Context: an optimization exercise on an open-source flow, tuned for small area. The choices shown serve that exercise and are no tape-out recipe. Where RTL was checked, it was by simulation tests only, not by an equivalence proof against the original. The series may have gaps, and a smaller design here may also do less where the tests do not look. No functional check of the RTL was part of run 2. No activity file was given, so power comes from the tool's default toggle rates.

### Cell placement, run 1

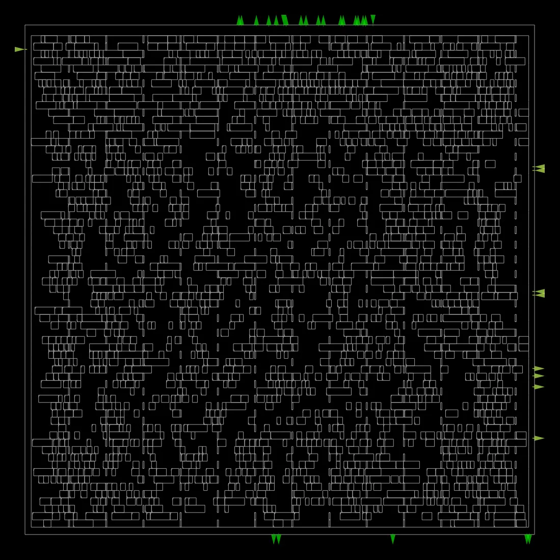
### Cell sizes after repair, run 1

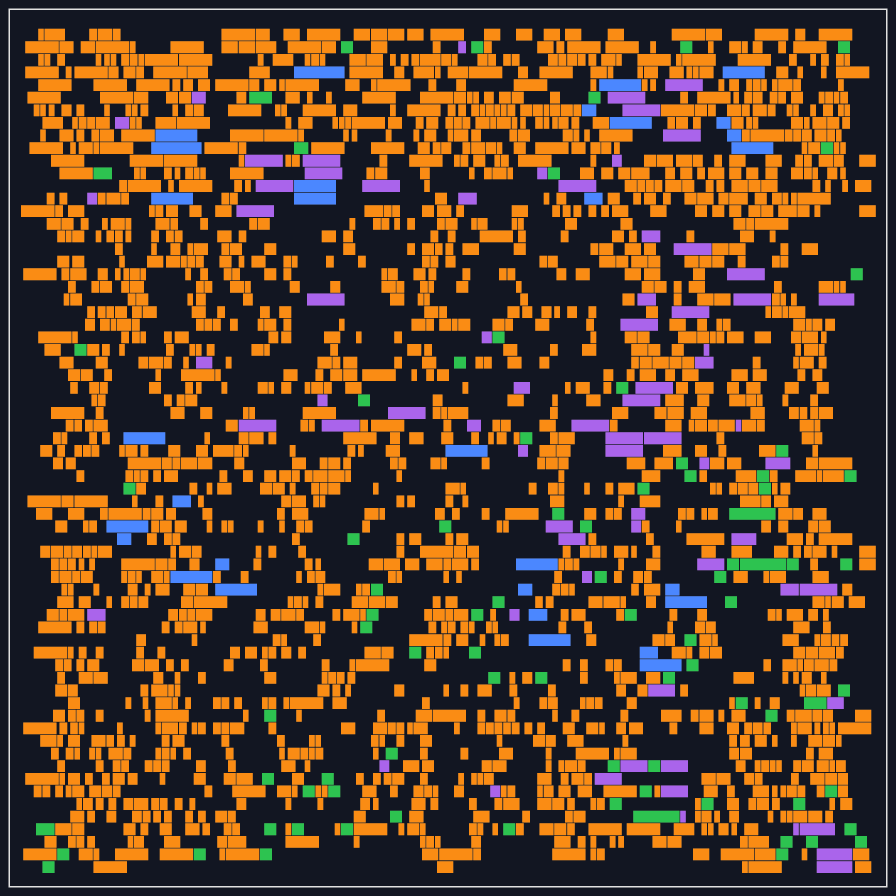
### Cell classes on the final placement, run 1

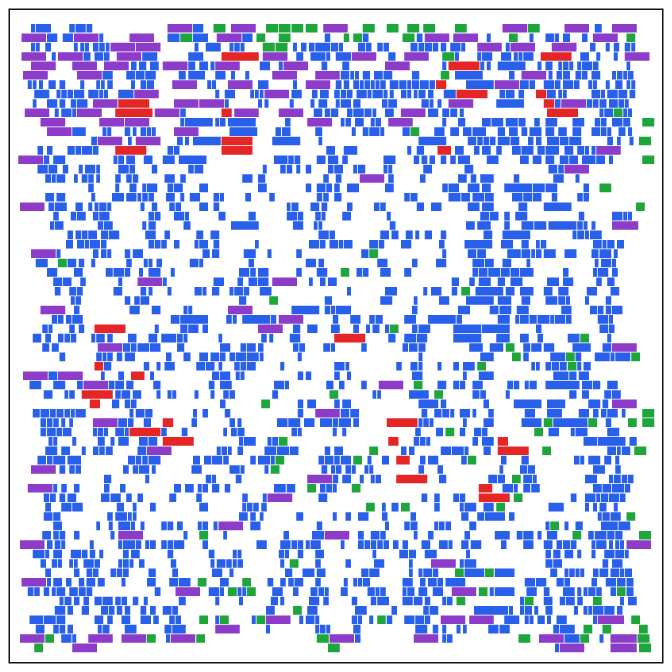
===== flow/config.mk =====
export PLATFORM = sky130hd
export DESIGN_NAME = srcc
export DESIGN_NICKNAME = srcc
export VERILOG_FILES = /design/flow/design.v
export SDC_FILE = /design/flow/constraint.sdc
export NUM_CORES = 4
export LEC_CHECK = 0
export CAP_MARGIN = 20
export CORE_MARGIN = 2
export CORE_UTILIZATION = 40
export SLEW_MARGIN = 20

===== flow/design.v =====
`timescale 1ns / 1ps
module ClockDivider300hz(input CLK_IN, input RST, output reg CLK_OUT);
    reg [2:0] counter;
    parameter DIVISOR = 3'd6;
    always @(posedge CLK_IN)
    begin
        if (RST) begin
            counter <= 3'd0;
            CLK_OUT <= 1'b0;
        end else begin
            counter <= counter + 3'd1;
            if (counter >= (DIVISOR - 3'd1))
                counter <= 3'd0;
            CLK_OUT <= (counter < (DIVISOR >> 1)) ? 1'b1 : 1'b0;
        end
    end
endmodule
module ClockDivider1by3sec(input CLK_IN, input RST, output reg CLK_OUT);
    reg [5:0] counter;
    parameter DIVISOR = 6'd40;
    always @(posedge CLK_IN)
    begin
        if (RST) begin
            counter <= 6'd0;
            CLK_OUT <= 1'b0;
        end else begin
            counter <= counter + 6'd1;
            if (counter > (DIVISOR - 6'd1))
                counter <= 6'd0;
            CLK_OUT <= (counter < (DIVISOR >> 1)) ? 1'b1 : 1'b0;
        end
    end
endmodule
module ClockDivider_slow(input CLK_IN, input RST, output reg CLK_OUT);
    reg [6:0] counter;
    parameter DIVISOR = 7'd100;
    always @(posedge CLK_IN)
    begin
        if (RST) begin
            counter <= 7'd0;
            CLK_OUT <= 1'b0;
        end else begin
            counter <= counter + 7'd1;
            if (counter > (DIVISOR - 7'd1))
                counter <= 7'd0;
            CLK_OUT <= (counter < (DIVISOR >> 1)) ? 1'b1 : 1'b0;
        end
    end
endmodule
module srcc( clk,reset,level,user1_up,user1_down,user2_up,user2_down ,col,row
        ,centre_r,centre_c,movement
         );
    input clk,user1_up,user1_down,user2_up,user2_down;
    input reset,level;
    output reg [7:0] col, row;
    reg [63:0] mat;
    output reg [2:0] centre_r,centre_c;
    output reg [2:0] movement;        
    localparam [63:0] MAT_INIT  = {8'b00000000, 8'b00000000, 8'b10000001, 8'b10001001,
                                   8'b10000001, 8'b00000000, 8'b00000000, 8'b00000000};
    localparam [63:0] MAT_LWIN  = {8'b00000000, 8'b10000001, 8'b10000001, 8'b10000001,
                                   8'b10011001, 8'b10100101, 8'b11000011, 8'b10000001};
    localparam [63:0] MAT_RWIN  = {8'b10000001, 8'b11000001, 8'b10100001, 8'b10010001,
                                   8'b10001001, 8'b10000101, 8'b10000011, 8'b10000001};
    wire clk_300hz, clk_fast, clk_slow;
    ClockDivider300hz   c00hz(clk, reset, clk_300hz);
    ClockDivider1by3sec c26  (clk, reset, clk_fast);
    ClockDivider_slow   c526 (clk, reset, clk_slow);
    reg clk_300hz_d;
    always @(posedge clk)
        if (reset) clk_300hz_d <= 1'b0;
        else       clk_300hz_d <= clk_300hz;
    wire tick_300hz = clk_300hz & ~clk_300hz_d;
    reg clk_milisec, clk_milisec_d;
    always @(posedge clk)
    begin
        if (reset) begin
            clk_milisec   <= 1'b0;
            clk_milisec_d <= 1'b0;
        end else begin
            if (tick_300hz)
                clk_milisec <= level ? clk_fast : clk_slow;
            clk_milisec_d <= clk_milisec;
        end
    end
    wire tick_game = clk_milisec & ~clk_milisec_d;
    reg [2:0] counter;
    always @(posedge clk)
    begin
        if (reset) begin
            counter <= 3'd0;
            row <= 8'b11111111;
            col <= 8'b00000000;
        end else if (tick_300hz) begin
            row <= ~(8'b00000001 << counter);
            col <= mat[{counter, 3'b000} +: 8];
            counter <= counter + 3'd1;
        end
    end
    wire [3:0] r_up = {1'b0, centre_r} - 4'd1;
    wire [3:0] r_dn = {1'b0, centre_r} + 4'd1;
    wire [2:0] c_l  = centre_c - 3'd1;
    wire [2:0] c_r  = centre_c + 3'd1;
    wire l_mid = mat[{centre_r,  c_l}];
    wire l_up  = r_up[3] ? 1'b0 : mat[{r_up[2:0], c_l}];
    wire l_dn  = r_dn[3] ? 1'b0 : mat[{r_dn[2:0], c_l}];
    wire r_mid = mat[{centre_r,  c_r}];
    wire r_upp = r_up[3] ? 1'b0 : mat[{r_up[2:0], c_r}];
    wire r_dnn = r_dn[3] ? 1'b0 : mat[{r_dn[2:0], c_r}];
    reg [2:0] mv_left, mv_right;
    always @(*)
    begin
        mv_left = movement;
        if (l_mid) begin
            if      ( l_up &&  l_dn) mv_left = 3'b100;
            else if ( l_up && !l_dn) mv_left = 3'b101;
            else if (!l_up &&  l_dn) mv_left = 3'b011;
        end else
            mv_left = 3'b010;
        mv_right = movement;
        if (r_mid) begin
            if      ( r_upp &&  r_dnn) mv_right = 3'b000;
            else if ( r_upp && !r_dnn) mv_right = 3'b111;
            else if (!r_upp &&  r_dnn) mv_right = 3'b001;
        end else
            mv_right = 3'b110;
    end
    reg counter2;
    always @(posedge clk)
    begin
     if (reset)
        begin
            centre_r <= 3'd4;
            centre_c <= 3'd4;
            mat      <= MAT_INIT;
            movement <= 3'b000;
            counter2 <= 1'b0;
        end
     else if (tick_game)
      begin
        counter2 <= ~counter2;
        case (counter2)
        1'b0:
        begin
            case (movement)
            3'b000:  
                if (centre_c == 3'd1) movement <= mv_left;
                else begin
                    mat[{centre_r, centre_c}] <= 1'b0;
                    mat[{centre_r, c_l}]      <= 1'b1;
                    centre_c <= c_l;
                end
            3'b001:  
                if (centre_r == 3'd0) movement <= 3'b111;
                else if (centre_c == 3'd1) movement <= mv_left;
                else begin
                    mat[{centre_r, centre_c}]   <= 1'b0;
                    mat[{r_up[2:0], c_l}]       <= 1'b1;
                    centre_c <= c_l;
                    centre_r <= r_up[2:0];
                end
            3'b010:  
                mat <= MAT_LWIN;
            3'b011:  
                if (centre_r == 3'd0) movement <= 3'b101;
                else if (centre_c == 3'd6) movement <= mv_right;
                else begin
                    mat[{centre_r, centre_c}]   <= 1'b0;
                    mat[{r_up[2:0], c_r}]       <= 1'b1;
                    centre_c <= c_r;
                    centre_r <= r_up[2:0];
                end
            3'b100:  
                if (centre_c == 3'd6) movement <= mv_right;
                else begin
                    mat[{centre_r, centre_c}] <= 1'b0;
                    mat[{centre_r, c_r}]      <= 1'b1;
                    centre_c <= c_r;
                end
            3'b101:  
                if (centre_r == 3'd7) movement <= 3'b011;
                else if (centre_c == 3'd6) movement <= mv_right;
                else begin
                    mat[{centre_r, centre_c}]   <= 1'b0;
                    mat[{r_dn[2:0], c_r}]       <= 1'b1;
                    centre_c <= c_r;
                    centre_r <= r_dn[2:0];
                end
            3'b110:  
                mat <= MAT_RWIN;
            3'b111:  
                if (centre_r == 3'd7) movement <= 3'b001;
                else if (centre_c == 3'd1) movement <= mv_left;
                else begin
                    mat[{centre_r, centre_c}]   <= 1'b0;
                    mat[{r_dn[2:0], c_l}]       <= 1'b1;
                    centre_c <= c_l;
                    centre_r <= r_dn[2:0];
                end
            endcase
        end
        1'b1:
        begin
            if (user1_up) begin
                if (mat[{3'd0,3'd0}] == 1'b0) begin
                    if      (mat[{3'd1,3'd0}]) begin mat[{3'd0,3'd0}] <= 1'b1; mat[{3'd3,3'd0}] <= 1'b0; end
                    else if (mat[{3'd2,3'd0}]) begin mat[{3'd1,3'd0}] <= 1'b1; mat[{3'd4,3'd0}] <= 1'b0; end
                    else if (mat[{3'd3,3'd0}]) begin mat[{3'd2,3'd0}] <= 1'b1; mat[{3'd5,3'd0}] <= 1'b0; end
                    else if (mat[{3'd4,3'd0}]) begin mat[{3'd3,3'd0}] <= 1'b1; mat[{3'd6,3'd0}] <= 1'b0; end
                    else if (mat[{3'd5,3'd0}]) begin mat[{3'd4,3'd0}] <= 1'b1; mat[{3'd7,3'd0}] <= 1'b0; end
                end
            end
            else if (user1_down) begin
                if (mat[{3'd7,3'd0}] == 1'b0) begin
                    if      (mat[{3'd6,3'd0}]) begin mat[{3'd7,3'd0}] <= 1'b1; mat[{3'd4,3'd0}] <= 1'b0; end
                    else if (mat[{3'd5,3'd0}]) begin mat[{3'd6,3'd0}] <= 1'b1; mat[{3'd3,3'd0}] <= 1'b0; end
                    else if (mat[{3'd4,3'd0}]) begin mat[{3'd5,3'd0}] <= 1'b1; mat[{3'd2,3'd0}] <= 1'b0; end
                    else if (mat[{3'd3,3'd0}]) begin mat[{3'd4,3'd0}] <= 1'b1; mat[{3'd1,3'd0}] <= 1'b0; end
                    else if (mat[{3'd2,3'd0}]) begin mat[{3'd3,3'd0}] <= 1'b1; mat[{3'd0,3'd0}] <= 1'b0; end
                end
            end
            if (user2_up) begin
                if (mat[{3'd0,3'd7}] == 1'b0) begin
                    if      (mat[{3'd1,3'd7}]) begin mat[{3'd0,3'd7}] <= 1'b1; mat[{3'd3,3'd7}] <= 1'b0; end
                    else if (mat[{3'd2,3'd7}]) begin mat[{3'd1,3'd7}] <= 1'b1; mat[{3'd4,3'd7}] <= 1'b0; end
                    else if (mat[{3'd3,3'd7}]) begin mat[{3'd2,3'd7}] <= 1'b1; mat[{3'd5,3'd7}] <= 1'b0; end
                    else if (mat[{3'd4,3'd7}]) begin mat[{3'd3,3'd7}] <= 1'b1; mat[{3'd6,3'd7}] <= 1'b0; end
                    else if (mat[{3'd5,3'd7}]) begin mat[{3'd4,3'd7}] <= 1'b1; mat[{3'd7,3'd7}] <= 1'b0; end
                end
            end
            else if (user2_down) begin
                if (mat[{3'd7,3'd7}] == 1'b0) begin
                    if      (mat[{3'd6,3'd7}]) begin mat[{3'd7,3'd7}] <= 1'b1; mat[{3'd4,3'd7}] <= 1'b0; end
                    else if (mat[{3'd5,3'd7}]) begin mat[{3'd6,3'd7}] <= 1'b1; mat[{3'd3,3'd7}] <= 1'b0; end
                    else if (mat[{3'd4,3'd7}]) begin mat[{3'd5,3'd7}] <= 1'b1; mat[{3'd2,3'd7}] <= 1'b0; end
                    else if (mat[{3'd3,3'd7}]) begin mat[{3'd4,3'd7}] <= 1'b1; mat[{3'd1,3'd7}] <= 1'b0; end
                    else if (mat[{3'd2,3'd7}]) begin mat[{3'd3,3'd7}] <= 1'b1; mat[{3'd0,3'd7}] <= 1'b0; end
                end
            end
        end
        endcase
      end
    end
endmodule

===== flow/constraint.sdc =====
create_clock -name core_clock -period 8.0 [get_ports {clk}]
set_input_delay 1.6000 -clock core_clock [delete_from_list [all_inputs] [get_ports {clk}]]
set_output_delay 1.6000 -clock core_clock [all_outputs]
set_load 0.01 [all_outputs]

===== flow/run.sh =====
#!/bin/bash
# synth_recipe.tcl (not shown) runs the flow's synth.tcl, then flattens the netlist and writes it again
# the make line also repeats each setting of config.mk as NAME=value (left out here)
make -C /OpenROAD-flow-scripts/flow DESIGN_CONFIG=/design/flow/config.mk WORK_HOME=/design/flow/orfs CLKGATE_MAP_FILE= SYNTH_SCRIPT=/design/flow/synth_recipe.tcl finish

==> impl_metrics.csv, run 1 <==
group,metric,value,unit
grt,grt_pass1_vias,17000,
power,irDropWorstVdd,0.171,mV
critical_path,end_kind,"flop",
cts,ctsHoldBuffers,0,
worst_hold_path,hold_path.class,"reg -> reg",
finish,n_all_inverters,31,
place,dp_cells,2356,
route,drtIter0Drc,3310,
outcome,status,"no timing/DRC/antenna violations",
finish,seqCellArea,2310,um^2
cts,post-cts-setup-buffers,0,
timing,fin_skew,27.3,ps
synthesis,yosys_warnings,4,
grt,antenna_found_initial,5,
place,gp_routability_congestion,1.13,
finish,num-nets-final,1958,
route,routed_wl,90.6,mm
finish,num-clock-buffers,17,
place,port_buffers,31,
timing,rsz0062_at_grt,"false",
floorplan,io_pins,32,
floorplan,die_w,189,um
route,first_pass_iters,8,
power,leakage,4.73,nW
timing,min_period_over_period,63.7,%
timing,tns,0,ps
finish,seq_cells,115,
cts,clk_pin_slew,80,ps
synthesis,async_flop_share,0,%
route,routedWlPerCell,37.8,um
synthesis,avgSynthCellArea,6.89,um^2
synthesis,ys_ff_latch,115,
run,cap_violations,0,
grt,grt_max_degree,82,
grt,grt_usage,49.8,%
power,p_per_area,175,nW/um^2
cts,cts_tree,"yes",
timing,relSlewSlack,13.9,%
critical_path,critical_path.top_delay_family,"simple AND/OR/NAND/NOR gates",
grt,grt_pass1_wl,127,mm
finish,clk_share,4.01,%
synthesis,synthFlopType,"dfxtp_1",
critical_path,cp.arrival,5470,ps
finish,multi_input_gates,1657,
finish,layout_common_cells,"nand2_1, a21oi_1, nor2_1",
critical_path,crit_path_max_fanout,64,
route,via_per_inst,7.76,
grt,grt_overflow,0,
finish,multiInputGateArea,10700,um^2
finish,diodes,9,
cts,cts_made_buffers,17,
cts,clkLatencyLatePin,480,ps
finish,multi_input_area_share,70.5,%
route,ant_nets,0,
synthesis,ys_seq_area_share,16.8,%
critical_path,path_cells,"inv_1 -> ha_2 -> buf_4 -> nand2b_1 -> nor4_1 -> nor2_1 -> nand3_1 -> o221ai_1 -> nor3_1 -> or4_1 -> a21oi_1",
floorplan,die-area,35700,um^2
place,hpwl,60.0,mm
timing,max_freq,0.196,GHz
synthesis,syn_inst,1984,
critical_path,start_kind,"flop",
critical_path,max_stage_delay,860,ps
timing,max_slew.worst_pin.slew,1290,ps
timing,setup_violations,0,
finish,layout_commonest_cell,"nand2_1",
synthesis,syn_nets,2015,
floorplan,tapCellCount,448,
cts,cts_max_level,4,
synthesis,yosysTopAreaCell,"dfxtp_1",
cts,clockRootBuffer,"clkbuf_16",
finish,bufAreaShareNonClock,5.67,%
synthesis,syn-cell-area,13700,um^2
timing,slew_violations,0,
timing,hold_viol,0,
route,route.detailed.drc,0,
critical_path,crit_slowest_cell,"nand3_1",
cts,cts-resized-gates,0,
synthesis,ys_types,88,
cts,clock-sinks,115,
floorplan,initial_core_util,40.7,%
timing,finalCriticalPeriod,5090,ps
critical_path,cp_num_buf_inv,2,
critical_path,worstSetupPathType,"reg -> reg",
synthesis,synth_area_leaders,"dfxtp_1, a21oi_1, nand2_1",
finish,largest_cell_class,"multi-input gates",
place,placed_cell_area,14500,um^2
synthesis,synth_edf_count,0,
finish,drive_gt1_share,9.48,%
cts,cts_buffer_depth,2,
critical_path,worstPathRequired,8380,ps
route,vias,18600,
floorplan,die_y,189,um
synthesis,yosys.area.top_type_share,16.8,%
finish,fillers,3557,
Back to the opening pictures, 'Cell placement':
Rows: 67
core area: 33,600 um^2
Cell Count, Final, Fillers Out: 2,397

Back to the opening pictures, 'Cell sizes after repair':
| size | color | cells | share | most used |
|---|---|---|---|---|
| drive 2 | purple | 71 | 3.7% | mux4_2 |
| drive 6 and up | blue | 30 | 1.5% | clkbuf_16 |
| drive 1 or less | orange | 1,756 | 91% | nand2_1 |
| drive 3 to 4 | green | 83 | 4.3% | buf_4 |
fin area: 15,200 um^2
area grow syn2layout: 11.0%
PnR worst setup slack: 2910 ps
Non-clk bufs: 105

Back to the opening pictures, 'Cell classes on the final placement':
| class | color | cells | share of their area |
|---|---|---|---|
| flip-flops | purple | 115 | 16% |
| clock drivers and dummy loads | red | 32 | 4.2% |
| all other logic | blue | 1,688 | 74% |
| other buffers and delay cells | green | 105 | 5.9% |
Util after Layout: 45.1%
Seq/total area: 15.2%

## run 1: cell usage after synthesis, types with 29 or more instances
| cell | instances |
|---|---|
| nand2_1 | 208 |
| nor2_1 | 184 |
| a21oi_1 | 175 |
| clkbuf_1 | 146 |
| o21ai_0 | 131 |
| dfxtp_1 | 115 |
| nand3_1 | 90 |
| nor3_1 | 69 |
| o211ai_1 | 68 |
| o21ai_1 | 60 |
| mux2i_1 | 46 |
| a31oi_1 | 41 |
| xnor2_1 | 31 |
| nand2b_1 | 29 |
## run 1: where the power goes
part / switching (mW) / internal, mW / total, mW
sequential: 0.0785 / 0.607 / 0.686
clock: 0.387 / 0.475 / 0.861
combinational: 0.764 / 0.347 / 1.11
## run 1: routing by layer
| layer | share of wire [%] | wire length, um | GRT usage (%) |
|---|---|---|---|
| met5 | 0 | 0 | 0 |
| met4 | 9.2 | 8310 | 36.0 |
| met3 | 16 | 14100 | 20.8 |
| met2 | 39 | 35100 | 68.2 |
| met1 | 37 | 33100 | 62.0 |
## run 1: final timing paths
path                       start             end  slack, ps  cells past startpoint
setup / recovery     centre_c[1]         mat[16]       2910                     11
hold / removal    c26.counter[0]  c26.counter[0]        450                      1
setup reg to reg     centre_c[1]         mat[16]       2910                     11
hold reg to reg   c26.counter[0]  c26.counter[0]        450                      1
## run 1: per-stage QoR
step	utilization (%)	setup WS [ps]	hold WS [ps]	total power, mW
after floorplan	-	4120	418	1.35
after global placement	43.2	3090	429	1.73
after detailed placement	43.2	3120	442	1.74
after CTS	45.0	3080	452	2.59
after global routing	45.1	2930	477	2.72
final	45.1	2910	450	2.66
## run 1: registers in the layout, indices dropped and copies added, names as in the netlist
name	flops
mat	64
counter2	1
clk_300hz_d	1
counter	3
row	8
clk_milisec_d	1
clk_milisec	1
centre_c	3
c00hz.CLK_OUT	1
c526.CLK_OUT	1
c526.counter	7
centre_r	3
c26.counter	6
c26.CLK_OUT	1
col	8
c00hz.counter	3
movement	3
## run 1: kinds of logic (layout without fill, tap and decap cells)
kind of cell             Yosys count  in the layout  share of synthesized area (%)
adder cells (fa/ha/maj)           24             24                           2.20
XOR/XNOR                          42             42                           3.04
other                              0              9                              0
AND/OR/NAND/NOR                  731            731                           25.6
multiplexers                      88             88                           9.05
flip-flops                       115            115                           16.8
buffers and inverters            212            168                           6.06
AO/OA/AOI/OAI                    772            772                           37.2
### Routing view, run 1

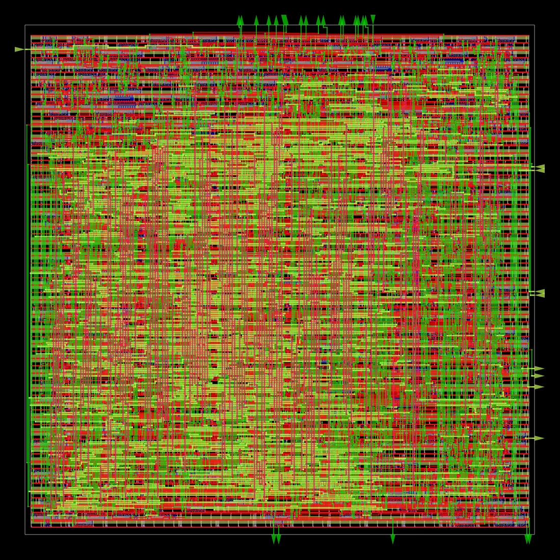

==> inputs of run 2 (changes only) <==
==> flow/design.v (replaced) <==
`timescale 1ns / 1ps
module srcc( clk,reset,level,user1_up,user1_down,user2_up,user2_down ,col,row
        ,centre_r,centre_c,movement
         );
    input clk,user1_up,user1_down,user2_up,user2_down;
    input reset,level;
    output reg [7:0] col;
    output [7:0] row;
    output reg [2:0] centre_r,centre_c;
    output reg [2:0] movement;
    reg [2:0] js;
    always @(posedge clk)
        if (reset) js <= 3'b000;
        else       js <= {js[1:0], ~js[2]};
    wire tick = js[0] & ~js[1];
    reg [5:0] df;
    always @(posedge clk)
        if (reset)                     df <= 6'd52;
        else if (df[5] & df[4] & df[2]) df <= 6'd12;
        else                           df <= df + 6'd1;
    reg [6:0] ds;
    always @(posedge clk)
        if (reset)                              ds <= 7'd63;
        else if (ds[6] & ds[5] & ds[4] & ds[0]) ds <= 7'd13;
        else                                    ds <= ds + 7'd1;
    reg gclk, gclk_d;
    always @(posedge clk)
        if (reset) begin
            gclk   <= 1'b0;
            gclk_d <= 1'b0;
        end else begin
            if (tick) gclk <= level ? ~df[5] : ds[6];
            gclk_d <= gclk;
        end
    wire tick_game = gclk & ~gclk_d;
    reg [2:0] t1, t2;
    wire loaded = t1[2] & t1[1];
    reg [2:0] counter;
    reg       valid;
    assign row = valid ? ~(8'b00000001 << (counter - 3'd1)) : 8'hFF;
    function lit;
        input [2:0] t;
        input [2:0] s;
        input       rwin;
        reg   [2:0] d;
        begin
            d = s - t;
            if (t[2] & t[1])
                lit = t[0] ? (s != 3'd4) : (rwin | (s != 3'd7));
            else
                lit = (d == 3'd0) | (d == 3'd1) | (d == 3'd2);
        end
    endfunction
    reg [7:0] line;
    integer c;
    always @(*) begin
        line[0] = lit(t1, counter, movement[2]);
        line[7] = lit(t2, counter, movement[2]);
        for (c = 1; c < 7; c = c + 1)
            if (loaded)
                line[c] = (counter == c && (movement[2] || counter <= 3)) ||
                          (!movement[2] && counter == 7 - c && counter >= 1 && counter <= 3);
            else
                line[c] = (centre_r == counter) && (centre_c == c);
    end
    always @(posedge clk)
        if (reset) begin
            counter <= 3'd0;
            valid   <= 1'b0;
            col     <= 8'b00000000;
        end else if (tick) begin
            col     <= line;
            counter <= counter + 3'd1;
            valid   <= 1'b1;
        end
    wire [2:0] dl = centre_r - t1;
    wire [2:0] dr = centre_r - t2;
    reg [2:0] mv_left, mv_right;
    always @(*) begin
        case (dl)
            3'd0:    mv_left = 3'b011;
            3'd1:    mv_left = 3'b100;
            3'd2:    mv_left = 3'b101;
            default: mv_left = 3'b010;
        endcase
        case (dr)
            3'd0:    mv_right = 3'b001;
            3'd1:    mv_right = 3'b000;
            3'd2:    mv_right = 3'b111;
            default: mv_right = 3'b110;
        endcase
    end
    function [2:0] paddle;
        input [2:0] t;
        input       up, down, lwin;
        begin
            paddle = t;
            if (up) begin
                if (!(t[2] & t[1]) && t != 3'd0) paddle = t - 3'd1;
            end else if (down) begin
                if (t[2] & t[1]) begin
                    if (lwin) paddle = 3'd7;
                end else if (t != 3'd5)
                    paddle = t + 3'd1;
            end
        end
    endfunction
    wire [2:0] c_l = centre_c - 3'd1;
    wire [2:0] c_r = centre_c + 3'd1;
    wire [2:0] r_up = centre_r - 3'd1;
    wire [2:0] r_dn = centre_r + 3'd1;
    reg ph;
    always @(posedge clk)
    begin
     if (reset) begin
        centre_r <= 3'd4;
        centre_c <= 3'd4;
        movement <= 3'b000;
        ph       <= 1'b0;
        t1       <= 3'd3;
        t2       <= 3'd3;
     end else if (tick_game) begin
        ph <= ~ph;
        if (!ph) begin
            case (movement)
            3'b000:
                if (centre_c == 3'd1) movement <= mv_left;
                else centre_c <= c_l;
            3'b001:
                if (centre_r == 3'd0) movement <= 3'b111;
                else if (centre_c == 3'd1) movement <= mv_left;
                else begin centre_c <= c_l; centre_r <= r_up; end
            3'b011:
                if (centre_r == 3'd0) movement <= 3'b101;
                else if (centre_c == 3'd6) movement <= mv_right;
                else begin centre_c <= c_r; centre_r <= r_up; end
            3'b100:
                if (centre_c == 3'd6) movement <= mv_right;
                else centre_c <= c_r;
            3'b101:
                if (centre_r == 3'd7) movement <= 3'b011;
                else if (centre_c == 3'd6) movement <= mv_right;
                else begin centre_c <= c_r; centre_r <= r_dn; end
            3'b111:
                if (centre_r == 3'd7) movement <= 3'b001;
                else if (centre_c == 3'd1) movement <= mv_left;
                else begin centre_c <= c_l; centre_r <= r_dn; end
            default: begin  
                t1 <= 3'd6;
                t2 <= 3'd6;
            end
            endcase
        end else begin
            t1 <= paddle(t1, user1_up, user1_down, !movement[2]);
            t2 <= paddle(t2, user2_up, user2_down, !movement[2]);
        end
     end
    end
endmodule
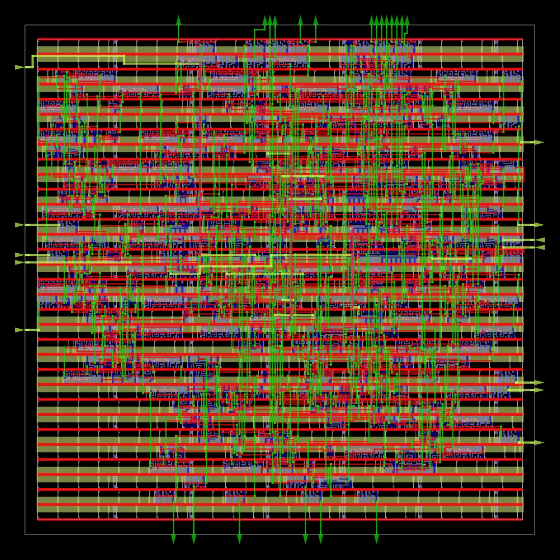
*Routing view, run 2*
routed len/inst: 14.4 um
met3 WL post-DR: 181 um
final wirelength: 7.15 mm
Vias: 2,654
GRT Util Overall: 17.4%

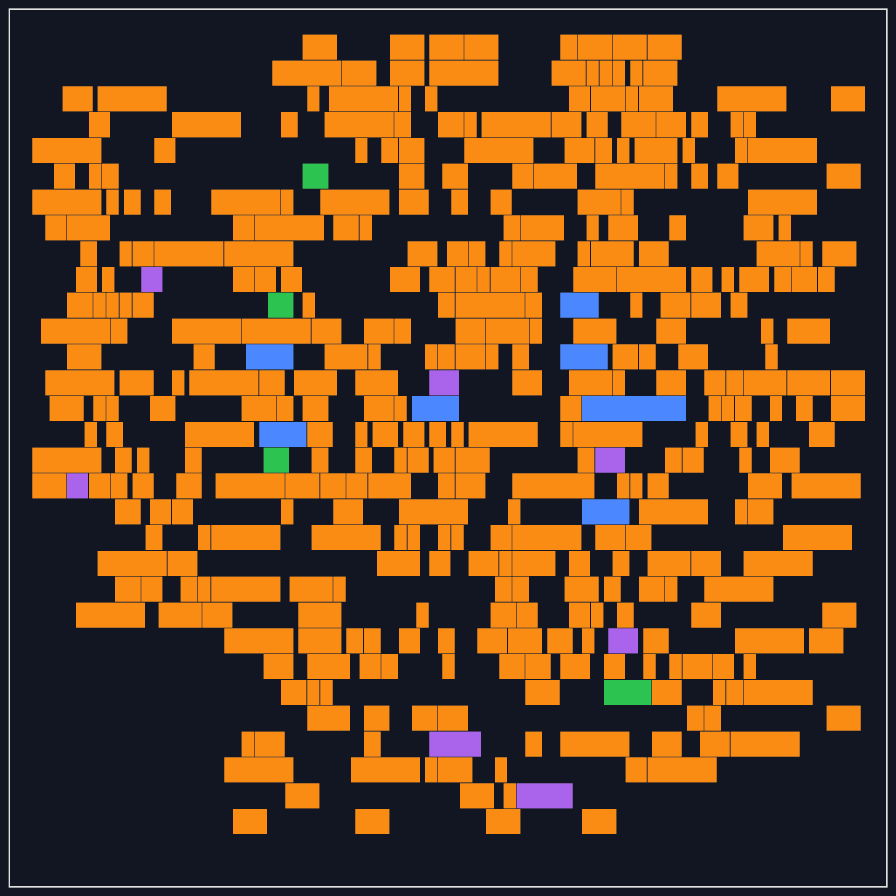
*Cell sizes after repair, run 2*
| size | color | cells | share | most used |
|---|---|---|---|---|
| drive 3 to 4 | green | 4 | 1.0% | buf_4 |
| drive 2 | purple | 7 | 1.8% | or2_2 |
| drive 6 and up | blue | 7 | 1.8% | clkbuf_8 |
| drive 1 or less | orange | 377 | 95% | dfxtp_1 |

==> run 2 against run 1 <==
Still clean. Core utilization up 1.9 points. Via count down 86%. Power down 76%. Largest cell class unchanged. Sequential share of layout area up 10 points. First-iteration DRC count down 95%. Maximum frequency up 30%. Register-to-register slack better by 2700 ps. Flip-flop and latch count down 69. Synthesized cell count down 81%. Setup slack better by 1200 ps.
==> impl_metrics.csv, run 2 <==
group,metric,value,unit
outcome,status,"no timing/DRC/antenna violations",
critical_path,worstSetupPathType,"reg -> out",
finish,regMostFlops,"col",
finish,synthToLayoutAreaGrowth,15.4,%
grt,top_usage_layer,"met2",
grt,grt_overflow,0,
timing,slew_violations,0,
cts,post-cts-setup-buffers,0,
grt,grt_max_degree,28,
cts,cts_made_buffers,5,
route,via_per_inst,5.34,
finish,num-nets-final,434,
floorplan,io_pins,32,
route,ant_nets,0,
route,first_pass_iters,4,
finish,layout_common_cells,"dfxtp_1, nor2_1, clkdlybuf4s50_1",
grt,grt_pass1_vias,2435,
synthesis,yosys-top-cells-count,"dfxtp_1, nor2_1, nand2_1, ha_1, a21oi_1",
synthesis,yosys.area.top_type_share,29.5,%
cts,clkLatencyLatePin,300,ps
floorplan,die_y,92.3,um
synthesis,yosys_warnings,1,
critical_path,end_kind,"output pin",
timing,relSlewSlack,42.5,%
synthesis,yosysTopAreaCell,"dfxtp_1",
synthesis,synthFlopType,"dfxtp_1",
timing,fin_ws,4090,ps
critical_path,worstPathRequired,6400,ps
route,drtIter0Drc,180,
run,cap_violations,0,
cts,cts_tree,"yes",
synthesis,avgSynthCellArea,8.34,um^2
timing,hold_viol,0,
grt,use_met2,28.4,%
power,leakage,1.40,nW
grt,global_route.usage.met3,2.93,%
grt,met1_usage,23.9,%
cts,cts_buffer_depth,2,
timing,min_period_over_period,48.9,%
synthesis,syn-cell-area,3120,um^2
worst_hold_path,hold_path.class,"reg -> reg",
place,post-place-ws,4420,ps
synthesis,ys_ff_latch,46,
finish,drive_gt1_share,4.56,%
timing,rsz0062_at_grt,"false",
cts,cts-resized-gates,0,
synthesis,synth_area_leaders,"dfxtp_1, ha_1, nor2_1",
power,power,633,uW
cts,ctsHoldBuffers,0,
finish,layout_commonest_cell,"dfxtp_1",
synthesis,synth.most_common_cell,"dfxtp_1",
cts,clockRootBuffer,"clkbuf_8",
synthesis,synth_edf_count,0,
timing,tns,0,ps
timing,fin_skew,8.64,ps
place,port_buffers,31,
grt,antenna_found_initial,0,
timing,setup_violations,0,
critical_path,cp.arrival,2310,ps
grt,grt_pass1_wl,12.0,mm
critical_path,start_kind,"flop",
critical_path,crit_path_max_fanout,11,
cts,clock-sinks,46,
timing,finalCriticalPeriod,3910,ps
synthesis,ys_seq_area_share,29.5,%
place,gp_routability_congestion,0.843,
floorplan,initial_core_util,40.8,%
place,hpwl,5.35,mm
finish,reg_top3,"col: 8 flops, ds: 7 flops, df: 6 flops",
synthesis,syn_nets,414,
power,irDropWorstVdd,0.0971,mV
finish,diodes,0,
cts,clk_pin_slew,90,ps
power,p_per_area,176,nW/um^2
critical_path,r2r_cells,5,
finish,largest_reg_flops,8,
timing,max_freq,0.256,GHz
floorplan,die_w,92.3,um
timing,max_slew.worst_pin.slew,862,ps
floorplan,die-area,8520,um^2
route,route.detailed.drc,0,
synthesis,async_flop_share,0,%
worst_hold_path,holdPathStages,1,
synthesis,syn_inst,374,
cts,cts_max_level,2,
synthesis,ys_types,63,
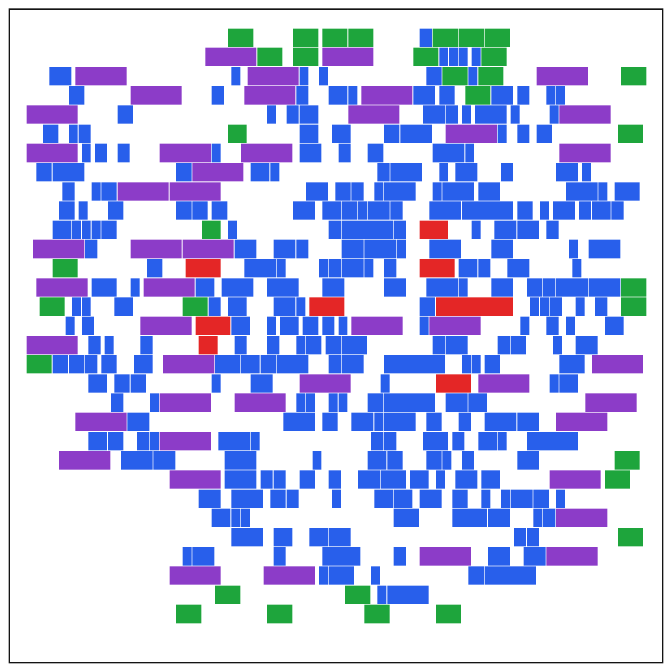
*Cell classes on the final placement, run 2*
| class | color | cells | share of their area |
|---|---|---|---|
| flip-flops | purple | 46 | 27% |
| all other logic | blue | 308 | 61% |
| clock drivers and dummy loads | red | 8 | 3.4% |
| other buffers and delay cells | green | 33 | 9.4% |
Util after Layout: 47.1%
core area: 7650 um^2
Seq/total area: 25.6%
Rows: 32
fin area: 3600 um^2

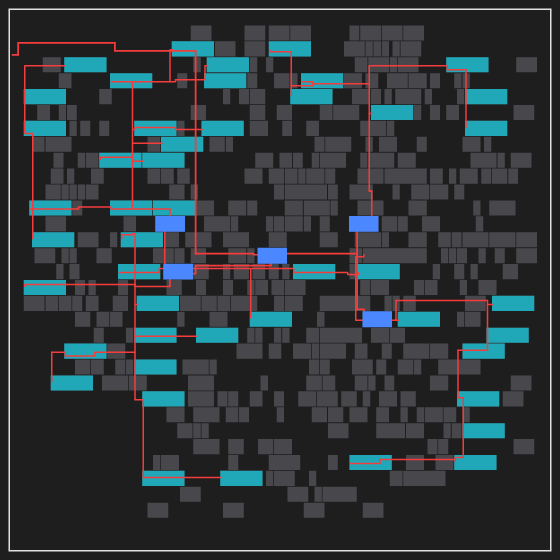
*Clock distribution, run 2*
[cells driving clock nets] blue | count: 5
[clock wires] red | length: 633 um
[flip-flops] cyan | count: 46
routed clock nets: 6
flops lie: widely spread

run 2: cell types whose count changed in the layout (fill, tap and decap cells not counted), sizes merged, moves of 73 or more:
cell / previous run / this run
o21ai: 191 / 17
a21oi: 175 / 22
nand3: 90 / 14
nor2: 184 / 35
nand2: 208 / 30
buf: 75 / 2
run 2: worst paths after layout:
check / start / end / slack, ps
worst min register to register: js[2] / js[0] / 400
worst max-delay path: counter[1] / row[4] / 4090
worst min-delay path: js[2] / js[0] / 400
worst max register to register: movement[2] / centre_r[2] / 5650
run 2: per-stage QoR:
stage | instances | utilization, % | hold WS (ps) | area, um^2
after floorplan | 374 | - | 363 | 3120
after global placement | 489 | 45.5 | 368 | 3480
after global routing | 497 | 47.1 | 411 | 3600
final | 497 | 47.1 | 398 | 3600
after CTS | 497 | 47.1 | 396 | 3600
after detailed placement | 489 | 45.5 | 376 | 3480
run 2: where the power goes:
part | switching, mW | leakage, nW | internal, mW
Sequential | 0.0374 | 0.378 | 0.256
Clock | 0.0872 | 0.0563 | 0.0953
Combinational | 0.0790 | 0.966 | 0.0778
run 2: layout make-up:
class | instances | area, um^2
Clock inverter | 3 | 48.8
Sequential cell | 46 | 921
Timing Repair Buffer | 33 | 325
Fill cell | 764 | 4050
Tap cell | 102 | 128
Clock buffer | 5 | 68.8
Multi-Input combinational cell | 287 | 2030
Inverter | 21 | 78.8
run 2: logic make-up (layout without fill, tap and decap cells):
logic type,count (synthesis),count (layout),synth area share [%]
AOI/OAI and AO/OA,98,98,21.7
muxes,4,4,1.28
buffers and inverters,41,62,5.41
and+or+nand+nor,134,134,21.9
xor gates and xnor gates,18,18,5.77
DFF,46,46,29.5
adders and majority gates,33,33,14.4
run 2: worst max-delay path: stages, from the launching register on:
cell and delay [ps]:
dfxtp_1 610, inv_1 170, ha_1 250, xor2_1 150
and2_1 220, nand2_1 70, clkdlybuf4s50_1 540
run 2: routing by layer:
layer | up-vias | wire, um
li1 | 1376 | -
met5 | - | 0
met2 | 30 | 3360
met3 | 7 | 181
met4 | 0 | 78
met1 | 1241 | 3530
### Ports around the boundary, run 2

Pins as bars across the die edge, other pins in gray.
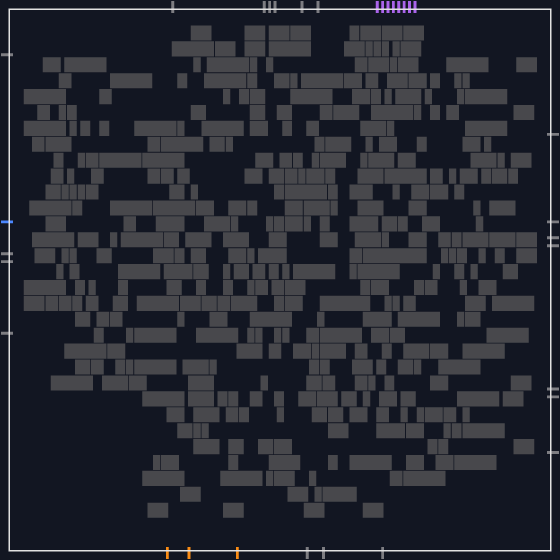

==> run 3: a larger rewrite; changed files in full <==
==> flow/design.v <==
`timescale 1ns / 1ps
module srcc( clk,reset,level,user1_up,user1_down,user2_up,user2_down ,col,row
        ,centre_r,centre_c,movement
         );
    input clk,user1_up,user1_down,user2_up,user2_down;
    input reset,level;
    output reg [7:0] col;
    output reg [7:0] row;
    output reg [2:0] centre_r,centre_c;
    output reg [2:0] movement;
    function [2:0] inc3;
        input [2:0] x;
        case (x)
            3'd0: inc3 = 3'd1; 3'd1: inc3 = 3'd2; 3'd2: inc3 = 3'd3; 3'd3: inc3 = 3'd4;
            3'd4: inc3 = 3'd5; 3'd5: inc3 = 3'd6; 3'd6: inc3 = 3'd7; default: inc3 = 3'd0;
        endcase
    endfunction
    function [2:0] dec3;
        input [2:0] x;
        case (x)
            3'd0: dec3 = 3'd7; 3'd1: dec3 = 3'd0; 3'd2: dec3 = 3'd1; 3'd3: dec3 = 3'd2;
            3'd4: dec3 = 3'd3; 3'd5: dec3 = 3'd4; 3'd6: dec3 = 3'd5; default: dec3 = 3'd6;
        endcase
    endfunction
    reg [2:0] js;
    always @(posedge clk)
        if (reset) js <= 3'b000;
        else       js <= {js[1:0], ~js[2]};
    wire tick = js[0] & ~js[1];
    reg [5:0] df;
    always @(posedge clk)
        if (reset | (df[5] & df[3])) df <= 6'd0;
        else                         df <= df + 6'd1;
    wire fast = ~df[5] & (df != 6'd0) & (~df[4] | (~df[3] & ~(df[2] & (df[1] | df[0]))));
    reg [6:0] ds;
    always @(posedge clk)
        if (reset | (ds[6] & ds[5] & ds[2])) ds <= 7'd0;
        else                                 ds <= ds + 7'd1;
    wire slow = (ds != 7'd0) & (ds <= 7'd50);
    reg gclk, gclk_d;
    always @(posedge clk)
        if (reset) begin
            gclk   <= 1'b0;
            gclk_d <= 1'b0;
        end else begin
            if (tick) gclk <= level ? fast : slow;
            gclk_d <= gclk;
        end
    wire tick_game = gclk & ~gclk_d;
    reg [2:0] t1, t2;
    wire loaded = t1[2] & t1[1];
    wire rwin = movement[2];
    function lit;
        input [2:0] t;
        input [2:0] s;
        input       rwin;
        case (t)
            3'd0: lit = (s == 3'd0) | (s == 3'd1) | (s == 3'd2);
            3'd1: lit = (s == 3'd1) | (s == 3'd2) | (s == 3'd3);
            3'd2: lit = (s == 3'd2) | (s == 3'd3) | (s == 3'd4);
            3'd3: lit = (s == 3'd3) | (s == 3'd4) | (s == 3'd5);
            3'd4: lit = (s == 3'd4) | (s == 3'd5) | (s == 3'd6);
            3'd5: lit = (s == 3'd5) | (s == 3'd6) | (s == 3'd7);
            3'd6: lit = rwin | (s != 3'd7);
            default: lit = (s != 3'd4);
        endcase
    endfunction
    reg [2:0] counter;
    reg       valid;
    always @(*) begin
        case (counter)
            3'd0: row = 8'b01111111; 3'd1: row = 8'b11111110;
            3'd2: row = 8'b11111101; 3'd3: row = 8'b11111011;
            3'd4: row = 8'b11110111; 3'd5: row = 8'b11101111;
            3'd6: row = 8'b11011111; default: row = 8'b10111111;
        endcase
        if (!valid) row = 8'hFF;
    end
    reg [7:0] line;
    integer c;
    always @(*) begin
        line[0] = lit(t1, counter, rwin);
        line[7] = lit(t2, counter, rwin);
        for (c = 1; c < 7; c = c + 1)
            if (loaded)
                line[c] = (counter == c && (rwin || counter <= 3)) ||
                          (!rwin && counter == 7 - c && counter >= 1 && counter <= 3);
            else
                line[c] = (centre_r == counter) && (centre_c == c);
    end
    always @(posedge clk)
        if (reset) begin
            counter <= 3'd0;
            valid   <= 1'b0;
            col     <= 8'b00000000;
        end else if (tick) begin
            col     <= line;
            counter <= inc3(counter);
            valid   <= 1'b1;
        end
    wire vert  = movement[0];
    wire down  = movement[2];
    wire right = movement[0] ? (movement[2] ^ movement[1]) : movement[2];
    wire over  = ~movement[0] & movement[1];
    wire [2:0] tp = right ? t2 : t1;
    reg  [2:0] mv_hit;
    always @(*) begin
        mv_hit = right ? 3'b110 : 3'b010;
        if      (centre_r == tp)                          mv_hit = right ? 3'b001 : 3'b011;
        else if (centre_r == inc3(tp) && tp != 3'd7)      mv_hit = right ? 3'b000 : 3'b100;
        else if (centre_r == inc3(inc3(tp)) && tp <= 3'd5) mv_hit = right ? 3'b111 : 3'b101;
    end
    wire vbounce = vert & (down ? (centre_r == 3'd7) : (centre_r == 3'd0));
    wire edge_c  = right ? (centre_c == 3'd6) : (centre_c == 3'd1);
    function [2:0] paddle;
        input [2:0] t;
        input       up, dn, lwin;
        begin
            paddle = t;
            if (up) begin
                if (!(t[2] & t[1]) && t != 3'd0) paddle = dec3(t);
            end else if (dn) begin
                if (t[2] & t[1]) begin
                    if (lwin) paddle = 3'd7;
                end else if (t != 3'd5)
                    paddle = inc3(t);
            end
        end
    endfunction
    reg ph;
    always @(posedge clk)
    begin
     if (reset) begin
        centre_r <= 3'd4;
        centre_c <= 3'd4;
        movement <= 3'b000;
        ph       <= 1'b0;
        t1       <= 3'd3;
        t2       <= 3'd3;
     end else if (tick_game) begin
        ph <= ~ph;
        if (!ph) begin
            if (over) begin
                t1 <= 3'd6;
                t2 <= 3'd6;
            end else if (vbounce)
                movement <= movement ^ 3'b110;
            else if (edge_c)
                movement <= mv_hit;
            else begin
                centre_c <= right ? inc3(centre_c) : dec3(centre_c);
                if (vert) centre_r <= down ? inc3(centre_r) : dec3(centre_r);
            end
        end else begin
            t1 <= paddle(t1, user1_up, user1_down, !rwin);
            t2 <= paddle(t2, user2_up, user2_down, !rwin);
        end
     end
    end
endmodule
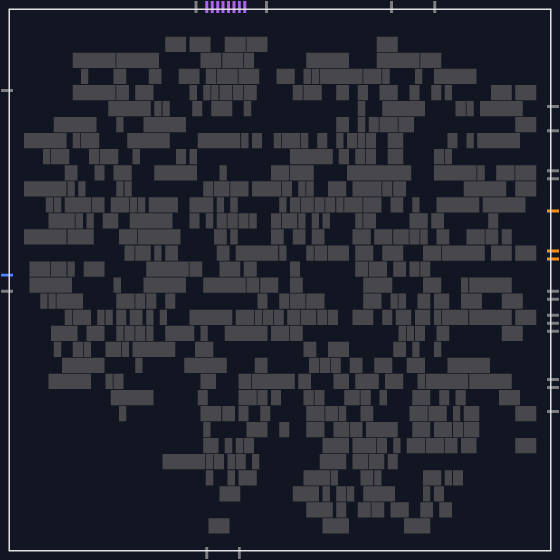
*Ports around the boundary, run 3*
Pins as bars across the die edge, other pins in gray.
| port | color | pins | direction | edge |
|---|---|---|---|---|
| row | purple | 8 | output | north |
| centre_c | orange | 3 | output | east |
| level | blue | 1 | input | west |
all pins by edge: 15 east, 12 north, 3 west, 2 south
chip height: 91.5 um
# port buffers: 31

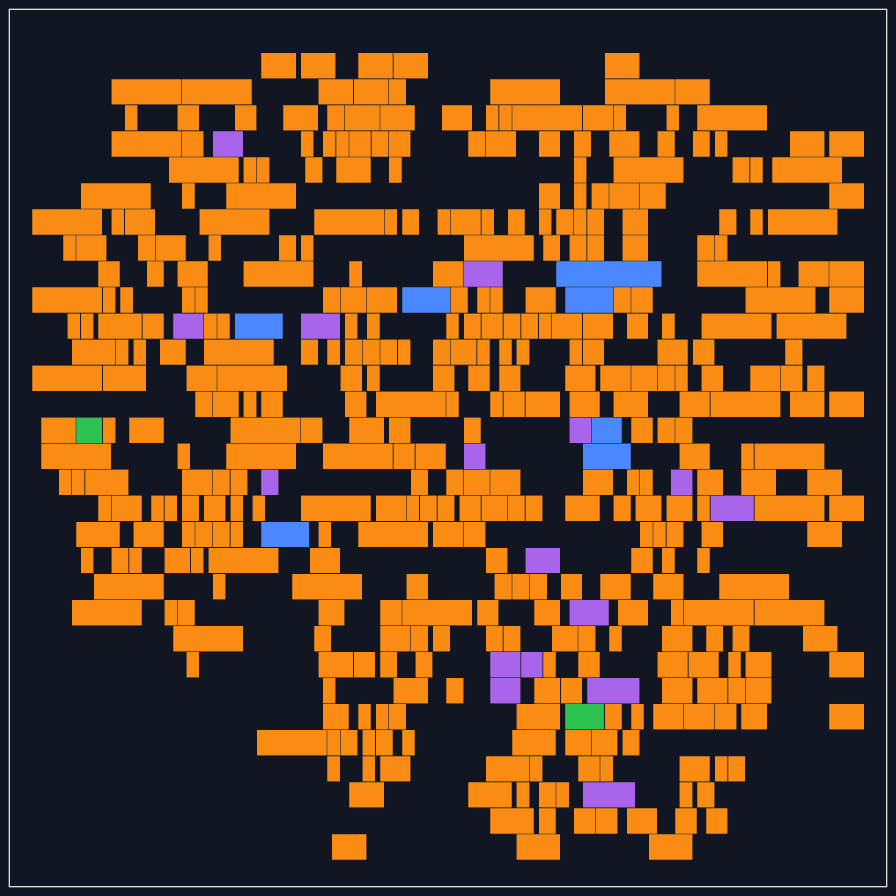
*Cell sizes after repair, run 3*
| size | color | cells | share |
|---|---|---|---|
| drive 1 or less | orange | 393 | 94% |
| drive 6 and up | blue | 7 | 1.7% |
| drive 3 to 4 | green | 2 | 0.48% |
| drive 2 | purple | 16 | 3.8% |
fin area: 3490 um^2
Non-clk bufs: 32
PnR worst setup slack: 4200 ps

==> run 3 against run 2 <==
Still clean. Setup slack gained 120 ps. Critical path depth shrank 3. Flip-flop and latch count is the same. Maximum frequency grew 3.1%. Clock skew shrank 5.5 ps. Sequential power shrank 12%. Clock-buffer cell count is the same. Synthesized area shrank 1.8%. Largest power group unchanged.
==> impl_metrics.csv, run 3 <==
group,metric,value,unit
outcome,status,"no timing/DRC/antenna violations",
finish,num-nets-final,436,
timing,min_period_over_period,47.5,%
finish,layout_commonest_cell,"nor2_1",
finish,multiInputGateArea,1950,um^2
cts,clk_pin_slew,90,ps
timing,rsz0062_at_grt,"false",
cts,ctsHoldBuffers,0,
worst_hold_path,holdPathStages,1,
cts,cts_made_buffers,5,
route,first_pass_iters,4,
synthesis,synth_edf_count,0,
cts,cts-resized-gates,0,
route,route.detailed.drc,0,
grt,antenna_found_initial,0,
critical_path,end_kind,"output pin",
floorplan,die_w,91.5,um
timing,tns,0,ps
timing,hold_viol,0,
power,p_int,376,uW
finish,reg_top3,"col: 8 flops, ds: 7 flops, df: 6 flops",
synthesis,ys_types,63,
grt,grt_pass1_wl,11.9,mm
synthesis,yosys-top-cells-count,"nor2_1, dfxtp_1, nand2_1",
timing,hold_slack,396,ps
place,gp_routability_congestion,0.813,
cts,cts_tree,"yes",
power,leakage,1.28,nW
synthesis,syn_nets,426,
power,clkPwrFrac,33.7,%
timing,fin_skew,3.11,ps
synthesis,syn-cell-area,3060,um^2
synthesis,ys_ff_latch,46,
route,via_per_inst,5.46,
grt,grt_usage,16.8,%
synthesis,synth_area_leaders,"dfxtp_1, nor2_1, ha_1",
floorplan,initial_core_util,41.8,%
critical_path,start_kind,"flop",
critical_path,crit_slowest_cell,"dfxtp_1",
critical_path,worstSetupPathType,"reg -> out",
cts,clock-sinks,46,
finish,synthToLayoutAreaGrowth,14.1,%
timing,slew_violations,0,
timing,max_freq,0.263,GHz
finish,seqCellArea,921,um^2
finish,layout_common_cells,"nor2_1, dfxtp_1, nand2_1, clkdlybuf4s50_1",
synthesis,ys_seq_area_share,30.1,%
critical_path,cp.depth,3,
floorplan,die-area,8370,um^2
critical_path,cp_num_buf_inv,1,
grt,grt_pass1_vias,2606,
synthesis,async_flop_share,0,%
synthesis,yosysTopAreaCell,"dfxtp_1",
synthesis,yosys.area.top_type_share,30.1,%
timing,max_slew.worst_pin.slew,700,ps
route,drtIter0Drc,163,
synthesis,synth.most_common_cell,"nor2_1",
floorplan,io_pins,32,
power,irDropWorstVdd,0.0916,mV
finish,diodes,0,
route,vias,2824,
cts,cts_max_level,2,
finish,regMostFlops,"col",
critical_path,crit_path_max_fanout,16,
power,switchingPower,146,uW
synthesis,syn_inst,407,
timing,setup_violations,0,
power,p_per_area,149,nW/um^2
finish,largest_reg_flops,8,
timing,relSlewSlack,53.3,%
grt,grt_max_degree,39,
power,p_sw_share,27.9,%
critical_path,path_cells,"nor2b_1 -> nand3_1 -> clkdlybuf4s50_1",
synthesis,yosys_warnings,1,
synthesis,avgSynthCellArea,7.53,um^2
critical_path,cp.arrival,2200,ps
critical_path,max_stage_delay,670,ps
grt,grt_overflow,0,
worst_hold_path,hold_path.class,"reg -> reg",
critical_path,r2r_cells,12,
timing,finalCriticalPeriod,3800,ps
route,ant_nets,0,
power,pwr-share-comb,16.6,%
place,hpwl,5.00,mm
finish,fillers,733,
run,cap_violations,0,
cts,clockRootBuffer,"clkbuf_8",
route,routed_wl,6.90,mm
critical_path,critical_path.top_delay_family,"simple AND/OR/NAND/NOR gates",
cts,cts_buffer_depth,2,
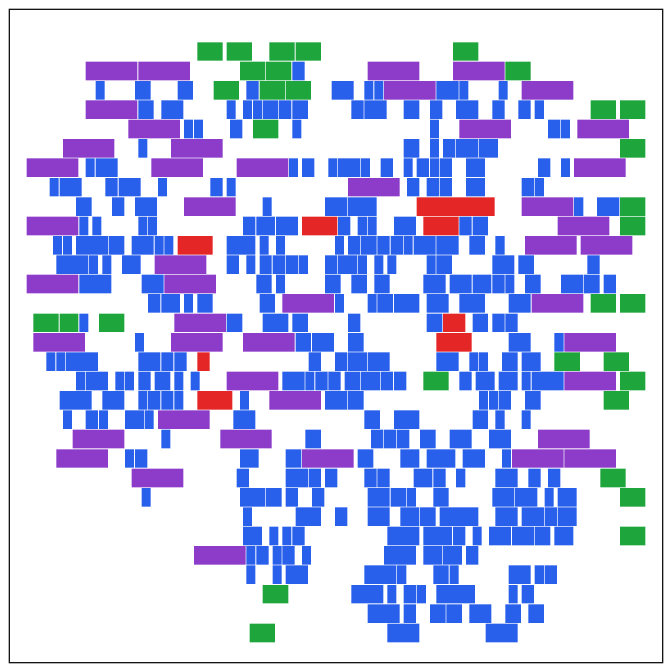
*Cell classes on the final placement, run 3*
| class | color | cells | share of their area |
|---|---|---|---|
| flip-flops | purple | 46 | 27% |
| all other logic | blue | 332 | 60% |
| other buffers and delay cells | green | 32 | 9.4% |
| clock drivers and dummy loads | red | 8 | 3.3% |
Rows: 31
Seq/total area: 26.4%
Util after Layout: 47.7%

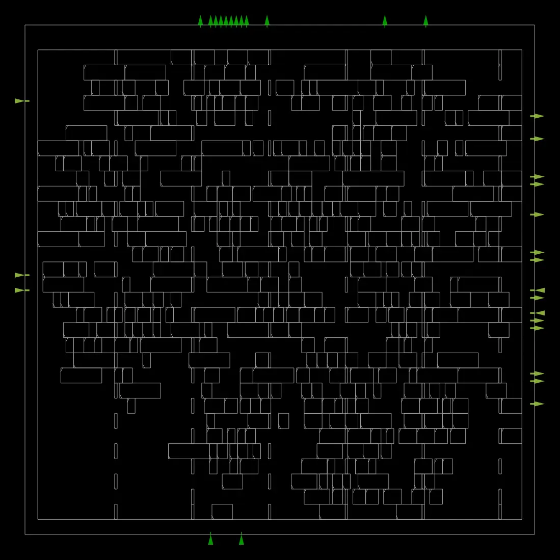
*Cell placement, run 3*
seq_cells: 46
core area: 7330 um^2
n_taps: 99

## run 3: routing by layer
layer	part of all wire, %	GRT usage, %	routed length (um)
met3	3.6	2.57	247
met2	47	29.2	3270
met5	0	0	0
met1	48	21.7	3310
met4	1.1	4.29	75
## run 3: logic make-up (layout without fill, tap and decap cells)
group,count (synthesis),count (layout),synth area share (%)
AO/OA/AOI/OAI,98,98,22.7
XOR/XNOR,23,23,6.58
buffers and inverters,47,58,6.29
adder cells (fa/ha/maj),12,12,4.90
AND/OR/NAND/NOR,180,180,29.2
flip-flops,46,46,30.1
multiplexers,1,1,0.327
## run 3: final timing paths
| kind | slack (ps) | from | to |
|---|---|---|---|
| hold reg to reg | 400 | js[2] | js[0] |
| setup / recovery | 4200 | counter[1] | row[5] |
| hold / removal | 400 | js[2] | js[0] |
| setup reg to reg | 4520 | movement[2] | movement[1] |
## run 3: worst register-to-register path, delay by kind of cell, from the launching register on
| kind | cells | cell delay [ps] |
|---|---|---|
| simple gates | 3 | 680 |
| fa+ha+maj | 1 | 210 |
| buf+inv | 1 | 120 |
| compound gates | 7 | 1650 |
| flops | 1 | 730 |
## run 3: power groups by stage
stage          Clock [mW]  Combinational [mW]  Sequential [mW]
2_1_floorplan           0              0.0673            0.257
3_3_place_gp            0              0.0852            0.264
3_5_place_dp            0              0.0870            0.265
4_1_cts             0.183              0.0874            0.259
5_1_grt             0.188              0.0992            0.262
6_report            0.176              0.0867            0.259
## run 3: cell type report
type | instances | share of cell area, %
Multi-Input combinational cell | 314 | 55.9
Sequential cell | 46 | 26.4
Timing Repair Buffer | 32 | 9.09
Tap cell | 99 | 3.54
Clock buffer | 5 | 1.97
Inverter | 18 | 1.93
Clock inverter | 3 | 1.25
## run 3: per-stage QoR
stage | std cells | setup WS (ps) | power [mW] | util, % | instance area (um^2)
floorplan | 407 | 4960 | 0.324 | - | 3060
global placement | 509 | 4480 | 0.349 | 46.1 | 3380
detailed placement | 509 | 4370 | 0.352 | 46.1 | 3380
CTS | 517 | 4240 | 0.529 | 47.6 | 3490
global route | 517 | 4070 | 0.549 | 47.7 | 3490
finish | 517 | 4200 | 0.522 | 47.7 | 3490
### Clock distribution, run 3

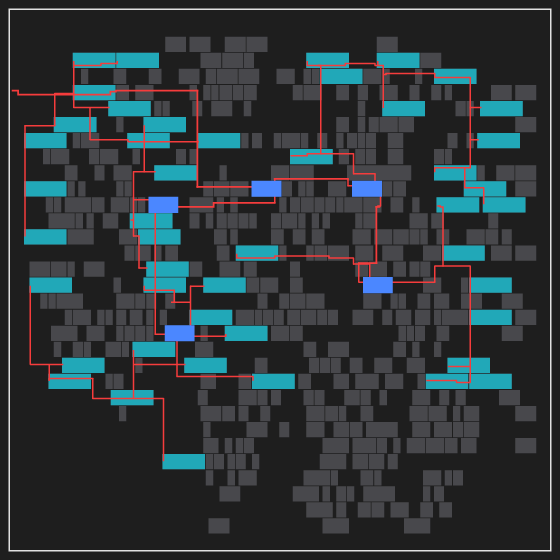

==> inputs of run 4 (changes only) <==
==> flow/flow/run.sh (new file) <==
#!/bin/bash
# Own layout flow: the standard ORFS flow with
#  - the standard synthesis script, except that adders are left to ABC and
#    ABC runs an area-oriented script (flow/abc_area.script);
#  - the smallest buffer for the port buffers;
#  - small clock buffers and no dummy loads in clock tree synthesis.
# Each tool's output goes to a log file in this folder.
set -euo pipefail
W=$(pwd)
F=$W/flow

# synthesis script: synth_recipe.tcl with ORFS's synth.tcl patched to use our ABC script
sed "s|log_cmd abc {\*}\$abc_args|set abc_args [lreplace \$abc_args 1 1 $F/abc_area.script]\n  log_cmd abc {*}\$abc_args|" \
    "$FLOW_HOME/scripts/synth.tcl" > "$W/synth_own.tcl"
grep -q "$F/abc_area.script" "$W/synth_own.tcl"
sed "s|\$::env(SCRIPTS_DIR)/synth.tcl|$W/synth_own.tcl|" "$W/synth_recipe.tcl" > "$W/synth_top.tcl"
grep -q "$W/synth_own.tcl" "$W/synth_top.tcl"

# standard.sh with our settings added to its make call
sed -e "s|SYNTH_SCRIPT=[^ ]*|SYNTH_SCRIPT=$W/synth_top.tcl ADDER_MAP_FILE= BUFFER_PORTS_ARGS='-buffer_cell sky130_fd_sc_hd__buf_1' CTS_ARGS='-sink_clustering_enable -sink_clustering_size 50 -sink_clustering_max_diameter 300 -repair_clock_nets -dont_use_dummy_load -buf_list sky130_fd_sc_hd__clkbuf_16 -root_buf sky130_fd_sc_hd__clkbuf_16'|" \
    "$W/standard.sh" > "$W/own.sh"
grep -q "synth_top.tcl" "$W/own.sh"

bash "$W/own.sh" > "$W/flow.log" 2>&1
==> flow/flow/abc_area.script (new file) <==
strash
&get -n
&deepsyn -T 30
&put
strash
dch -f
map -a
mfs2
strash
dch -f
map -a
==> flow/standard.sh (new file) <==
#!/bin/bash
# synth_recipe.tcl (not shown) runs the flow's synth.tcl, then flattens the netlist and writes it again
# the make line also repeats each setting of config.mk as NAME=value (left out here)
make -C /OpenROAD-flow-scripts/flow DESIGN_CONFIG=/design/flow/config.mk WORK_HOME=/design/flow/orfs CLKGATE_MAP_FILE= SYNTH_SCRIPT=/design/flow/synth_recipe.tcl "${@:-finish}"
removed: flow/run.sh
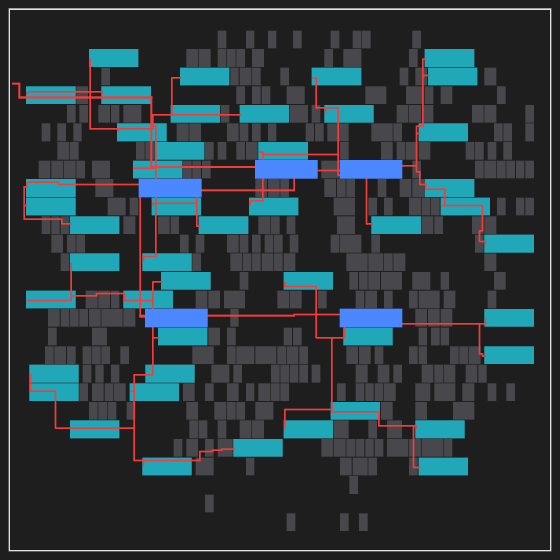
*Clock distribution, run 4*
[cells driving clock nets] blue | count: 5
[clock wires] red | length: 541 um
[flip-flops] cyan | count: 46
routed clock nets: 6
flops lie: widely spread
clock network fraction of total power: 38.3%
clock skew: 12.7 ps
Worst-Skew Late Latency: 280 ps
P_clk: 187 uW

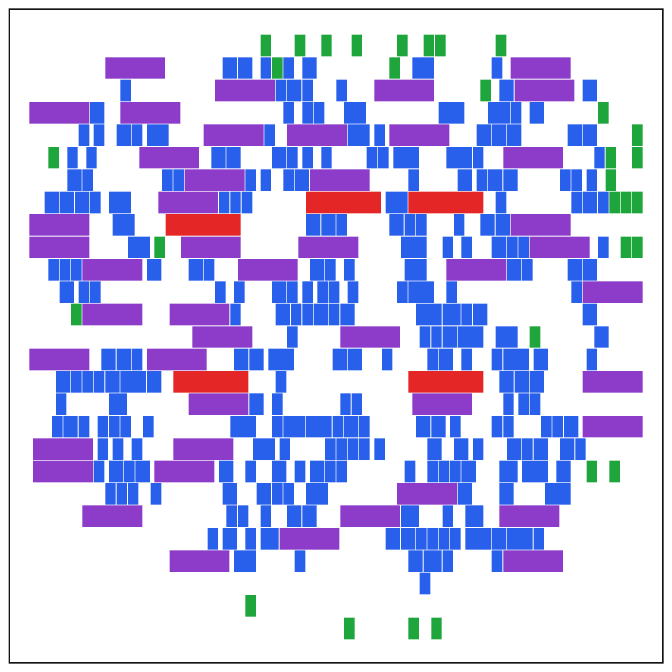
*Cell classes on the final placement, run 4*
| class | color | cells | share of their area |
|---|---|---|---|
| cells driving clock nets | red | 5 | 5.0% |
| all other logic | blue | 281 | 53% |
| other buffers and delay cells | green | 31 | 4.7% |
| flip-flops | purple | 46 | 37% |

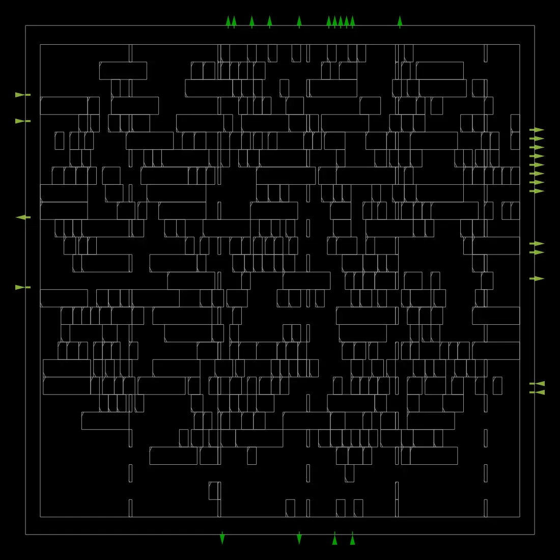
*Cell placement, run 4*
Filler cells: 594
Seq/total area: 35.8%
Cell Count, Final, Fillers Out: 435

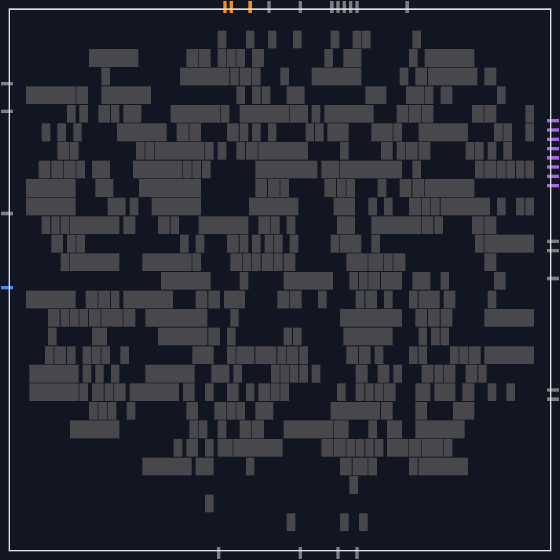
*Ports around the boundary, run 4*
Pins as bars across the die edge, other pins in gray.
| port | color | pins | direction | edge |
|---|---|---|---|---|
| centre_c | orange | 3 | output | north |
| level | blue | 1 | input | west |
| row | purple | 8 | output | east |
all pins by edge: 13 east, 11 north, 4 west, 4 south

==> run 4 against run 3 <==
Still clean. Clock power grew 6%. Maximum frequency up 12%. Setup slack improved by 400 ps. Sequential power decreased by 3%. Sequential share of layout area rose by 9.4 points. Synthesized cell count decreased by 19%. Clock skew grew 9.6 ps. Register-to-register slack better by 1000 ps. Synthesized area fell by 26%. Global-route usage grew 1.9 points. Flip-flop and latch count stayed put. Non-clock buffer count down 1. Critical endpoint is now row[6]. Largest power group unchanged. Highest routed layer unchanged.
==> impl_metrics.csv, run 4 <==
group,metric,value,unit
grt,antenna_found_initial,0,
floorplan,io_pins,32,
critical_path,crit_slowest_cell,"dfxtp_1",
route,highest_layer,"met4",
finish,regMostFlops,"col",
synthesis,synth.most_common_cell,"nor2_1",
synthesis,ys_types,27,
route,ant_nets,0,
synthesis,yosys-top-cells-count,"nor2_1, clkinv_1, dfxtp_1, nand2_1, a21oi_1",
place,hpwl,4.22,mm
synthesis,ys_seq_area_share,40.8,%
place,dp_cells,430,
worst_hold_path,holdPathStages,1,
synthesis,synthFlopType,"dfxtp_1",
finish,diodes,0,
grt,grt_pass1_wl,9.38,mm
finish,layout_commonest_cell,"nor2_1",
route,routed-wl-met3,261,um
cts,cts_buffer_depth,2,
route,route.detailed.drc,0,
timing,slew_violations,0,
grt,grt_usage,18.8,%
floorplan,initial_core_util,41.2,%
worst_hold_path,hold_path.class,"reg -> reg",
timing,tns,0,ps
finish,layout_common_cells,"nor2_1, clkinv_1, dfxtp_1",
cts,cts_tree,"yes",
cts,clockRootBuffer,"clkbuf_16",
synthesis,yosys_warnings,1,
timing,relSlewSlack,53.2,%
grt,grt_overflow,0,
timing,max_freq,0.295,GHz
finish,reg_top3,"col: 8 flops, ds: 7 flops, df: 6 flops",
cts,cts_made_buffers,5,
run,cap_violations,0,
place,port_buffers,31,
critical_path,cp.arrival,1800,ps
floorplan,die_y,79.1,um
route,via_per_inst,5.22,
place,placed_cell_area,2450,um^2
synthesis,syn-cell-area,2260,um^2
outcome,status,"no timing/DRC/antenna violations",
grt,grt_max_degree,16,
timing,setup_violations,0,
synthesis,syn_nets,336,
place,post-place-ws,4490,ps
cts,ctsHoldBuffers,0,
critical_path,r2r_cells,10,
critical_path,end_kind,"output pin",
power,p_per_area,190,nW/um^2
cts,cts-resized-gates,0,
synthesis,synth_edf_count,0,
place,gp_routability_congestion,0.897,
critical_path,worstPathRequired,6400,ps
synthesis,syn_inst,329,
finish,drive_gt1_share,1.93,%
synthesis,synth_area_leaders,"dfxtp_1, nor2_1, clkinv_1",
synthesis,yosysTopAreaCell,"dfxtp_1",
synthesis,avgSynthCellArea,6.86,um^2
synthesis,async_flop_share,0,%
cts,post-cts-setup-buffers,0,
timing,finalCriticalPeriod,3400,ps
floorplan,die_w,79.1,um
timing,rsz0062_at_grt,"false",
route,drtIter0Drc,154,
finish,largest_reg_flops,8,
power,leakage,0.926,nW
cts,clk_pin_slew,60,ps
timing,hold_viol,0,
critical_path,crit_path_max_fanout,10,
route,met1_length,2.53,mm
finish,multiInputGateArea,1110,um^2
floorplan,row_count,27,
critical_path,start_kind,"flop",
critical_path,path_cells,"clkinv_1 -> nor2_1 -> nand3_1 -> buf_1",
floorplan,die-area,6260,um^2
timing,max_slew.worst_pin.slew,703,ps
floorplan,core,5470,um^2
route,first_pass_iters,4,
timing,fin_ws,4600,ps
finish,seqCellArea,921,um^2
synthesis,ys_ff_latch,46,
critical_path,max_stage_delay,480,ps
critical_path,worstSetupPathType,"reg -> out",
cts,clock-sinks,46,
power,irDropWorstVdd,0.136,mV
cts,cts_max_level,2,
route,routedWlPerCell,12.4,um
[run 4: changes by cell type after synthesis, sizes merged, moves of 7 or more]
cell    change
nor3        -8
clkbuf     -21
xnor2      -11
nand2b     -13
inv        -18
xor2        -8
clkinv     +55
nor2b      -13
nand2       +8
a21oi      +12
o21ai       +7
ha         -12
[run 4: final timing paths]
check | from | to | slack [ps]
min reg2reg | js[2] | js[0] | 390
max | counter[1] | row[6] | 4600
min | js[2] | js[0] | 390
max reg2reg | movement[2] | movement[1] | 5550
[run 4: power by group]
part / leakage (nW) / internal (mW) / switching, mW
sequential: 0.375 / 0.239 / 0.0107
combinational: 0.490 / 0.0170 / 0.0341
clock: 0.0616 / 0.110 / 0.0763
total: 0.926 / 0.367 / 0.121
[run 4: final cells by class]
cell class	count	share of cell area, %
sequential	46	35.8
timing repair buffer	31	4.52
tap	72	3.50
clock buffer	5	4.86
multi-input combinational	226	43.3
inverter	55	8.02
[run 4: kinds of logic after synthesis]
logic type                count (synthesis)  share of synthesized area, %
buffers and inverters                    57                          9.81
and+or+nand+nor                         131                          24.1
DFF                                      46                          40.8
xor gates and xnor gates                  4                          1.55
AOI/OAI and AO/OA                        91                          23.7
[run 4: through the flow]
step,power (mW),hold slack [ps],util [%]
6_report,0.488,386,47.0
5_1_grt,0.516,400,47.0
4_1_cts,0.493,389,47.0
3_5_place_dp,0.306,380,44.7
3_3_place_gp,0.305,371,44.7
2_1_floorplan,0.290,365,-
[run 4: layer usage]
| layer | up-vias | track usage (%) |
|---|---|---|
| met3 | 2 | 4.20 |
| met2 | 48 | 31.8 |
| met4 | 0 | 4.83 |
| li1 | 1192 | - |
| met1 | 1027 | 24.1 |
| met5 | - | 0 |
[run 4: critical path, delay by kind of cell, from the launching register on]
family                 cells  cell delay, ps
AND/OR/NAND/NOR            2             570
buffers and inverters      2             480
flip-flops                 1             480
### Routing view, run 4

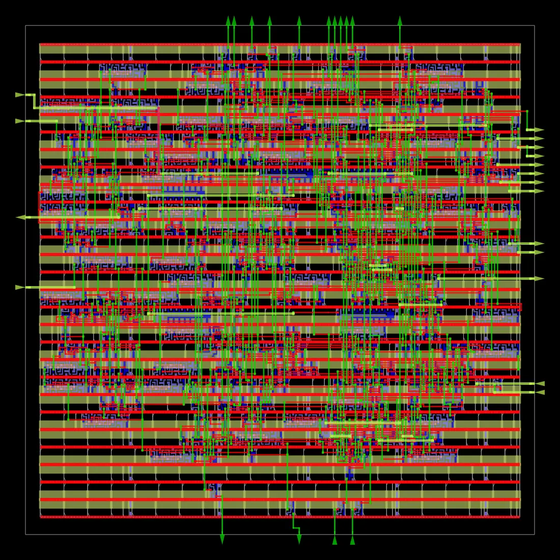

==> inputs of run 5 (changes only) <==
--- a/flow/flow/run.sh
+++ b/flow/flow/run.sh
@@ -17,7 +17,7 @@
 grep -q "$W/synth_own.tcl" "$W/synth_top.tcl"
 
 # standard.sh with our settings added to its make call
-sed -e "s|SYNTH_SCRIPT=[^ ]*|SYNTH_SCRIPT=$W/synth_top.tcl ADDER_MAP_FILE= BUFFER_PORTS_ARGS='-buffer_cell sky130_fd_sc_hd__buf_1' CTS_ARGS='-sink_clustering_enable -sink_clustering_size 50 -sink_clustering_max_diameter 300 -repair_clock_nets -dont_use_dummy_load -buf_list sky130_fd_sc_hd__clkbuf_16 -root_buf sky130_fd_sc_hd__clkbuf_16'|" \
+sed -e "s|SYNTH_SCRIPT=[^ ]*|SYNTH_SCRIPT=$W/synth_top.tcl ADDER_MAP_FILE= BUFFER_PORTS_ARGS='-buffer_cell sky130_fd_sc_hd__buf_1' CTS_ARGS='-sink_clustering_enable -repair_clock_nets -dont_use_dummy_load -buf_list sky130_fd_sc_hd__clkbuf_4 -root_buf sky130_fd_sc_hd__clkbuf_8'|" \
     "$W/standard.sh" > "$W/own.sh"
 grep -q "synth_top.tcl" "$W/own.sh"
 
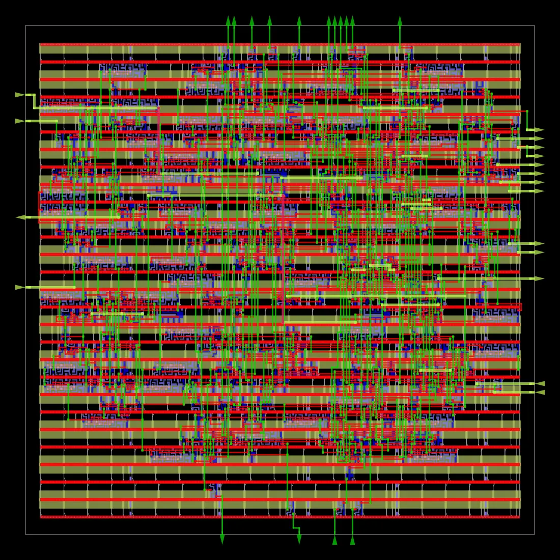
*Routing view, run 5*
uppermost layer routed: met4
met2 WL: 2.58 mm
routed len/inst: 12.5 um
final wirelength: 5.46 mm
Vias: 2,264

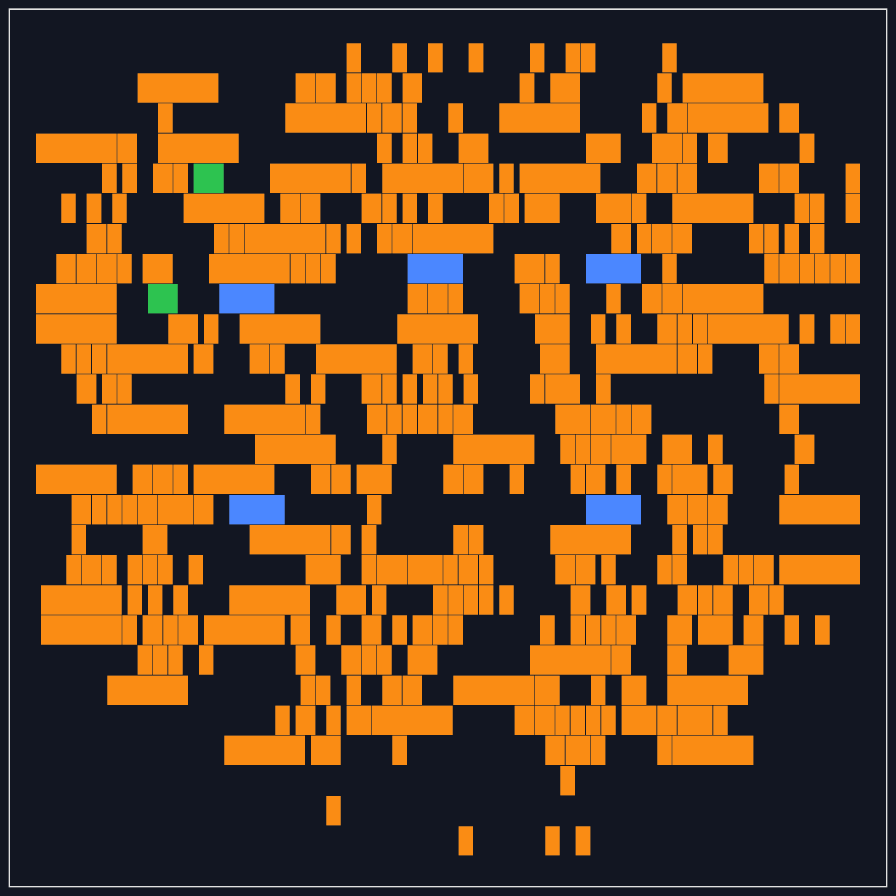
*Cell sizes after repair, run 5*
| size | color | cells | share |
|---|---|---|---|
| drive 2 | green | 2 | 0.55% |
| drive 6 and up | blue | 5 | 1.4% |
| drive 1 or less | orange | 356 | 98% |
area grow syn2layout: 11.5%
fin area: 2520 um^2

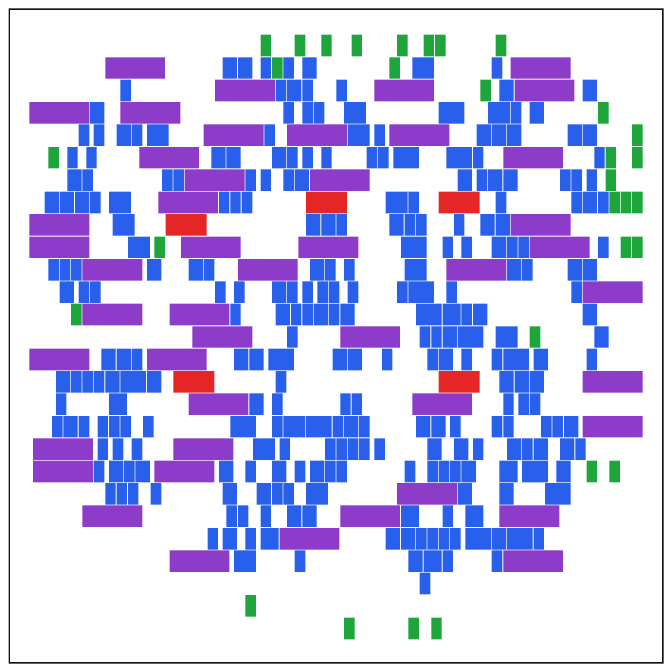
*Cell classes on the final placement, run 5*
| class | color | cells | share of their area |
|---|---|---|---|
| flip-flops | purple | 46 | 38% |
| other buffers and delay cells | green | 31 | 4.8% |
| cells driving clock nets | red | 5 | 2.8% |
| all other logic | blue | 281 | 54% |
Rows: 27
core area: 5470 um^2
Seq/total area: 36.6%

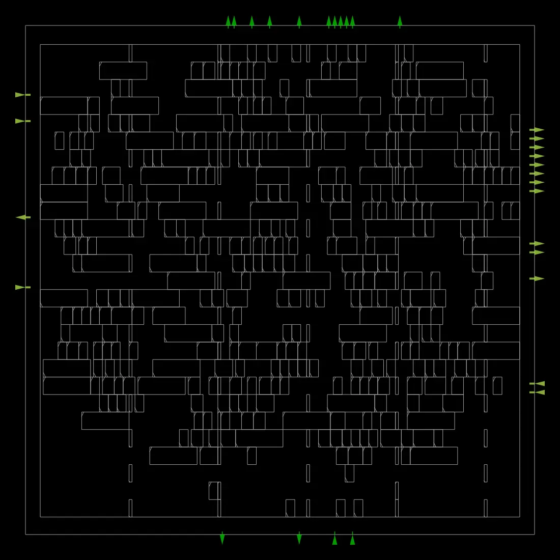
*Cell placement, run 5*
Filler cells: 603
n_taps: 72

==> run 5 against run 4 <==
Clock-buffer cell count unchanged. Wire length increased by 0.81%. Maximum frequency grew 0.67%. Critical path type unchanged. Critical endpoint unchanged. Largest power group unchanged. Highest routed layer unchanged.
==> impl_metrics.csv, run 5 <==
group,metric,value,unit
route,first_pass_iters,4,
critical_path,crit_path_max_fanout,10,
cts,cts-resized-gates,0,
synthesis,syn-cell-area,2260,um^2
finish,multiInputGateArea,1110,um^2
cts,clk_pin_slew,90,ps
run,cap_violations,0,
grt,grt_pass1_wl,9.42,mm
floorplan,die_w,79.1,um
finish,largest_reg_flops,8,
timing,hold_viol,0,
finish,num-nets-final,372,
grt,grt_pass1_vias,2069,
timing,finalCriticalPeriod,3370,ps
synthesis,syn_nets,336,
critical_path,max_stage_delay,480,ps
place,port_buffers,31,
timing,setup_violations,0,
synthesis,syn_inst,329,
critical_path,path_cells,"clkinv_1 -> nor2_1 -> nand3_1 -> buf_1",
cts,clkLatencyLatePin,300,ps
cts,cts_max_level,2,
finish,final_util,46.0,%
synthesis,yosys_warnings,1,
critical_path,timing.rr.start,"movement[2]",
synthesis,synth_area_leaders,"dfxtp_1, nor2_1, clkinv_1",
place,hpwl,4.22,mm
cts,ctsHoldBuffers,0,
power,irDropWorstVdd,0.118,mV
finish,layout_commonest_cell,"nor2_1",
route,route.detailed.drc,0,
route,via_per_inst,5.20,
timing,tns,0,ps
synthesis,synthFlopType,"dfxtp_1",
synthesis,yosys.area.top_type_share,40.8,%
critical_path,worstSetupPathType,"reg -> out",
cts,post-cts-setup-buffers,0,
synthesis,synth.most_common_cell,"nor2_1",
grt,grt_usage,18.9,%
critical_path,r2r_slack,5540,ps
finish,seqCellArea,921,um^2
floorplan,die-area,6260,um^2
place,placed_cell_area,2450,um^2
floorplan,initial_core_util,41.2,%
synthesis,ys_ff_latch,46,
critical_path,start_kind,"flop",
critical_path,r2r_cells,10,
synthesis,avgSynthCellArea,6.86,um^2
critical_path,crit_slowest_cell,"dfxtp_1",
synthesis,synth_edf_count,0,
finish,reg_top3,"col: 8 flops, ds: 7 flops, df: 6 flops",
synthesis,yosys-top-cells-count,"nor2_1, clkinv_1, dfxtp_1, nand2_1, a21oi_1",
critical_path,end_kind,"output pin",
timing,max_slew.worst_pin.slew,694,ps
finish,drive_gt1_share,1.93,%
worst_hold_path,holdPathStages,1,
synthesis,ys_seq_area_share,40.8,%
worst_hold_path,whs_endpoint,"js[0]",
power,leakage,0.901,nW
finish,diodes,0,
synthesis,yosysTopAreaCell,"dfxtp_1",
power,p_per_area,171,nW/um^2
cts,cts_buffer_depth,2,
critical_path,cp.arrival,1770,ps
place,gp_routability_congestion,0.897,
cts,clockRootBuffer,"clkbuf_8",
timing,relSlewSlack,53.7,%
timing,max_freq,0.296,GHz
floorplan,io_pins,32,
cts,cts_made_buffers,5,
timing,min_period_over_period,42.2,%
grt,grt_max_degree,16,
grt,grt_overflow,0,
timing,slew_violations,0,
critical_path,cp.depth,4,
synthesis,async_flop_share,0,%
finish,regMostFlops,"col",
grt,antenna_found_initial,0,
timing,rsz0062_at_grt,"false",
finish,layout_common_cells,"nor2_1, clkinv_1, dfxtp_1",
worst_hold_path,hp-start,"js[2]",
timing,fin_skew,18.3,ps
outcome,status,"no timing/DRC/antenna violations",
floorplan,die_y,79.1,um
synthesis,ys_types,27,
critical_path,cp_num_buf_inv,2,
cts,cts_tree,"yes",
cts,clock-sinks,46,
critical_path,worstPathRequired,6400,ps
critical_path,r2r_end,"movement[1]",
route,drtIter0Drc,134,
route,ant_nets,0,
critical_path,critical_path.top_delay_family,"simple AND/OR/NAND/NOR gates",
worst_hold_path,hold_path.class,"reg -> reg",
-- run 5: changes by cell type in the layout (fill, tap and decap cells not counted) --
| cell | before | now |
|---|---|---|
| clkbuf_16 | 5 | 0 |
| clkbuf_8 | 0 | 5 |
-- run 5: layout make-up --
class / count / area share, %
repair buffers: 31 / 4.62
multi-input cells: 226 / 44.3
well taps: 72 / 3.58
inverters: 55 / 8.20
flip-flops and latches: 46 / 36.6
clock buffers: 5 / 2.73
-- run 5: logic make-up after synthesis --
group	synth area share [%]
and+or+nand+nor	24.1
AOI/OAI and AO/OA	23.7
buffers and inverters	9.81
DFF	40.8
xor gates and xnor gates	1.55
-- run 5: worst max-delay path by stage --
stage	slack, ps	from	end
2_1_floorplan	5360	counter[1]	row[6]
5_1_grt	4390	counter[1]	row[6]
3_3_place_gp	4580	reset	col[4]
4_1_cts	4640	counter[1]	row[6]
6_report	4630	counter[1]	row[6]
3_5_place_dp	4490	reset	col[4]
-- run 5: power by group --
group / internal [mW] / switching (mW) / leakage (nW)
logic: 0.0170 / 0.0341 / 0.490
clock network: 0.0565 / 0.0728 / 0.0359
registers: 0.239 / 0.0106 / 0.375
total: 0.312 / 0.118 / 0.901
-- run 5: per-stage QoR --
step                      power (mW)  instances  hold WS, ps  setup slack, ps
after global placement         0.305        430          371             4580
after detailed placement       0.306        430          380             4490
final                          0.430        435          390             4630
after floorplan                0.290        329          365             5360
after global routing           0.456        435          405             4390
after CTS                      0.433        435          393             4640
-- run 5: layer usage --
layer  track usage [%]  share of wire (%)  up-vias
met5                 0                  0        -
met4              3.28               0.53        0
met3              5.91                4.6        4
met2              31.8                 47       47
met1              24.2                 47     1024
li1                  -                  -     1189
### Ports around the boundary, run 5

Pins as bars across the die edge, other pins in gray.
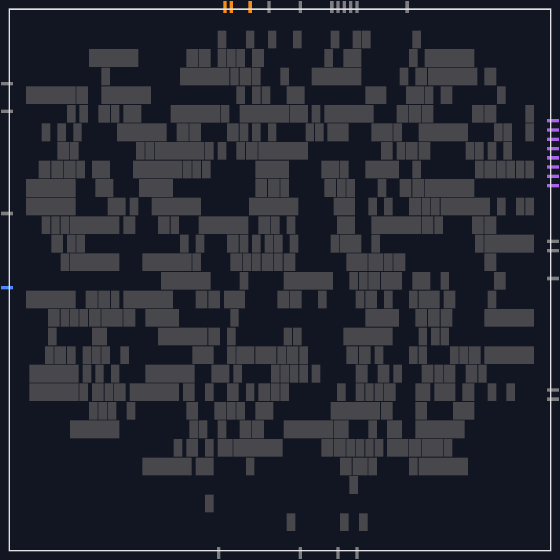

==> inputs of run 6 (changes only) <==
--- a/flow/design.v
+++ b/flow/design.v
@@ -100,18 +100,18 @@
         end
     wire vert  = movement[0];
     wire down  = movement[2];
-    wire right = movement[0] ? (movement[2] ^ movement[1]) : movement[2];
+    wire right = movement[2] ^ movement[1];
     wire over  = ~movement[0] & movement[1];
     wire [2:0] tp = right ? t2 : t1;
     reg  [2:0] mv_hit;
     always @(*) begin
         mv_hit = right ? 3'b110 : 3'b010;
-        if      (centre_r == tp)                          mv_hit = right ? 3'b001 : 3'b011;
-        else if (centre_r == inc3(tp) && tp != 3'd7)      mv_hit = right ? 3'b000 : 3'b100;
-        else if (centre_r == inc3(inc3(tp)) && tp <= 3'd5) mv_hit = right ? 3'b111 : 3'b101;
+        if      (centre_r == tp)               mv_hit = right ? 3'b001 : 3'b011;
+        else if (centre_r == inc3(tp))         mv_hit = right ? 3'b000 : 3'b100;
+        else if (centre_r == inc3(inc3(tp)))   mv_hit = right ? 3'b111 : 3'b101;
     end
     wire vbounce = vert & (down ? (centre_r == 3'd7) : (centre_r == 3'd0));
-    wire edge_c  = right ? (centre_c == 3'd6) : (centre_c == 3'd1);
+    wire edge_c  = right ? (centre_c[2] & centre_c[1]) : ~(centre_c[2] | centre_c[1]);
     function [2:0] paddle;
         input [2:0] t;
         input       up, dn, lwin;
==> flow/flow/abc_area.script (replaced) <==
strash
&get -n
&deepsyn -T 30
&put
strash
dch -f
map -a
mfs2
strash
dch -f
map -a
mfs2
strash
dch -f
amap
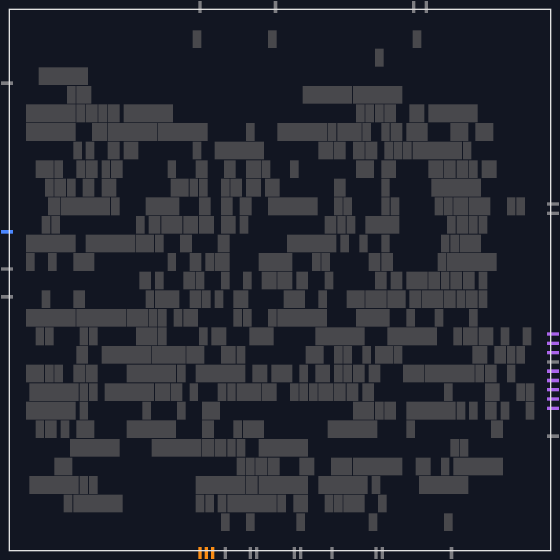
*Ports around the boundary, run 6*
Pins as bars across the die edge, other pins in gray.
| port | color | pins | direction | edge |
|---|---|---|---|---|
| level | blue | 1 | input | west |
| row | purple | 8 | output | east |
| centre_c | orange | 3 | output | south |
all pins by edge: 12 south, 12 east, 4 west, 4 north

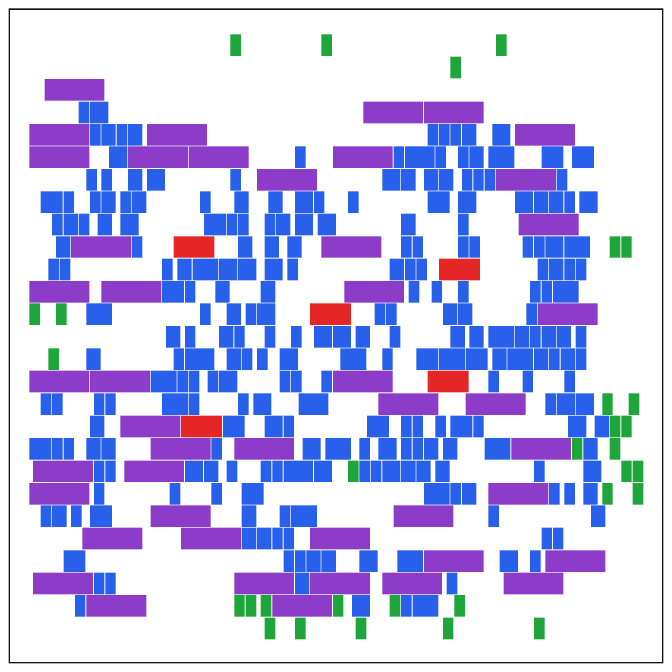
*Cell classes on the final placement, run 6*
| class | color | cells | share of their area |
|---|---|---|---|
| other buffers and delay cells | green | 31 | 4.8% |
| all other logic | blue | 262 | 54% |
| flip-flops | purple | 46 | 38% |
| cells driving clock nets | red | 5 | 2.8% |

==> run 6 against run 5 <==
Clock power is essentially flat. Sequential share of layout area grew 0.055 points. Synthesized area shrank 0.17%. Design area shrank 0.15%. Setup slack lost 9.3 ps. Core utilization shrank 0.069 points. First-iteration DRC count grew 24%. Combinational power grew 95%. Critical path depth grew 4. Clock-buffer cell count is the same. Critical endpoint is now col[6].
==> impl_metrics.csv, run 6 <==
group,metric,value,unit
route,via_per_inst,5.53,
timing,hold_viol,0,
cts,ctsHoldBuffers,0,
timing,rsz0062_at_grt,"false",
floorplan,die_y,79.1,um
finish,seqCellArea,921,um^2
power,p_sw_share,31.6,%
synthesis,yosys_warnings,1,
synthesis,async_flop_share,0,%
cts,post-cts-setup-buffers,0,
cts,clkLatencyLatePin,300,ps
power,power,490,uW
timing,tns,0,ps
power,irDropWorstVdd,0.0908,mV
route,ant_nets,0,
grt,grt_pass1_vias,2028,
grt,grt_pass1_wl,9.59,mm
synthesis,synth.most_common_cell,"nor2_1",
finish,fillers,589,
floorplan,core,5470,um^2
worst_hold_path,holdPathStages,1,
floorplan,die_w,79.1,um
power,leakage,0.800,nW
cts,cts_buffer_depth,2,
floorplan,die-area,6250,um^2
power,clkPwrFrac,25.7,%
synthesis,synthFlopType,"dfxtp_1",
synthesis,avgSynthCellArea,7.27,um^2
critical_path,worstSetupPathType,"in -> reg",
worst_hold_path,hold_path.class,"reg -> reg",
cts,cts_tree,"yes",
place,port_buffers,31,
critical_path,start_kind,"input pin",
timing,fin_skew,19.0,ps
finish,synthToLayoutAreaGrowth,11.5,%
finish,largest_reg_flops,8,
route,vias,2300,
finish,multiInputGateArea,1140,um^2
synthesis,synth_edf_count,0,
route,drtIter0Drc,166,
cts,clock-sinks,46,
synthesis,syn-cell-area,2250,um^2
synthesis,ys_types,36,
synthesis,yosysTopAreaCell,"dfxtp_1",
finish,drive_gt1_share,1.45,%
grt,antenna_found_initial,0,
synthesis,ys_seq_area_share,40.9,%
floorplan,initial_core_util,41.2,%
floorplan,row_count,27,
finish,num-nets-final,353,
route,route.detailed.drc,0,
critical_path,end_kind,"flop",
route,routed_wl,5.82,mm
finish,final_cells,416,
finish,layout_commonest_cell,"nor2_1",
outcome,status,"no timing/DRC/antenna violations",
finish,reg_top3,"col: 8 flops, ds: 7 flops, df: 6 flops",
timing,relSlewSlack,39.6,%
cts,cts-resized-gates,0,
synthesis,syn_inst,310,
finish,regMostFlops,"col",
timing,setup_violations,0,
power,pwr-share-comb,20.3,%
power,p_int,335,uW
synthesis,syn_nets,317,
critical_path,crit_path_max_fanout,19,
critical_path,r2r_cells,11,
critical_path,worstPathRequired,8210,ps
timing,finalCriticalPeriod,3380,ps
place,hpwl,4.38,mm
grt,grt_usage,19.4,%
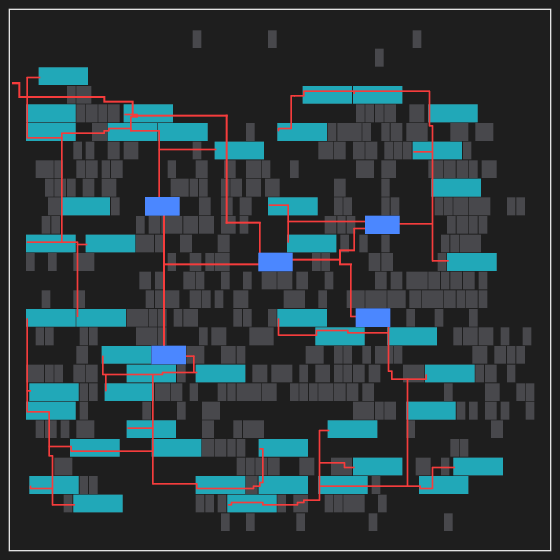
*Clock distribution, run 6*
[cells driving clock nets] blue | count: 5
[clock wires] red | length: 542 um
[flip-flops] cyan | count: 46
flops lie: widely spread
routed clock nets: 6

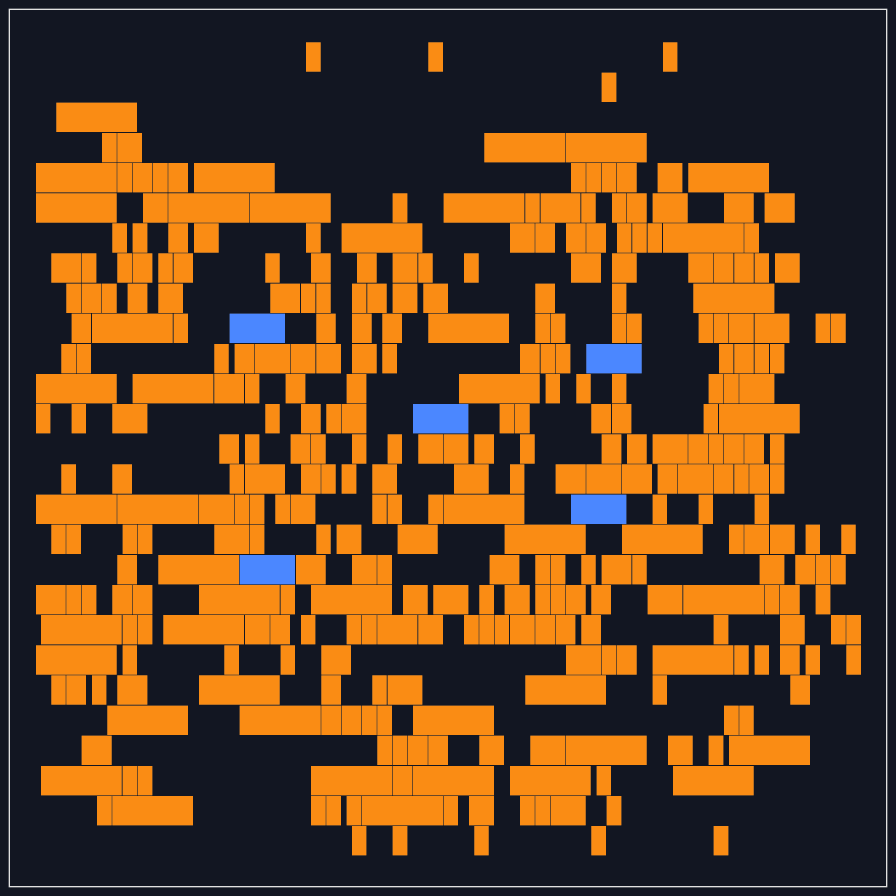
*Cell sizes after repair, run 6*
| size | color | cells | share | most used |
|---|---|---|---|---|
| drive 6 and up | blue | 5 | 1.5% | clkbuf_8 |
| drive 1 or less | orange | 339 | 99% | nor2_1 |

==> run 6: cell count changes after synthesis, sizes merged, moves of 4 or more <==
| cell | before | now |
|---|---|---|
| clkinv | 55 | 47 |
| nor3 | 8 | 19 |
| nand4 | 1 | 9 |
| a21oi | 33 | 10 |
| nand3 | 19 | 9 |
| a22oi | 5 | 1 |
| o22ai | 1 | 10 |
| o21ai | 30 | 26 |
| o2111ai | 4 | 0 |
| nand2 | 40 | 25 |
==> run 6: area by class of cell <==
cell class / instances / area share [%]
sequential: 46 / 36.6
clock buffer: 5 / 2.74
multi-input combinational: 215 / 45.4
tap: 72 / 3.58
timing repair buffer: 31 / 4.63
inverter: 47 / 7.02
==> run 6: power groups by stage <==
stage | Sequential [mW] | Combinational, mW | Clock, mW
2_1_floorplan | 0.268 | 0.0687 | 0
3_3_place_gp | 0.269 | 0.0992 | 0
3_5_place_dp | 0.269 | 0.0987 | 0
4_1_cts | 0.264 | 0.0992 | 0.131
5_1_grt | 0.267 | 0.112 | 0.140
6_report | 0.264 | 0.0996 | 0.126
==> run 6: kinds of logic (layout without fill, tap and decap cells) <==
| family | Yosys count | count (layout) | share of synthesized area (%) |
|---|---|---|---|
| buffers and inverters | 49 | 83 | 8.50 |
| AOI/OAI and AO/OA | 87 | 87 | 25.5 |
| and+or+nand+nor | 128 | 128 | 25.2 |
| DFF | 46 | 46 | 40.9 |
==> run 6: path summary, 6_finish.rpt <==
| path | start | slack (ps) | end |
|---|---|---|---|
| worst max-delay path | reset | 4620 | col[6] |
| worst min-delay path | js[2] | 390 | js[0] |
| worst max register to register | movement[2] | 4820 | movement[1] |
| worst min register to register | js[2] | 390 | js[0] |
==> run 6: worst max-delay path, cell delays in order <==
cell	delay, ps
buf_1	370
nor3_1	710
nand2_1	190
nor2_1	170
clkinv_1	90
nor3_1	250
a21oi_1	130
o221ai_1	80
==> run 6: per-layer routing <==
metal  GRT usage (%)  wire (um)
met4            4.66         37
met3            3.41        366
met1            27.0       2720
met5               0          0
met2            31.4       2690
==> run 6: per-stage QoR <==
step / cell area (um^2) / hold WS (ps)
finish: 2510 / 390
global route: 2510 / 427
CTS: 2510 / 391
detailed placement: 2440 / 377
global placement: 2440 / 378
floorplan: 2250 / 365
### Routing view, run 6

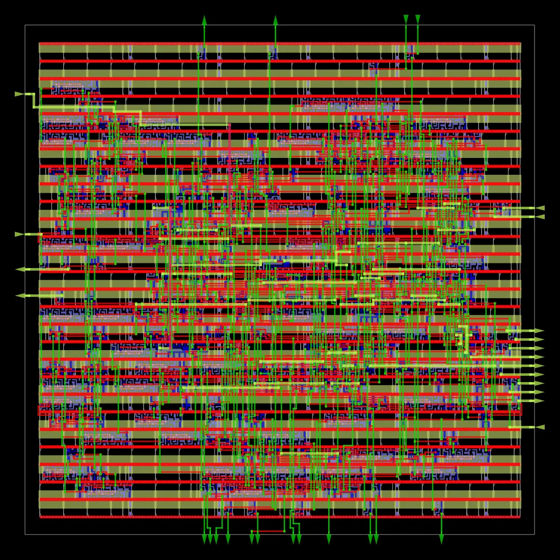

==> run 7: a larger rewrite; changed files in full <==
==> flow/design.v <==
`timescale 1ns / 1ps
module srcc( clk,reset,level,user1_up,user1_down,user2_up,user2_down ,col,row
        ,centre_r,centre_c,movement
         );
    input clk,user1_up,user1_down,user2_up,user2_down;
    input reset,level;
    output reg [7:0] col;
    output reg [7:0] row;
    output reg [2:0] centre_r,centre_c;
    output reg [2:0] movement;
    function [2:0] inc3;
        input [2:0] x;
        case (x)
            3'd0: inc3 = 3'd1; 3'd1: inc3 = 3'd2; 3'd2: inc3 = 3'd3; 3'd3: inc3 = 3'd4;
            3'd4: inc3 = 3'd5; 3'd5: inc3 = 3'd6; 3'd6: inc3 = 3'd7; default: inc3 = 3'd0;
        endcase
    endfunction
    function [2:0] dec3;
        input [2:0] x;
        case (x)
            3'd0: dec3 = 3'd7; 3'd1: dec3 = 3'd0; 3'd2: dec3 = 3'd1; 3'd3: dec3 = 3'd2;
            3'd4: dec3 = 3'd3; 3'd5: dec3 = 3'd4; 3'd6: dec3 = 3'd5; default: dec3 = 3'd6;
        endcase
    endfunction
    reg [2:0] js;
    always @(posedge clk)
        if (reset) js <= 3'b000;
        else       js <= {js[1:0], ~js[2]};
    wire tick = js[0] & ~js[1];
    reg pf; reg [4:0] qf;
    wire qf_e = ~qf[0] & qf[1] & ~qf[2] & ~qf[4];
    always @(posedge clk)
        if (reset)     begin pf <= 1'b0; qf <= 5'd10; end
        else if (qf_e) begin pf <= ~pf;  qf <= pf ? 5'd24 : 5'd16; end
        else           qf <= {qf[3:0], ~(qf[4] ^ qf[1])};
    reg ps; reg [5:0] qs;
    wire qs_e = qs[1] & ~qs[2] & qs[3] & ~qs[4] & ~qs[5];
    always @(posedge clk)
        if (reset)     begin ps <= 1'b0; qs <= 6'd11; end
        else if (qs_e) begin ps <= ~ps;  qs <= ps ? 6'd6 : 6'd12; end
        else           qs <= {qs[4:0], qs[5] ^ qs[0]};
    wire fast = pf;
    wire slow = ps;
    reg gclk, gclk_d;
    always @(posedge clk)
        if (reset) begin
            gclk   <= 1'b0;
            gclk_d <= 1'b0;
        end else begin
            if (tick) gclk <= level ? fast : slow;
            gclk_d <= gclk;
        end
    wire tick_game = gclk & ~gclk_d;
    reg [2:0] t1, t2;
    wire loaded = t1[2] & t1[1];
    wire rwin = movement[2];
    function lit;
        input [2:0] t;
        input [2:0] s;
        input       rwin;
        reg   [2:0] e;
        begin
            e = s - t;
            if (t[2] & t[1])
                lit = t[0] ? (s != 3'd4) : (rwin | (s != 3'd7));
            else
                lit = ~e[2] & ~(e[1] & e[0]);
        end
    endfunction
    reg [2:0] counter;
    reg       valid;
    always @(*) begin
        case (counter)
            3'd0: row = 8'b01111111; 3'd1: row = 8'b11111110;
            3'd2: row = 8'b11111101; 3'd3: row = 8'b11111011;
            3'd4: row = 8'b11110111; 3'd5: row = 8'b11101111;
            3'd6: row = 8'b11011111; default: row = 8'b10111111;
        endcase
        if (!valid) row = 8'hFF;
    end
    reg       pb1, pb2, hit, ld;
    reg [2:0] cc_s;
    always @(posedge clk)
        if (reset) begin
            counter <= 3'd0;
            valid   <= 1'b0;
            pb1 <= 1'b0; pb2 <= 1'b0; hit <= 1'b0; ld <= 1'b0;
        end else if (tick) begin
            pb1 <= lit(t1, counter, rwin);
            pb2 <= lit(t2, counter, rwin);
            hit <= (centre_r == counter);
            ld  <= loaded;
            counter <= counter + 3'd1;
            valid   <= 1'b1;
        end
    always @(posedge clk)
        if (tick) cc_s <= centre_c;
    always @(*) begin
        col[0] = pb1;
        col[7] = pb2;
        if (ld) begin
            col[1] = ~row[1];
            col[2] = ~row[2];
            col[3] = ~row[3];
            col[4] = rwin ? ~row[4] : ~row[3];
            col[5] = rwin ? ~row[5] : ~row[2];
            col[6] = rwin ? ~row[6] : ~row[1];
        end else begin
            col[1] = hit && (cc_s == 3'd1);
            col[2] = hit && (cc_s == 3'd2);
            col[3] = hit && (cc_s == 3'd3);
            col[4] = hit && (cc_s == 3'd4);
            col[5] = hit && (cc_s == 3'd5);
            col[6] = hit && (cc_s == 3'd6);
        end
    end
    wire vert  = movement[0];
    wire down  = movement[2];
    wire right = movement[2] ^ movement[1];
    wire over  = ~movement[0] & movement[1];
    wire [2:0] tp = right ? t2 : t1;
    wire [2:0] e  = centre_r - tp;
    wire hitp = ~e[2] & ~(e[1] & e[0]);
    wire ha   = right ? (~hitp | e[1]) : (hitp & (e[1] | e[0]));
    wire [2:0] mv_hit = {ha, ha ~^ right, hitp & ~e[0]};
    wire vbounce = vert & (down ? (centre_r == 3'd7) : (centre_r == 3'd0));
    wire edge_c  = right ? (centre_c[2] & centre_c[1]) : ~(centre_c[2] | centre_c[1]);
    function [2:0] paddle;
        input [2:0] t;
        input       up, dn, lwin;
        reg         mv;
        begin
            if (t[2] & t[1])
                mv = ~up & dn & lwin & ~t[0];
            else
                mv = up ? (t != 3'd0) : (dn & (t != 3'd5));
            paddle = mv ? t + {up, up, 1'b1} : t;
        end
    endfunction
    reg ph;
    always @(posedge clk)
    begin
     if (reset) begin
        centre_r <= 3'd4;
        centre_c <= 3'd4;
        movement <= 3'b000;
        ph       <= 1'b0;
        t1       <= 3'd3;
        t2       <= 3'd3;
     end else if (tick_game) begin
        ph <= ~ph;
        if (!ph) begin
            if (over) begin
                t1 <= 3'd6;
                t2 <= 3'd6;
            end else if (vbounce)
                movement <= movement ^ 3'b110;
            else if (edge_c)
                movement <= mv_hit;
            else begin
                centre_c <= centre_c + {~right, ~right, 1'b1};
                if (vert) centre_r <= centre_r + {~down, ~down, 1'b1};
            end
        end else begin
            t1 <= paddle(t1, user1_up, user1_down, !rwin);
            t2 <= paddle(t2, user2_up, user2_down, !rwin);
        end
     end
    end
endmodule
==> flow/flow/abc_area.script <==
strash
&get -n
&deepsyn -T 20
&put
strash
dch -f
amap
mfs2
strash
dch -f
amap
mfs3 -ae
strash
dch -f
amap
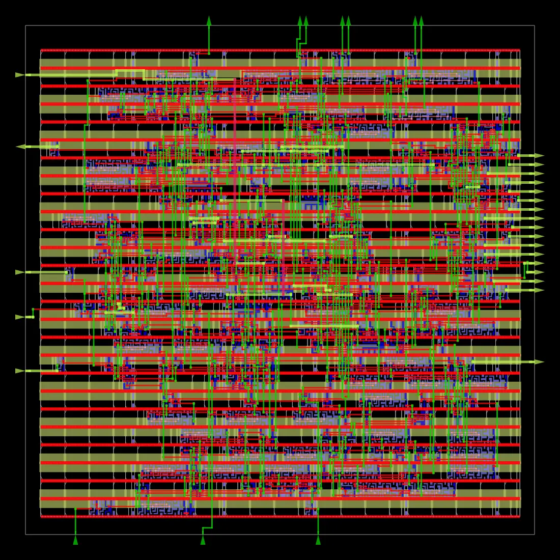
*Routing view, run 7*
final wirelength: 4.89 mm
GRT Util Overall: 17.0%
WL met1: 2.59 mm
routed len/inst: 12.7 um
Vias: 2,003

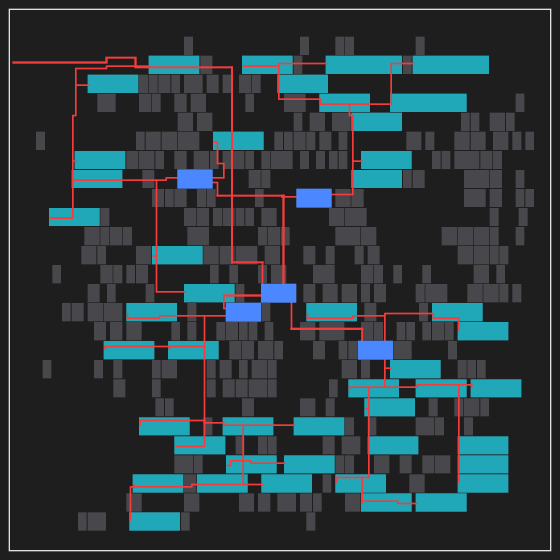
*Clock distribution, run 7*
[cells driving clock nets] blue | count: 5
[flip-flops] cyan | count: 45
[clock wires] red | length: 505 um
routed clock nets: 6

==> run 7 against run 6 <==
Still clean on timing, DRC and antenna. Synthesized cell count down 8.7%. Combinational power down 56%. Synthesized area down 4.9%. Critical path depth down 3. Critical endpoint is now col[5]. Largest cell class unchanged.
==> impl_metrics.csv, run 7 <==
group,metric,value,unit
synthesis,yosysTopAreaCell,"dfxtp_1",
floorplan,row_count,26,
route,via_per_inst,5.19,
place,placed_cell_area,2320,um^2
floorplan,initial_core_util,41.7,%
synthesis,yosys.area.top_type_share,39.2,%
timing,fin_ws,4370,ps
worst_hold_path,hp-start,"js[2]",
cts,cts_tree,"yes",
finish,final_cell_area,2390,um^2
cts,cts_made_buffers,5,
power,p_sw_share,24.6,%
synthesis,synth_edf_count,3,
grt,grt_overflow,0,
power,p_int,317,uW
finish,final_util,46.6,%
floorplan,core,5140,um^2
cts,clock-sinks,45,
cts,cts-resized-gates,0,
synthesis,synth_area_leaders,"dfxtp_1, nor2_1, clkinv_1",
grt,grt_pass1_wl,8.27,mm
timing,rsz0062_at_grt,"false",
timing,setup_violations,0,
critical_path,crit_start,"counter[1]",
finish,largest_reg_flops,6,
route,drtIter0Drc,115,
power,irDropWorstVdd,0.0676,mV
place,hpwl,3.71,mm
critical_path,start_kind,"flop",
timing,finalCriticalPeriod,3630,ps
synthesis,async_flop_share,0,%
timing,max_freq,0.276,GHz
synthesis,synth.most_common_cell,"nor2_1",
power,switchingPower,104,uW
power,leakage,0.772,nW
finish,layout_common_cells,"nor2_1, dfxtp_1, clkinv_1",
place,port_buffers,31,
place,post-place-ws,4730,ps
timing,slew_violations,0,
synthesis,syn_inst,283,
critical_path,crit_path_max_fanout,13,
timing,min_period_over_period,45.3,%
cts,clk_pin_slew,90,ps
cts,clockRootBuffer,"clkbuf_8",
power,p_per_area,176,nW/um^2
place,gp_routability_congestion,0.862,
synthesis,ys_seq_area_share,43.4,%
cts,cts_max_level,2,
synthesis,ys_types,31,
critical_path,r2r_end,"movement[2]",
cts,ctsHoldBuffers,0,
finish,synthToLayoutAreaGrowth,11.7,%
timing,relSlewSlack,48.4,%
synthesis,ys_ff_latch,45,
grt,grt_pass1_vias,1751,
finish,final_cells,386,
cts,post-cts-setup-buffers,0,
cts,cts_buffer_depth,2,
route,first_pass_iters,5,
critical_path,end_kind,"output pin",
route,ant_nets,0,
power,clkPwrFrac,29.0,%
timing,tns,0,ps
finish,num-nets-final,325,
critical_path,r2r_slack,4850,ps
floorplan,io_pins,32,
critical_path,worstSetupPathType,"reg -> out",
timing,fin_skew,20.6,ps
outcome,status,"no timing/DRC/antenna violations",
route,route.detailed.drc,0,
grt,antenna_found_initial,0,
place,dp_cells,381,
power,pwr-share-comb,10.5,%
critical_path,timing.rr.start,"movement[2]",
critical_path,cp.arrival,2030,ps
cts,clkLatencyLatePin,290,ps
synthesis,avgSynthCellArea,7.57,um^2
synthesis,yosys-top-cells-count,"nor2_1, dfxtp_1, clkinv_1, o21ai_0, nand2_1",
finish,diodes,0,
critical_path,r2r_cells,13,
finish,regMostFlops,"qs",
finish,reg_top3,"qs: 6 flops, qf: 5 flops",
worst_hold_path,hold_path.class,"reg -> reg",
finish,layout_commonest_cell,"nor2_1",
synthesis,syn_nets,290,
synthesis,syn-cell-area,2140,um^2
run,cap_violations,0,
grt,grt_max_degree,30,
critical_path,worstPathRequired,6400,ps
critical_path,worstSetupEndpoint,"col[5]",
floorplan,die-area,5960,um^2
timing,max_slew.worst_pin.slew,773,ps
timing,hold_viol,0,
synthesis,synthFlopType,"dfxtp_1",
finish,drive_gt1_share,1.90,%
power,p_seq_share,60.5,%
synthesis,yosys_warnings,1,
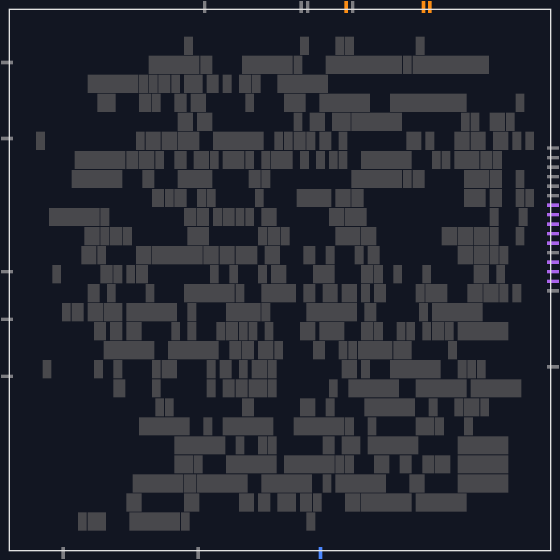
*Ports around the boundary, run 7*
Pins as bars across the die edge, other pins in gray.
| port | color | pins | direction | edge |
|---|---|---|---|---|
| level | blue | 1 | input | south |
| row | purple | 8 | output | east |
| centre_c | orange | 3 | output | north |
all pins by edge: 17 east, 7 north, 5 west, 3 south
Die X: 77.2 um
chip height: 77.2 um

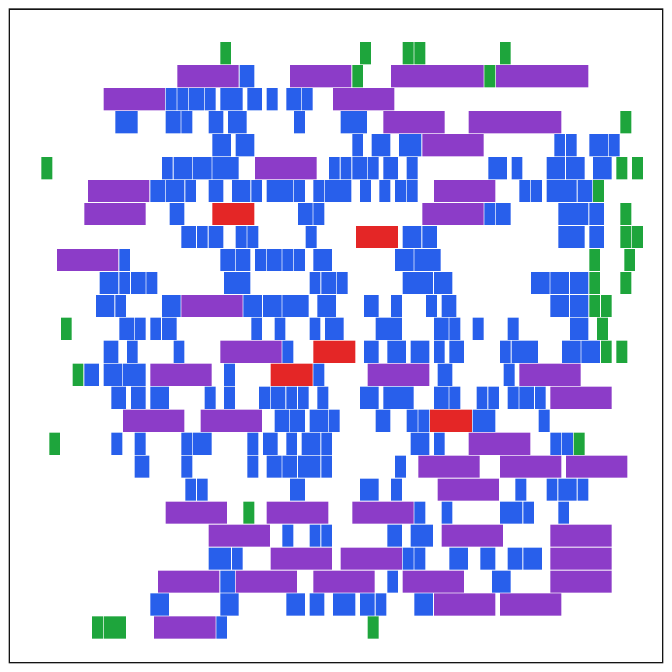
*Cell classes on the final placement, run 7*
| class | color | cells | share of their area |
|---|---|---|---|
| other buffers and delay cells | green | 32 | 5.4% |
| flip-flops | purple | 45 | 40% |
| cells driving clock nets | red | 5 | 3.0% |
| all other logic | blue | 234 | 51% |

run 7: worst min path at each step:
stage / slack [ps] / depth (start not counted) / to
global placement: 380 / 1 / js[0]
finish: 390 / 1 / js[0]
detailed placement: 390 / 1 / js[0]
floorplan: 360 / 1 / js[0]
CTS: 400 / 1 / js[0]
global route: 420 / 1 / js[0]
run 7: layout make-up:
class,instances,area [um^2]
well taps,70,87.6
clock buffers,5,68.8
flip-flops and latches,45,931
repair buffers,32,124
multi-input cells,196,1040
fillers,556,2750
inverters,38,143
run 7: cells by family (layout without fill, tap and decap cells):
group                  Yosys count  after routing  share of synthesized area [%]
AOI/OAI and AO/OA               85             85                           24.9
DFF                             45             45                           43.4
buffers and inverters           42             75                           8.06
and+or+nand+nor                111            111                           23.6
run 7: worst max-delay path, stage by stage, from the launching register on:
cell      delay (ps)
dfxtp_1          560
clkinv_1         280
or3_1            450
o22a_1           220
o21ai_0           70
buf_1            160
run 7: power by group through the flow:
| stage | registers [mW] | logic [mW] | clock network (mW) |
|---|---|---|---|
| after floorplan | 0.257 | 0.0323 | 0 |
| after global placement | 0.259 | 0.0441 | 0 |
| after detailed placement | 0.260 | 0.0444 | 0 |
| after CTS | 0.255 | 0.0446 | 0.127 |
| after global routing | 0.257 | 0.0510 | 0.137 |
| final | 0.255 | 0.0443 | 0.122 |
run 7: metrics by stage:
step	power (mW)	hold WS [ps]
CTS	0.426	403
detailed placement	0.304	389
finish	0.421	393
floorplan	0.289	363
global placement	0.304	381
global route	0.445	422
run 7: layer usage:
layer,track usage [%],part of all wire (%),vias to the layer above
met5,0,0,-
met4,4.29,0.86,0
met3,3.65,5.4,4
met2,26.2,41,57
met1,24.3,53,868
li1,-,-,1074
### Cell sizes after repair, run 7

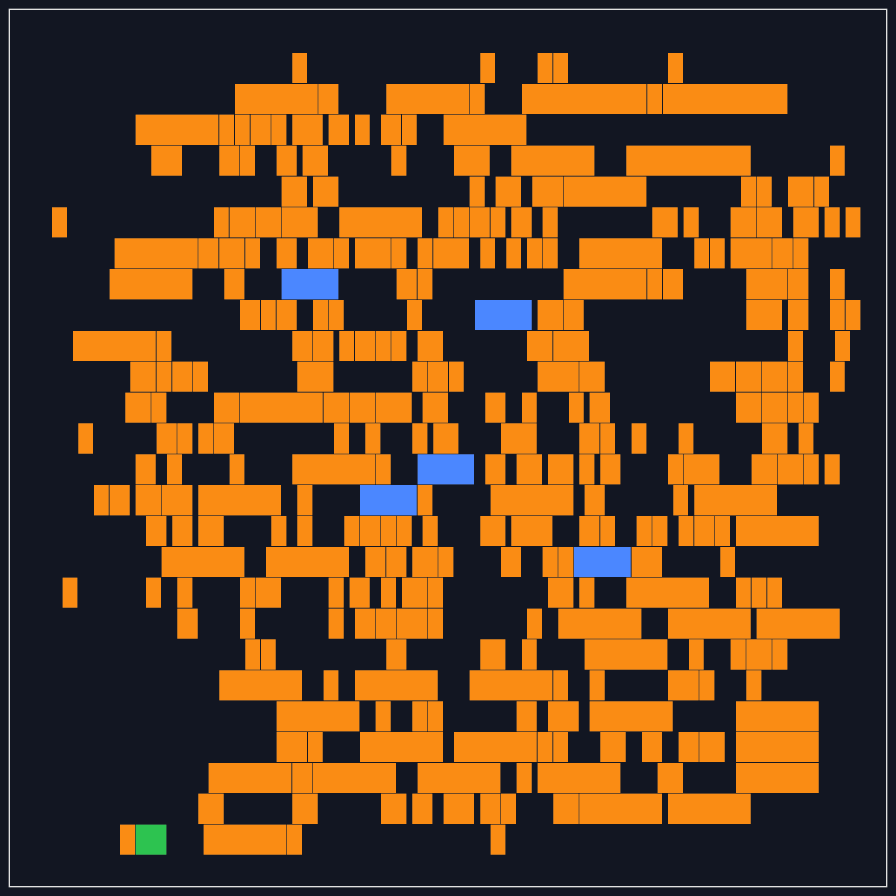

==> inputs of run 8 (changes only) <==
--- a/flow/design.v
+++ b/flow/design.v
@@ -7,7 +7,7 @@
     output reg [7:0] col;
     output reg [7:0] row;
     output reg [2:0] centre_r,centre_c;
-    output reg [2:0] movement;
+    output [2:0] movement;
     function [2:0] inc3;
         input [2:0] x;
         case (x)
@@ -53,7 +53,7 @@
     wire tick_game = gclk & ~gclk_d;
     reg [2:0] t1, t2;
     wire loaded = t1[2] & t1[1];
-    wire rwin = movement[2];
+    wire rwin;
     function lit;
         input [2:0] t;
         input [2:0] s;
@@ -114,15 +114,16 @@
             col[6] = hit && (cc_s == 3'd6);
         end
     end
-    wire vert  = movement[0];
-    wire down  = movement[2];
-    wire right = movement[2] ^ movement[1];
-    wire over  = ~movement[0] & movement[1];
+    reg  [2:0] md;
+    wire right = md[2];
+    wire vert  = md[0];
+    wire down  = md[2] ^ md[1];
+    wire over  = ~md[0] & md[1];
+    assign rwin = ~md[2];
+    assign movement = {md[2] ^ md[1], md[1], md[0]};
     wire [2:0] tp = right ? t2 : t1;
     wire [2:0] e  = centre_r - tp;
     wire hitp = ~e[2] & ~(e[1] & e[0]);
-    wire ha   = right ? (~hitp | e[1]) : (hitp & (e[1] | e[0]));
-    wire [2:0] mv_hit = {ha, ha ~^ right, hitp & ~e[0]};
     wire vbounce = vert & (down ? (centre_r == 3'd7) : (centre_r == 3'd0));
     wire edge_c  = right ? (centre_c[2] & centre_c[1]) : ~(centre_c[2] | centre_c[1]);
     function [2:0] paddle;
@@ -143,7 +144,7 @@
      if (reset) begin
         centre_r <= 3'd4;
         centre_c <= 3'd4;
-        movement <= 3'b000;
+        md       <= 3'b000;
         ph       <= 1'b0;
         t1       <= 3'd3;
         t2       <= 3'd3;
@@ -154,9 +155,9 @@
                 t1 <= 3'd6;
                 t2 <= 3'd6;
             end else if (vbounce)
-                movement <= movement ^ 3'b110;
+                md[1] <= ~md[1];
             else if (edge_c)
-                movement <= mv_hit;
+                md <= {~right, ~hitp | (right ? e[1] : ~(e[1] | e[0])), hitp & ~e[0]};
             else begin
                 centre_c <= centre_c + {~right, ~right, 1'b1};
                 if (vert) centre_r <= centre_r + {~down, ~down, 1'b1};
==> flow/flow/run.sh (replaced) <==
#!/bin/bash
# Own layout flow: the standard ORFS flow (standard.sh's make call) with
#  - the standard synthesis script, except that adders are left to ABC and
#    ABC runs an area-oriented script (flow/abc_area.script; if ABC fails on
#    it, flow/abc_safe.script);
#  - the smallest buffer for the port buffers;
#  - no dummy loads in clock tree synthesis.
# The make output goes to flow.log; each ORFS step logs to orfs/logs/.
set -euo pipefail
W=$(pwd)
F=$W/flow

mk_synth() {
  sed "s|log_cmd abc {\*}\$abc_args|set abc_args [lreplace \$abc_args 1 1 $1]\n  log_cmd abc {*}\$abc_args|" \
      "$FLOW_HOME/scripts/synth.tcl" > "$W/synth_own.tcl"
  grep -q "$1" "$W/synth_own.tcl"
}
mk_synth "$F/abc_area.script"
sed "s|\$::env(SCRIPTS_DIR)/synth.tcl|$W/synth_own.tcl|" "$W/synth_recipe.tcl" > "$W/synth_top.tcl"
grep -q "$W/synth_own.tcl" "$W/synth_top.tcl"

sed -e "s|SYNTH_SCRIPT=[^ ]*|SYNTH_SCRIPT=$W/synth_top.tcl ADDER_MAP_FILE= BUFFER_PORTS_ARGS='-buffer_cell sky130_fd_sc_hd__buf_1' CTS_ARGS='-sink_clustering_enable -repair_clock_nets -dont_use_dummy_load -buf_list sky130_fd_sc_hd__clkbuf_8 -root_buf sky130_fd_sc_hd__clkbuf_8'|" \
    "$W/standard.sh" > "$W/own.sh"
grep -q "synth_top.tcl" "$W/own.sh"

if ! bash "$W/own.sh" synth > "$W/synth.log" 2>&1; then
  mk_synth "$F/abc_safe.script"
  bash "$W/own.sh" synth > "$W/synth_safe.log" 2>&1
fi
bash "$W/own.sh" > "$W/flow.log" 2>&1
==> flow/flow/abc_safe.script (new file) <==
strash
dch -f
amap
mfs2
strash
dch -f
amap
mfs2
strash
dch -f
amap
mfs2
strash
dch -f
amap
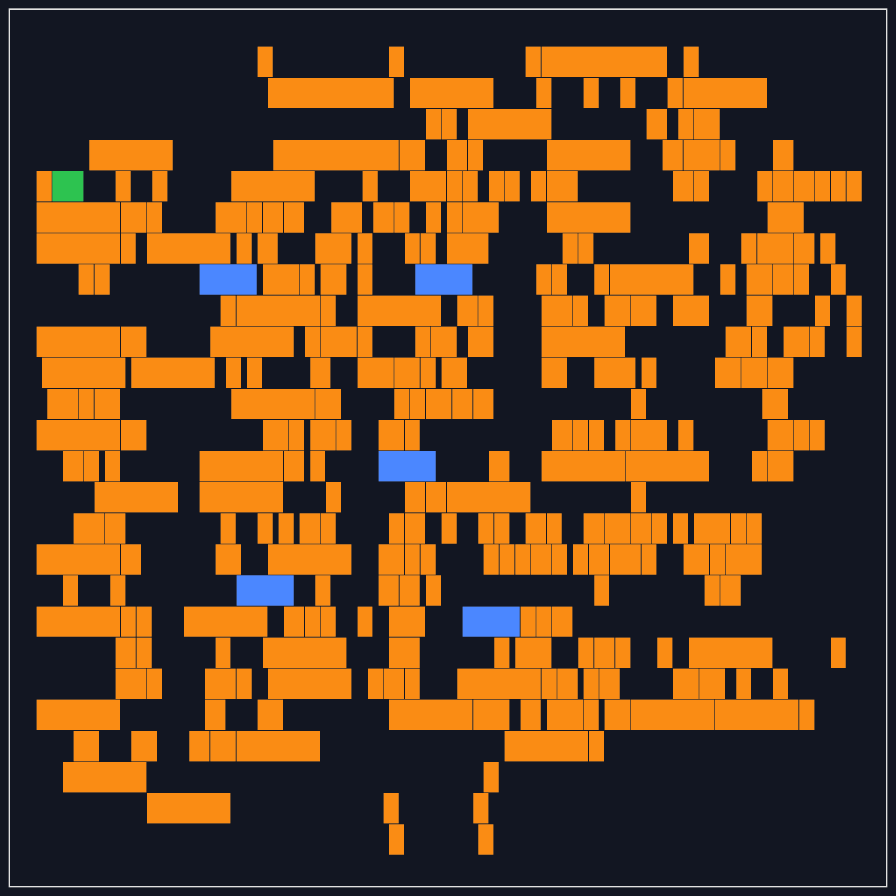
*Cell sizes after repair, run 8*
| size | color | cells | share | most used |
|---|---|---|---|---|
| drive 6 and up | blue | 5 | 1.6% | clkbuf_8 |
| drive 1 or less | orange | 304 | 98% | nor2_1 |
| drive 3 to 4 | green | 1 | 0.32% | buf_4 |

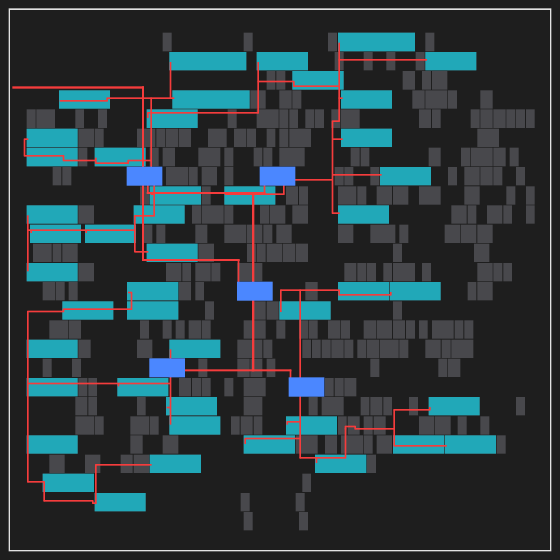
*Clock distribution, run 8*
[cells driving clock nets] blue | count: 5
[clock wires] red | length: 523 um
[flip-flops] cyan | count: 45
flops lie: widely spread
P_clk: 125 uW
clock network fraction of total power: 29.2%
Worst-Skew Late Latency: 290 ps

==> run 8 against run 7 <==
Still clean on timing, DRC and antenna. Non-clock buffer count is the same. Setup slack better by 1.7 ps. First-iteration DRC count up 24%. Combinational power rose by 7.2%.
==> impl_metrics.csv, run 8 <==
group,metric,value,unit
power,power,427,uW
grt,grt_pass1_vias,1727,
finish,synthToLayoutAreaGrowth,11.9,%
finish,drive_gt1_share,1.94,%
timing,setup_violations,0,
synthesis,synth_area_leaders,"dfxtp_1, nor2_1, clkinv_1",
power,irDropWorstVdd,0.119,mV
critical_path,end_kind,"output pin",
critical_path,path_cells,"clkinv_1 -> or3_1 -> or2_0 -> o21ai_0 -> buf_1",
cts,clk_pin_slew,80,ps
grt,grt_overflow,0,
floorplan,initial_core_util,41.3,%
floorplan,row_count,26,
critical_path,cp.arrival,2020,ps
synthesis,synth_top_family_by_area,"simple AND/OR/NAND/NOR gates",
route,route.detailed.drc,0,
route,vias,1953,
synthesis,synth-simple-area-share,25.3,%
cts,clockRootBuffer,"clkbuf_8",
critical_path,worstPathRequired,6400,ps
cts,post-cts-setup-buffers,0,
route,routed_wl,4.96,mm
place,hpwl,3.72,mm
timing,relSlewSlack,61.9,%
synthesis,synth_compound_area_share,22.2,%
timing,tns,0,ps
finish,num-nets-final,319,
synthesis,yosys.area_share.xor_xnor,0,%
finish,reg_top3,"qs: 6 flops, qf: 5 flops",
synthesis,syn_nets,284,
route,first_pass_iters,4,
critical_path,worstSetupPathType,"reg -> out",
timing,max_slew.worst_pin.slew,567,ps
grt,antenna_found_initial,0,
synthesis,ys_seq_area_share,44.1,%
synthesis,synthAdderAreaFrac,0,%
grt,grt_max_degree,29,
cts,clock-sinks,45,
floorplan,io_pins,32,
worst_hold_path,hold_path.class,"reg -> reg",
synthesis,synthFlopType,"dfxtp_1",
timing,hold_viol,0,
floorplan,die-area,5870,um^2
synthesis,synthMuxAreaShare,0,%
finish,layout_commonest_cell,"nor2_1",
power,p_per_area,181,nW/um^2
finish,fillers,542,
route,via_per_inst,5.14,
cts,cts_buffer_depth,2,
timing,hold_slack,378,ps
critical_path,crit_path_max_fanout,12,
floorplan,core,5110,um^2
synthesis,yosys-top-cells-count,"nor2_1, dfxtp_1, clkinv_1, nand2_1, nor3_1",
cts,cts-resized-gates,0,
place,gp_routability_congestion,0.781,
cts,cts_made_buffers,5,
cts,cts_max_level,2,
finish,layout_common_cells,"nor2_1, dfxtp_1, clkinv_1",
synthesis,synth.most_common_cell,"nor2_1",
synthesis,async_flop_share,0,%
run,cap_violations,0,
synthesis,synth_edf_count,3,
cts,ctsHoldBuffers,0,
synthesis,yosysTopAreaCell,"dfxtp_1",
synthesis,syn-cell-area,2110,um^2
timing,finalCriticalPeriod,3620,ps
power,leakage,0.759,nW
finish,largest_reg_flops,6,
synthesis,avgSynthCellArea,7.62,um^2
critical_path,max_stage_delay,530,ps
synthesis,yosys_warnings,1,
finish,regMostFlops,"qs",
timing,fin_skew,7.50,ps
timing,rsz0062_at_grt,"false",
critical_path,crit_slowest_cell,"dfxtp_1",
timing,slew_violations,0,
route,drtIter0Drc,143,
synthesis,ys_ff_latch,45,
critical_path,start_kind,"flop",
synthesis,yosys.area.top_type_share,39.9,%
place,placed_cell_area,2290,um^2
route,ant_nets,0,
cts,cts_tree,"yes",
timing,min_period_over_period,45.3,%
timing,max_freq,0.276,GHz
grt,grt_pass1_wl,8.38,mm
synthesis,ys_types,32,
finish,diodes,0,
outcome,status,"no timing/DRC/antenna violations",
finish,final_cell_area,2360,um^2
grt,grt_usage,17.7,%
synthesis,syn_inst,277,
place,port_buffers,31,
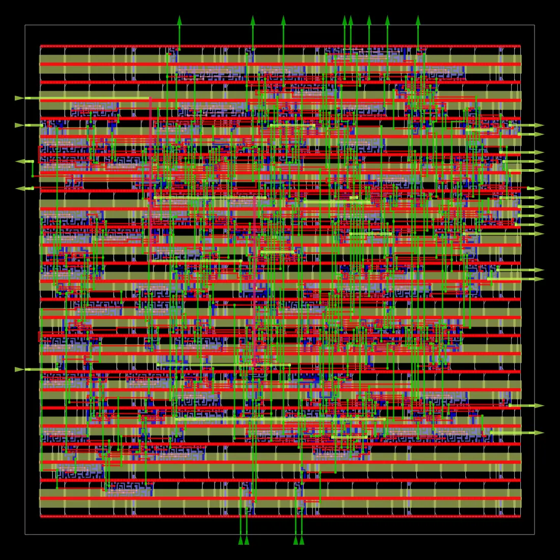
*Routing view, run 8*
met3 WL post-DR: 199 um
routed len/inst: 13.1 um
WL met1: 2.43 mm

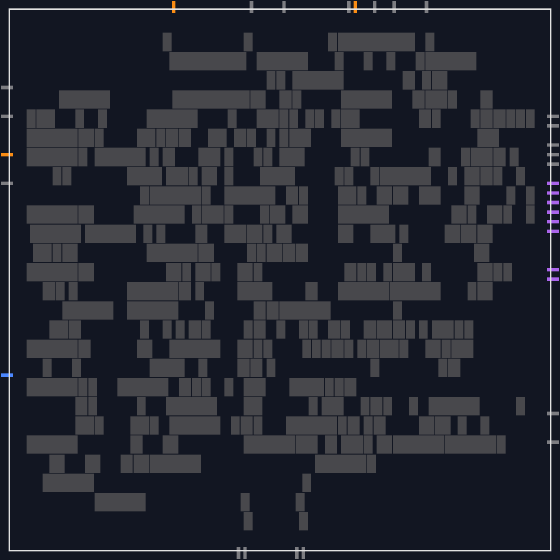
*Ports around the boundary, run 8*
Pins as bars across the die edge, other pins in gray.
| port | color | pins | direction | edge |
|---|---|---|---|---|
| centre_c | orange | 3 | output | 2 north, 1 west |
| level | blue | 1 | input | west |
| row | purple | 8 | output | east |
Die X: 76.6 um
chip height: 76.6 um

-- run 8: cell count changes in the layout (fill, tap and decap cells not counted), moves of 3 or more --
cell and delta:
o32a_1 -3, o21ai_0 -14, o22ai_1 -6, nor3_1 +4
nand3_1 +3, or3_1 -3, nor2_1 +7, o221ai_1 +4
-- run 8: metrics by stage --
step / util (%) / cells / setup slack, ps
after floorplan: - / 277 / 4860
after global placement: 44.9 / 375 / 4730
after detailed placement: 44.9 / 375 / 4680
after CTS: 46.2 / 380 / 4370
after global routing: 46.2 / 380 / 4210
final: 46.2 / 380 / 4380
-- run 8: cell type report --
class / instances / area [um^2] / area share [%]
flip-flops and latches: 45 / 931 / 39.4
well taps: 70 / 87.6 / 3.71
clock buffers: 5 / 68.8 / 2.92
repair buffers: 32 / 124 / 5.25
multi-input cells: 189 / 1000 / 42.5
inverters: 39 / 146 / 6.20
-- run 8: layer usage --
layer  vias to the layer above  global-route usage (%)  wire, um
li1                       1057                       -         -
met4                         0                    4.36        49
met2                        43                    28.8      2280
met5                         -                       0         0
met1                       848                    24.0      2430
met3                         5                    3.67       199
-- run 8: path summary, 6_finish.rpt --
check	from	cells after the start	endpoint	slack, ps
setup / recovery	counter[1]	5	col[5]	4380
hold / removal	js[2]	1	js[0]	380
setup reg to reg	md[2]	11	centre_r[0]	4970
hold reg to reg	js[2]	1	js[0]	380
-- run 8: worst max-delay path: cells and delay by family (launching register included) --
kind / cells / cell delay (ps)
compound gates: 1 / 160
buf+inv: 2 / 440
flops: 1 / 530
simple gates: 2 / 610
-- run 8: where the power goes --
part	internal (mW)	total, mW	switching [mW]
logic	0.0186	0.0475	0.0288
registers	0.243	0.255	0.0115
clock network	0.0564	0.125	0.0682
-- run 8: kinds of logic after synthesis --
group                  after synthesis
flip-flops                          45
AND/OR/NAND/NOR                    119
AO/OA/AOI/OAI                       70
buffers and inverters               43

[static timing again, ports no longer ideal]
The flow's constraints put no driver on any port. The routed layouts listed below were extracted and timed again, unchanged, in two steps.
Step 1, drivers: a clkbuf_16 drives clk and a buf_2 each remaining input, both assumed.
Step 2 moves the port delays by t, midway between the first and last clock arrival at a register: inputs arrive t later, outputs are due t later. That takes back most of the time a late clock gives input paths.
Slacks: ideal / step 1 / step 2; pairs: ideal / step 1.
| run | t, ns | setup WS [ns] | worst setup path at the end | clock arrival spread, ns | worst slew at a driven data input, ns |
|---|---|---|---|---|---|
| run 1 | 0.516 | 2.906 / 2.906 / 2.624 | input to register | 0.031 / 0.031 | 0.09 |
| run 2 | 0.330 | 4.087 / 4.056 / 4.386 | register to output | 0.009 / 0.009 | 0.04 |
| run 3 | 0.326 | 4.203 / 4.176 / 4.355 | input to register | 0.003 / 0.004 | 0.06 |
| run 4 | 0.303 | 4.605 / 4.576 / 4.468 | input to register | 0.013 / 0.013 | 0.03 |
| run 5 | 0.315 | 4.627 / 4.603 / 4.456 | input to register | 0.018 / 0.019 | 0.03 |
| run 6 | 0.315 | 4.618 / 4.612 / 4.307 | input to register | 0.020 / 0.019 | 0.03 |
| run 7 | 0.308 | 4.373 / 4.345 / 4.653 | register to output | 0.021 / 0.021 | 0.03 |
| run 8 | 0.313 | 4.375 / 4.347 / 4.660 | register to output | 0.008 / 0.008 | 0.03 |
After both steps setup and hold are still met in every run listed. The setup slack of run 6, which loses most, moves by -0.006 ns with the drivers and by -0.311 ns with both steps.
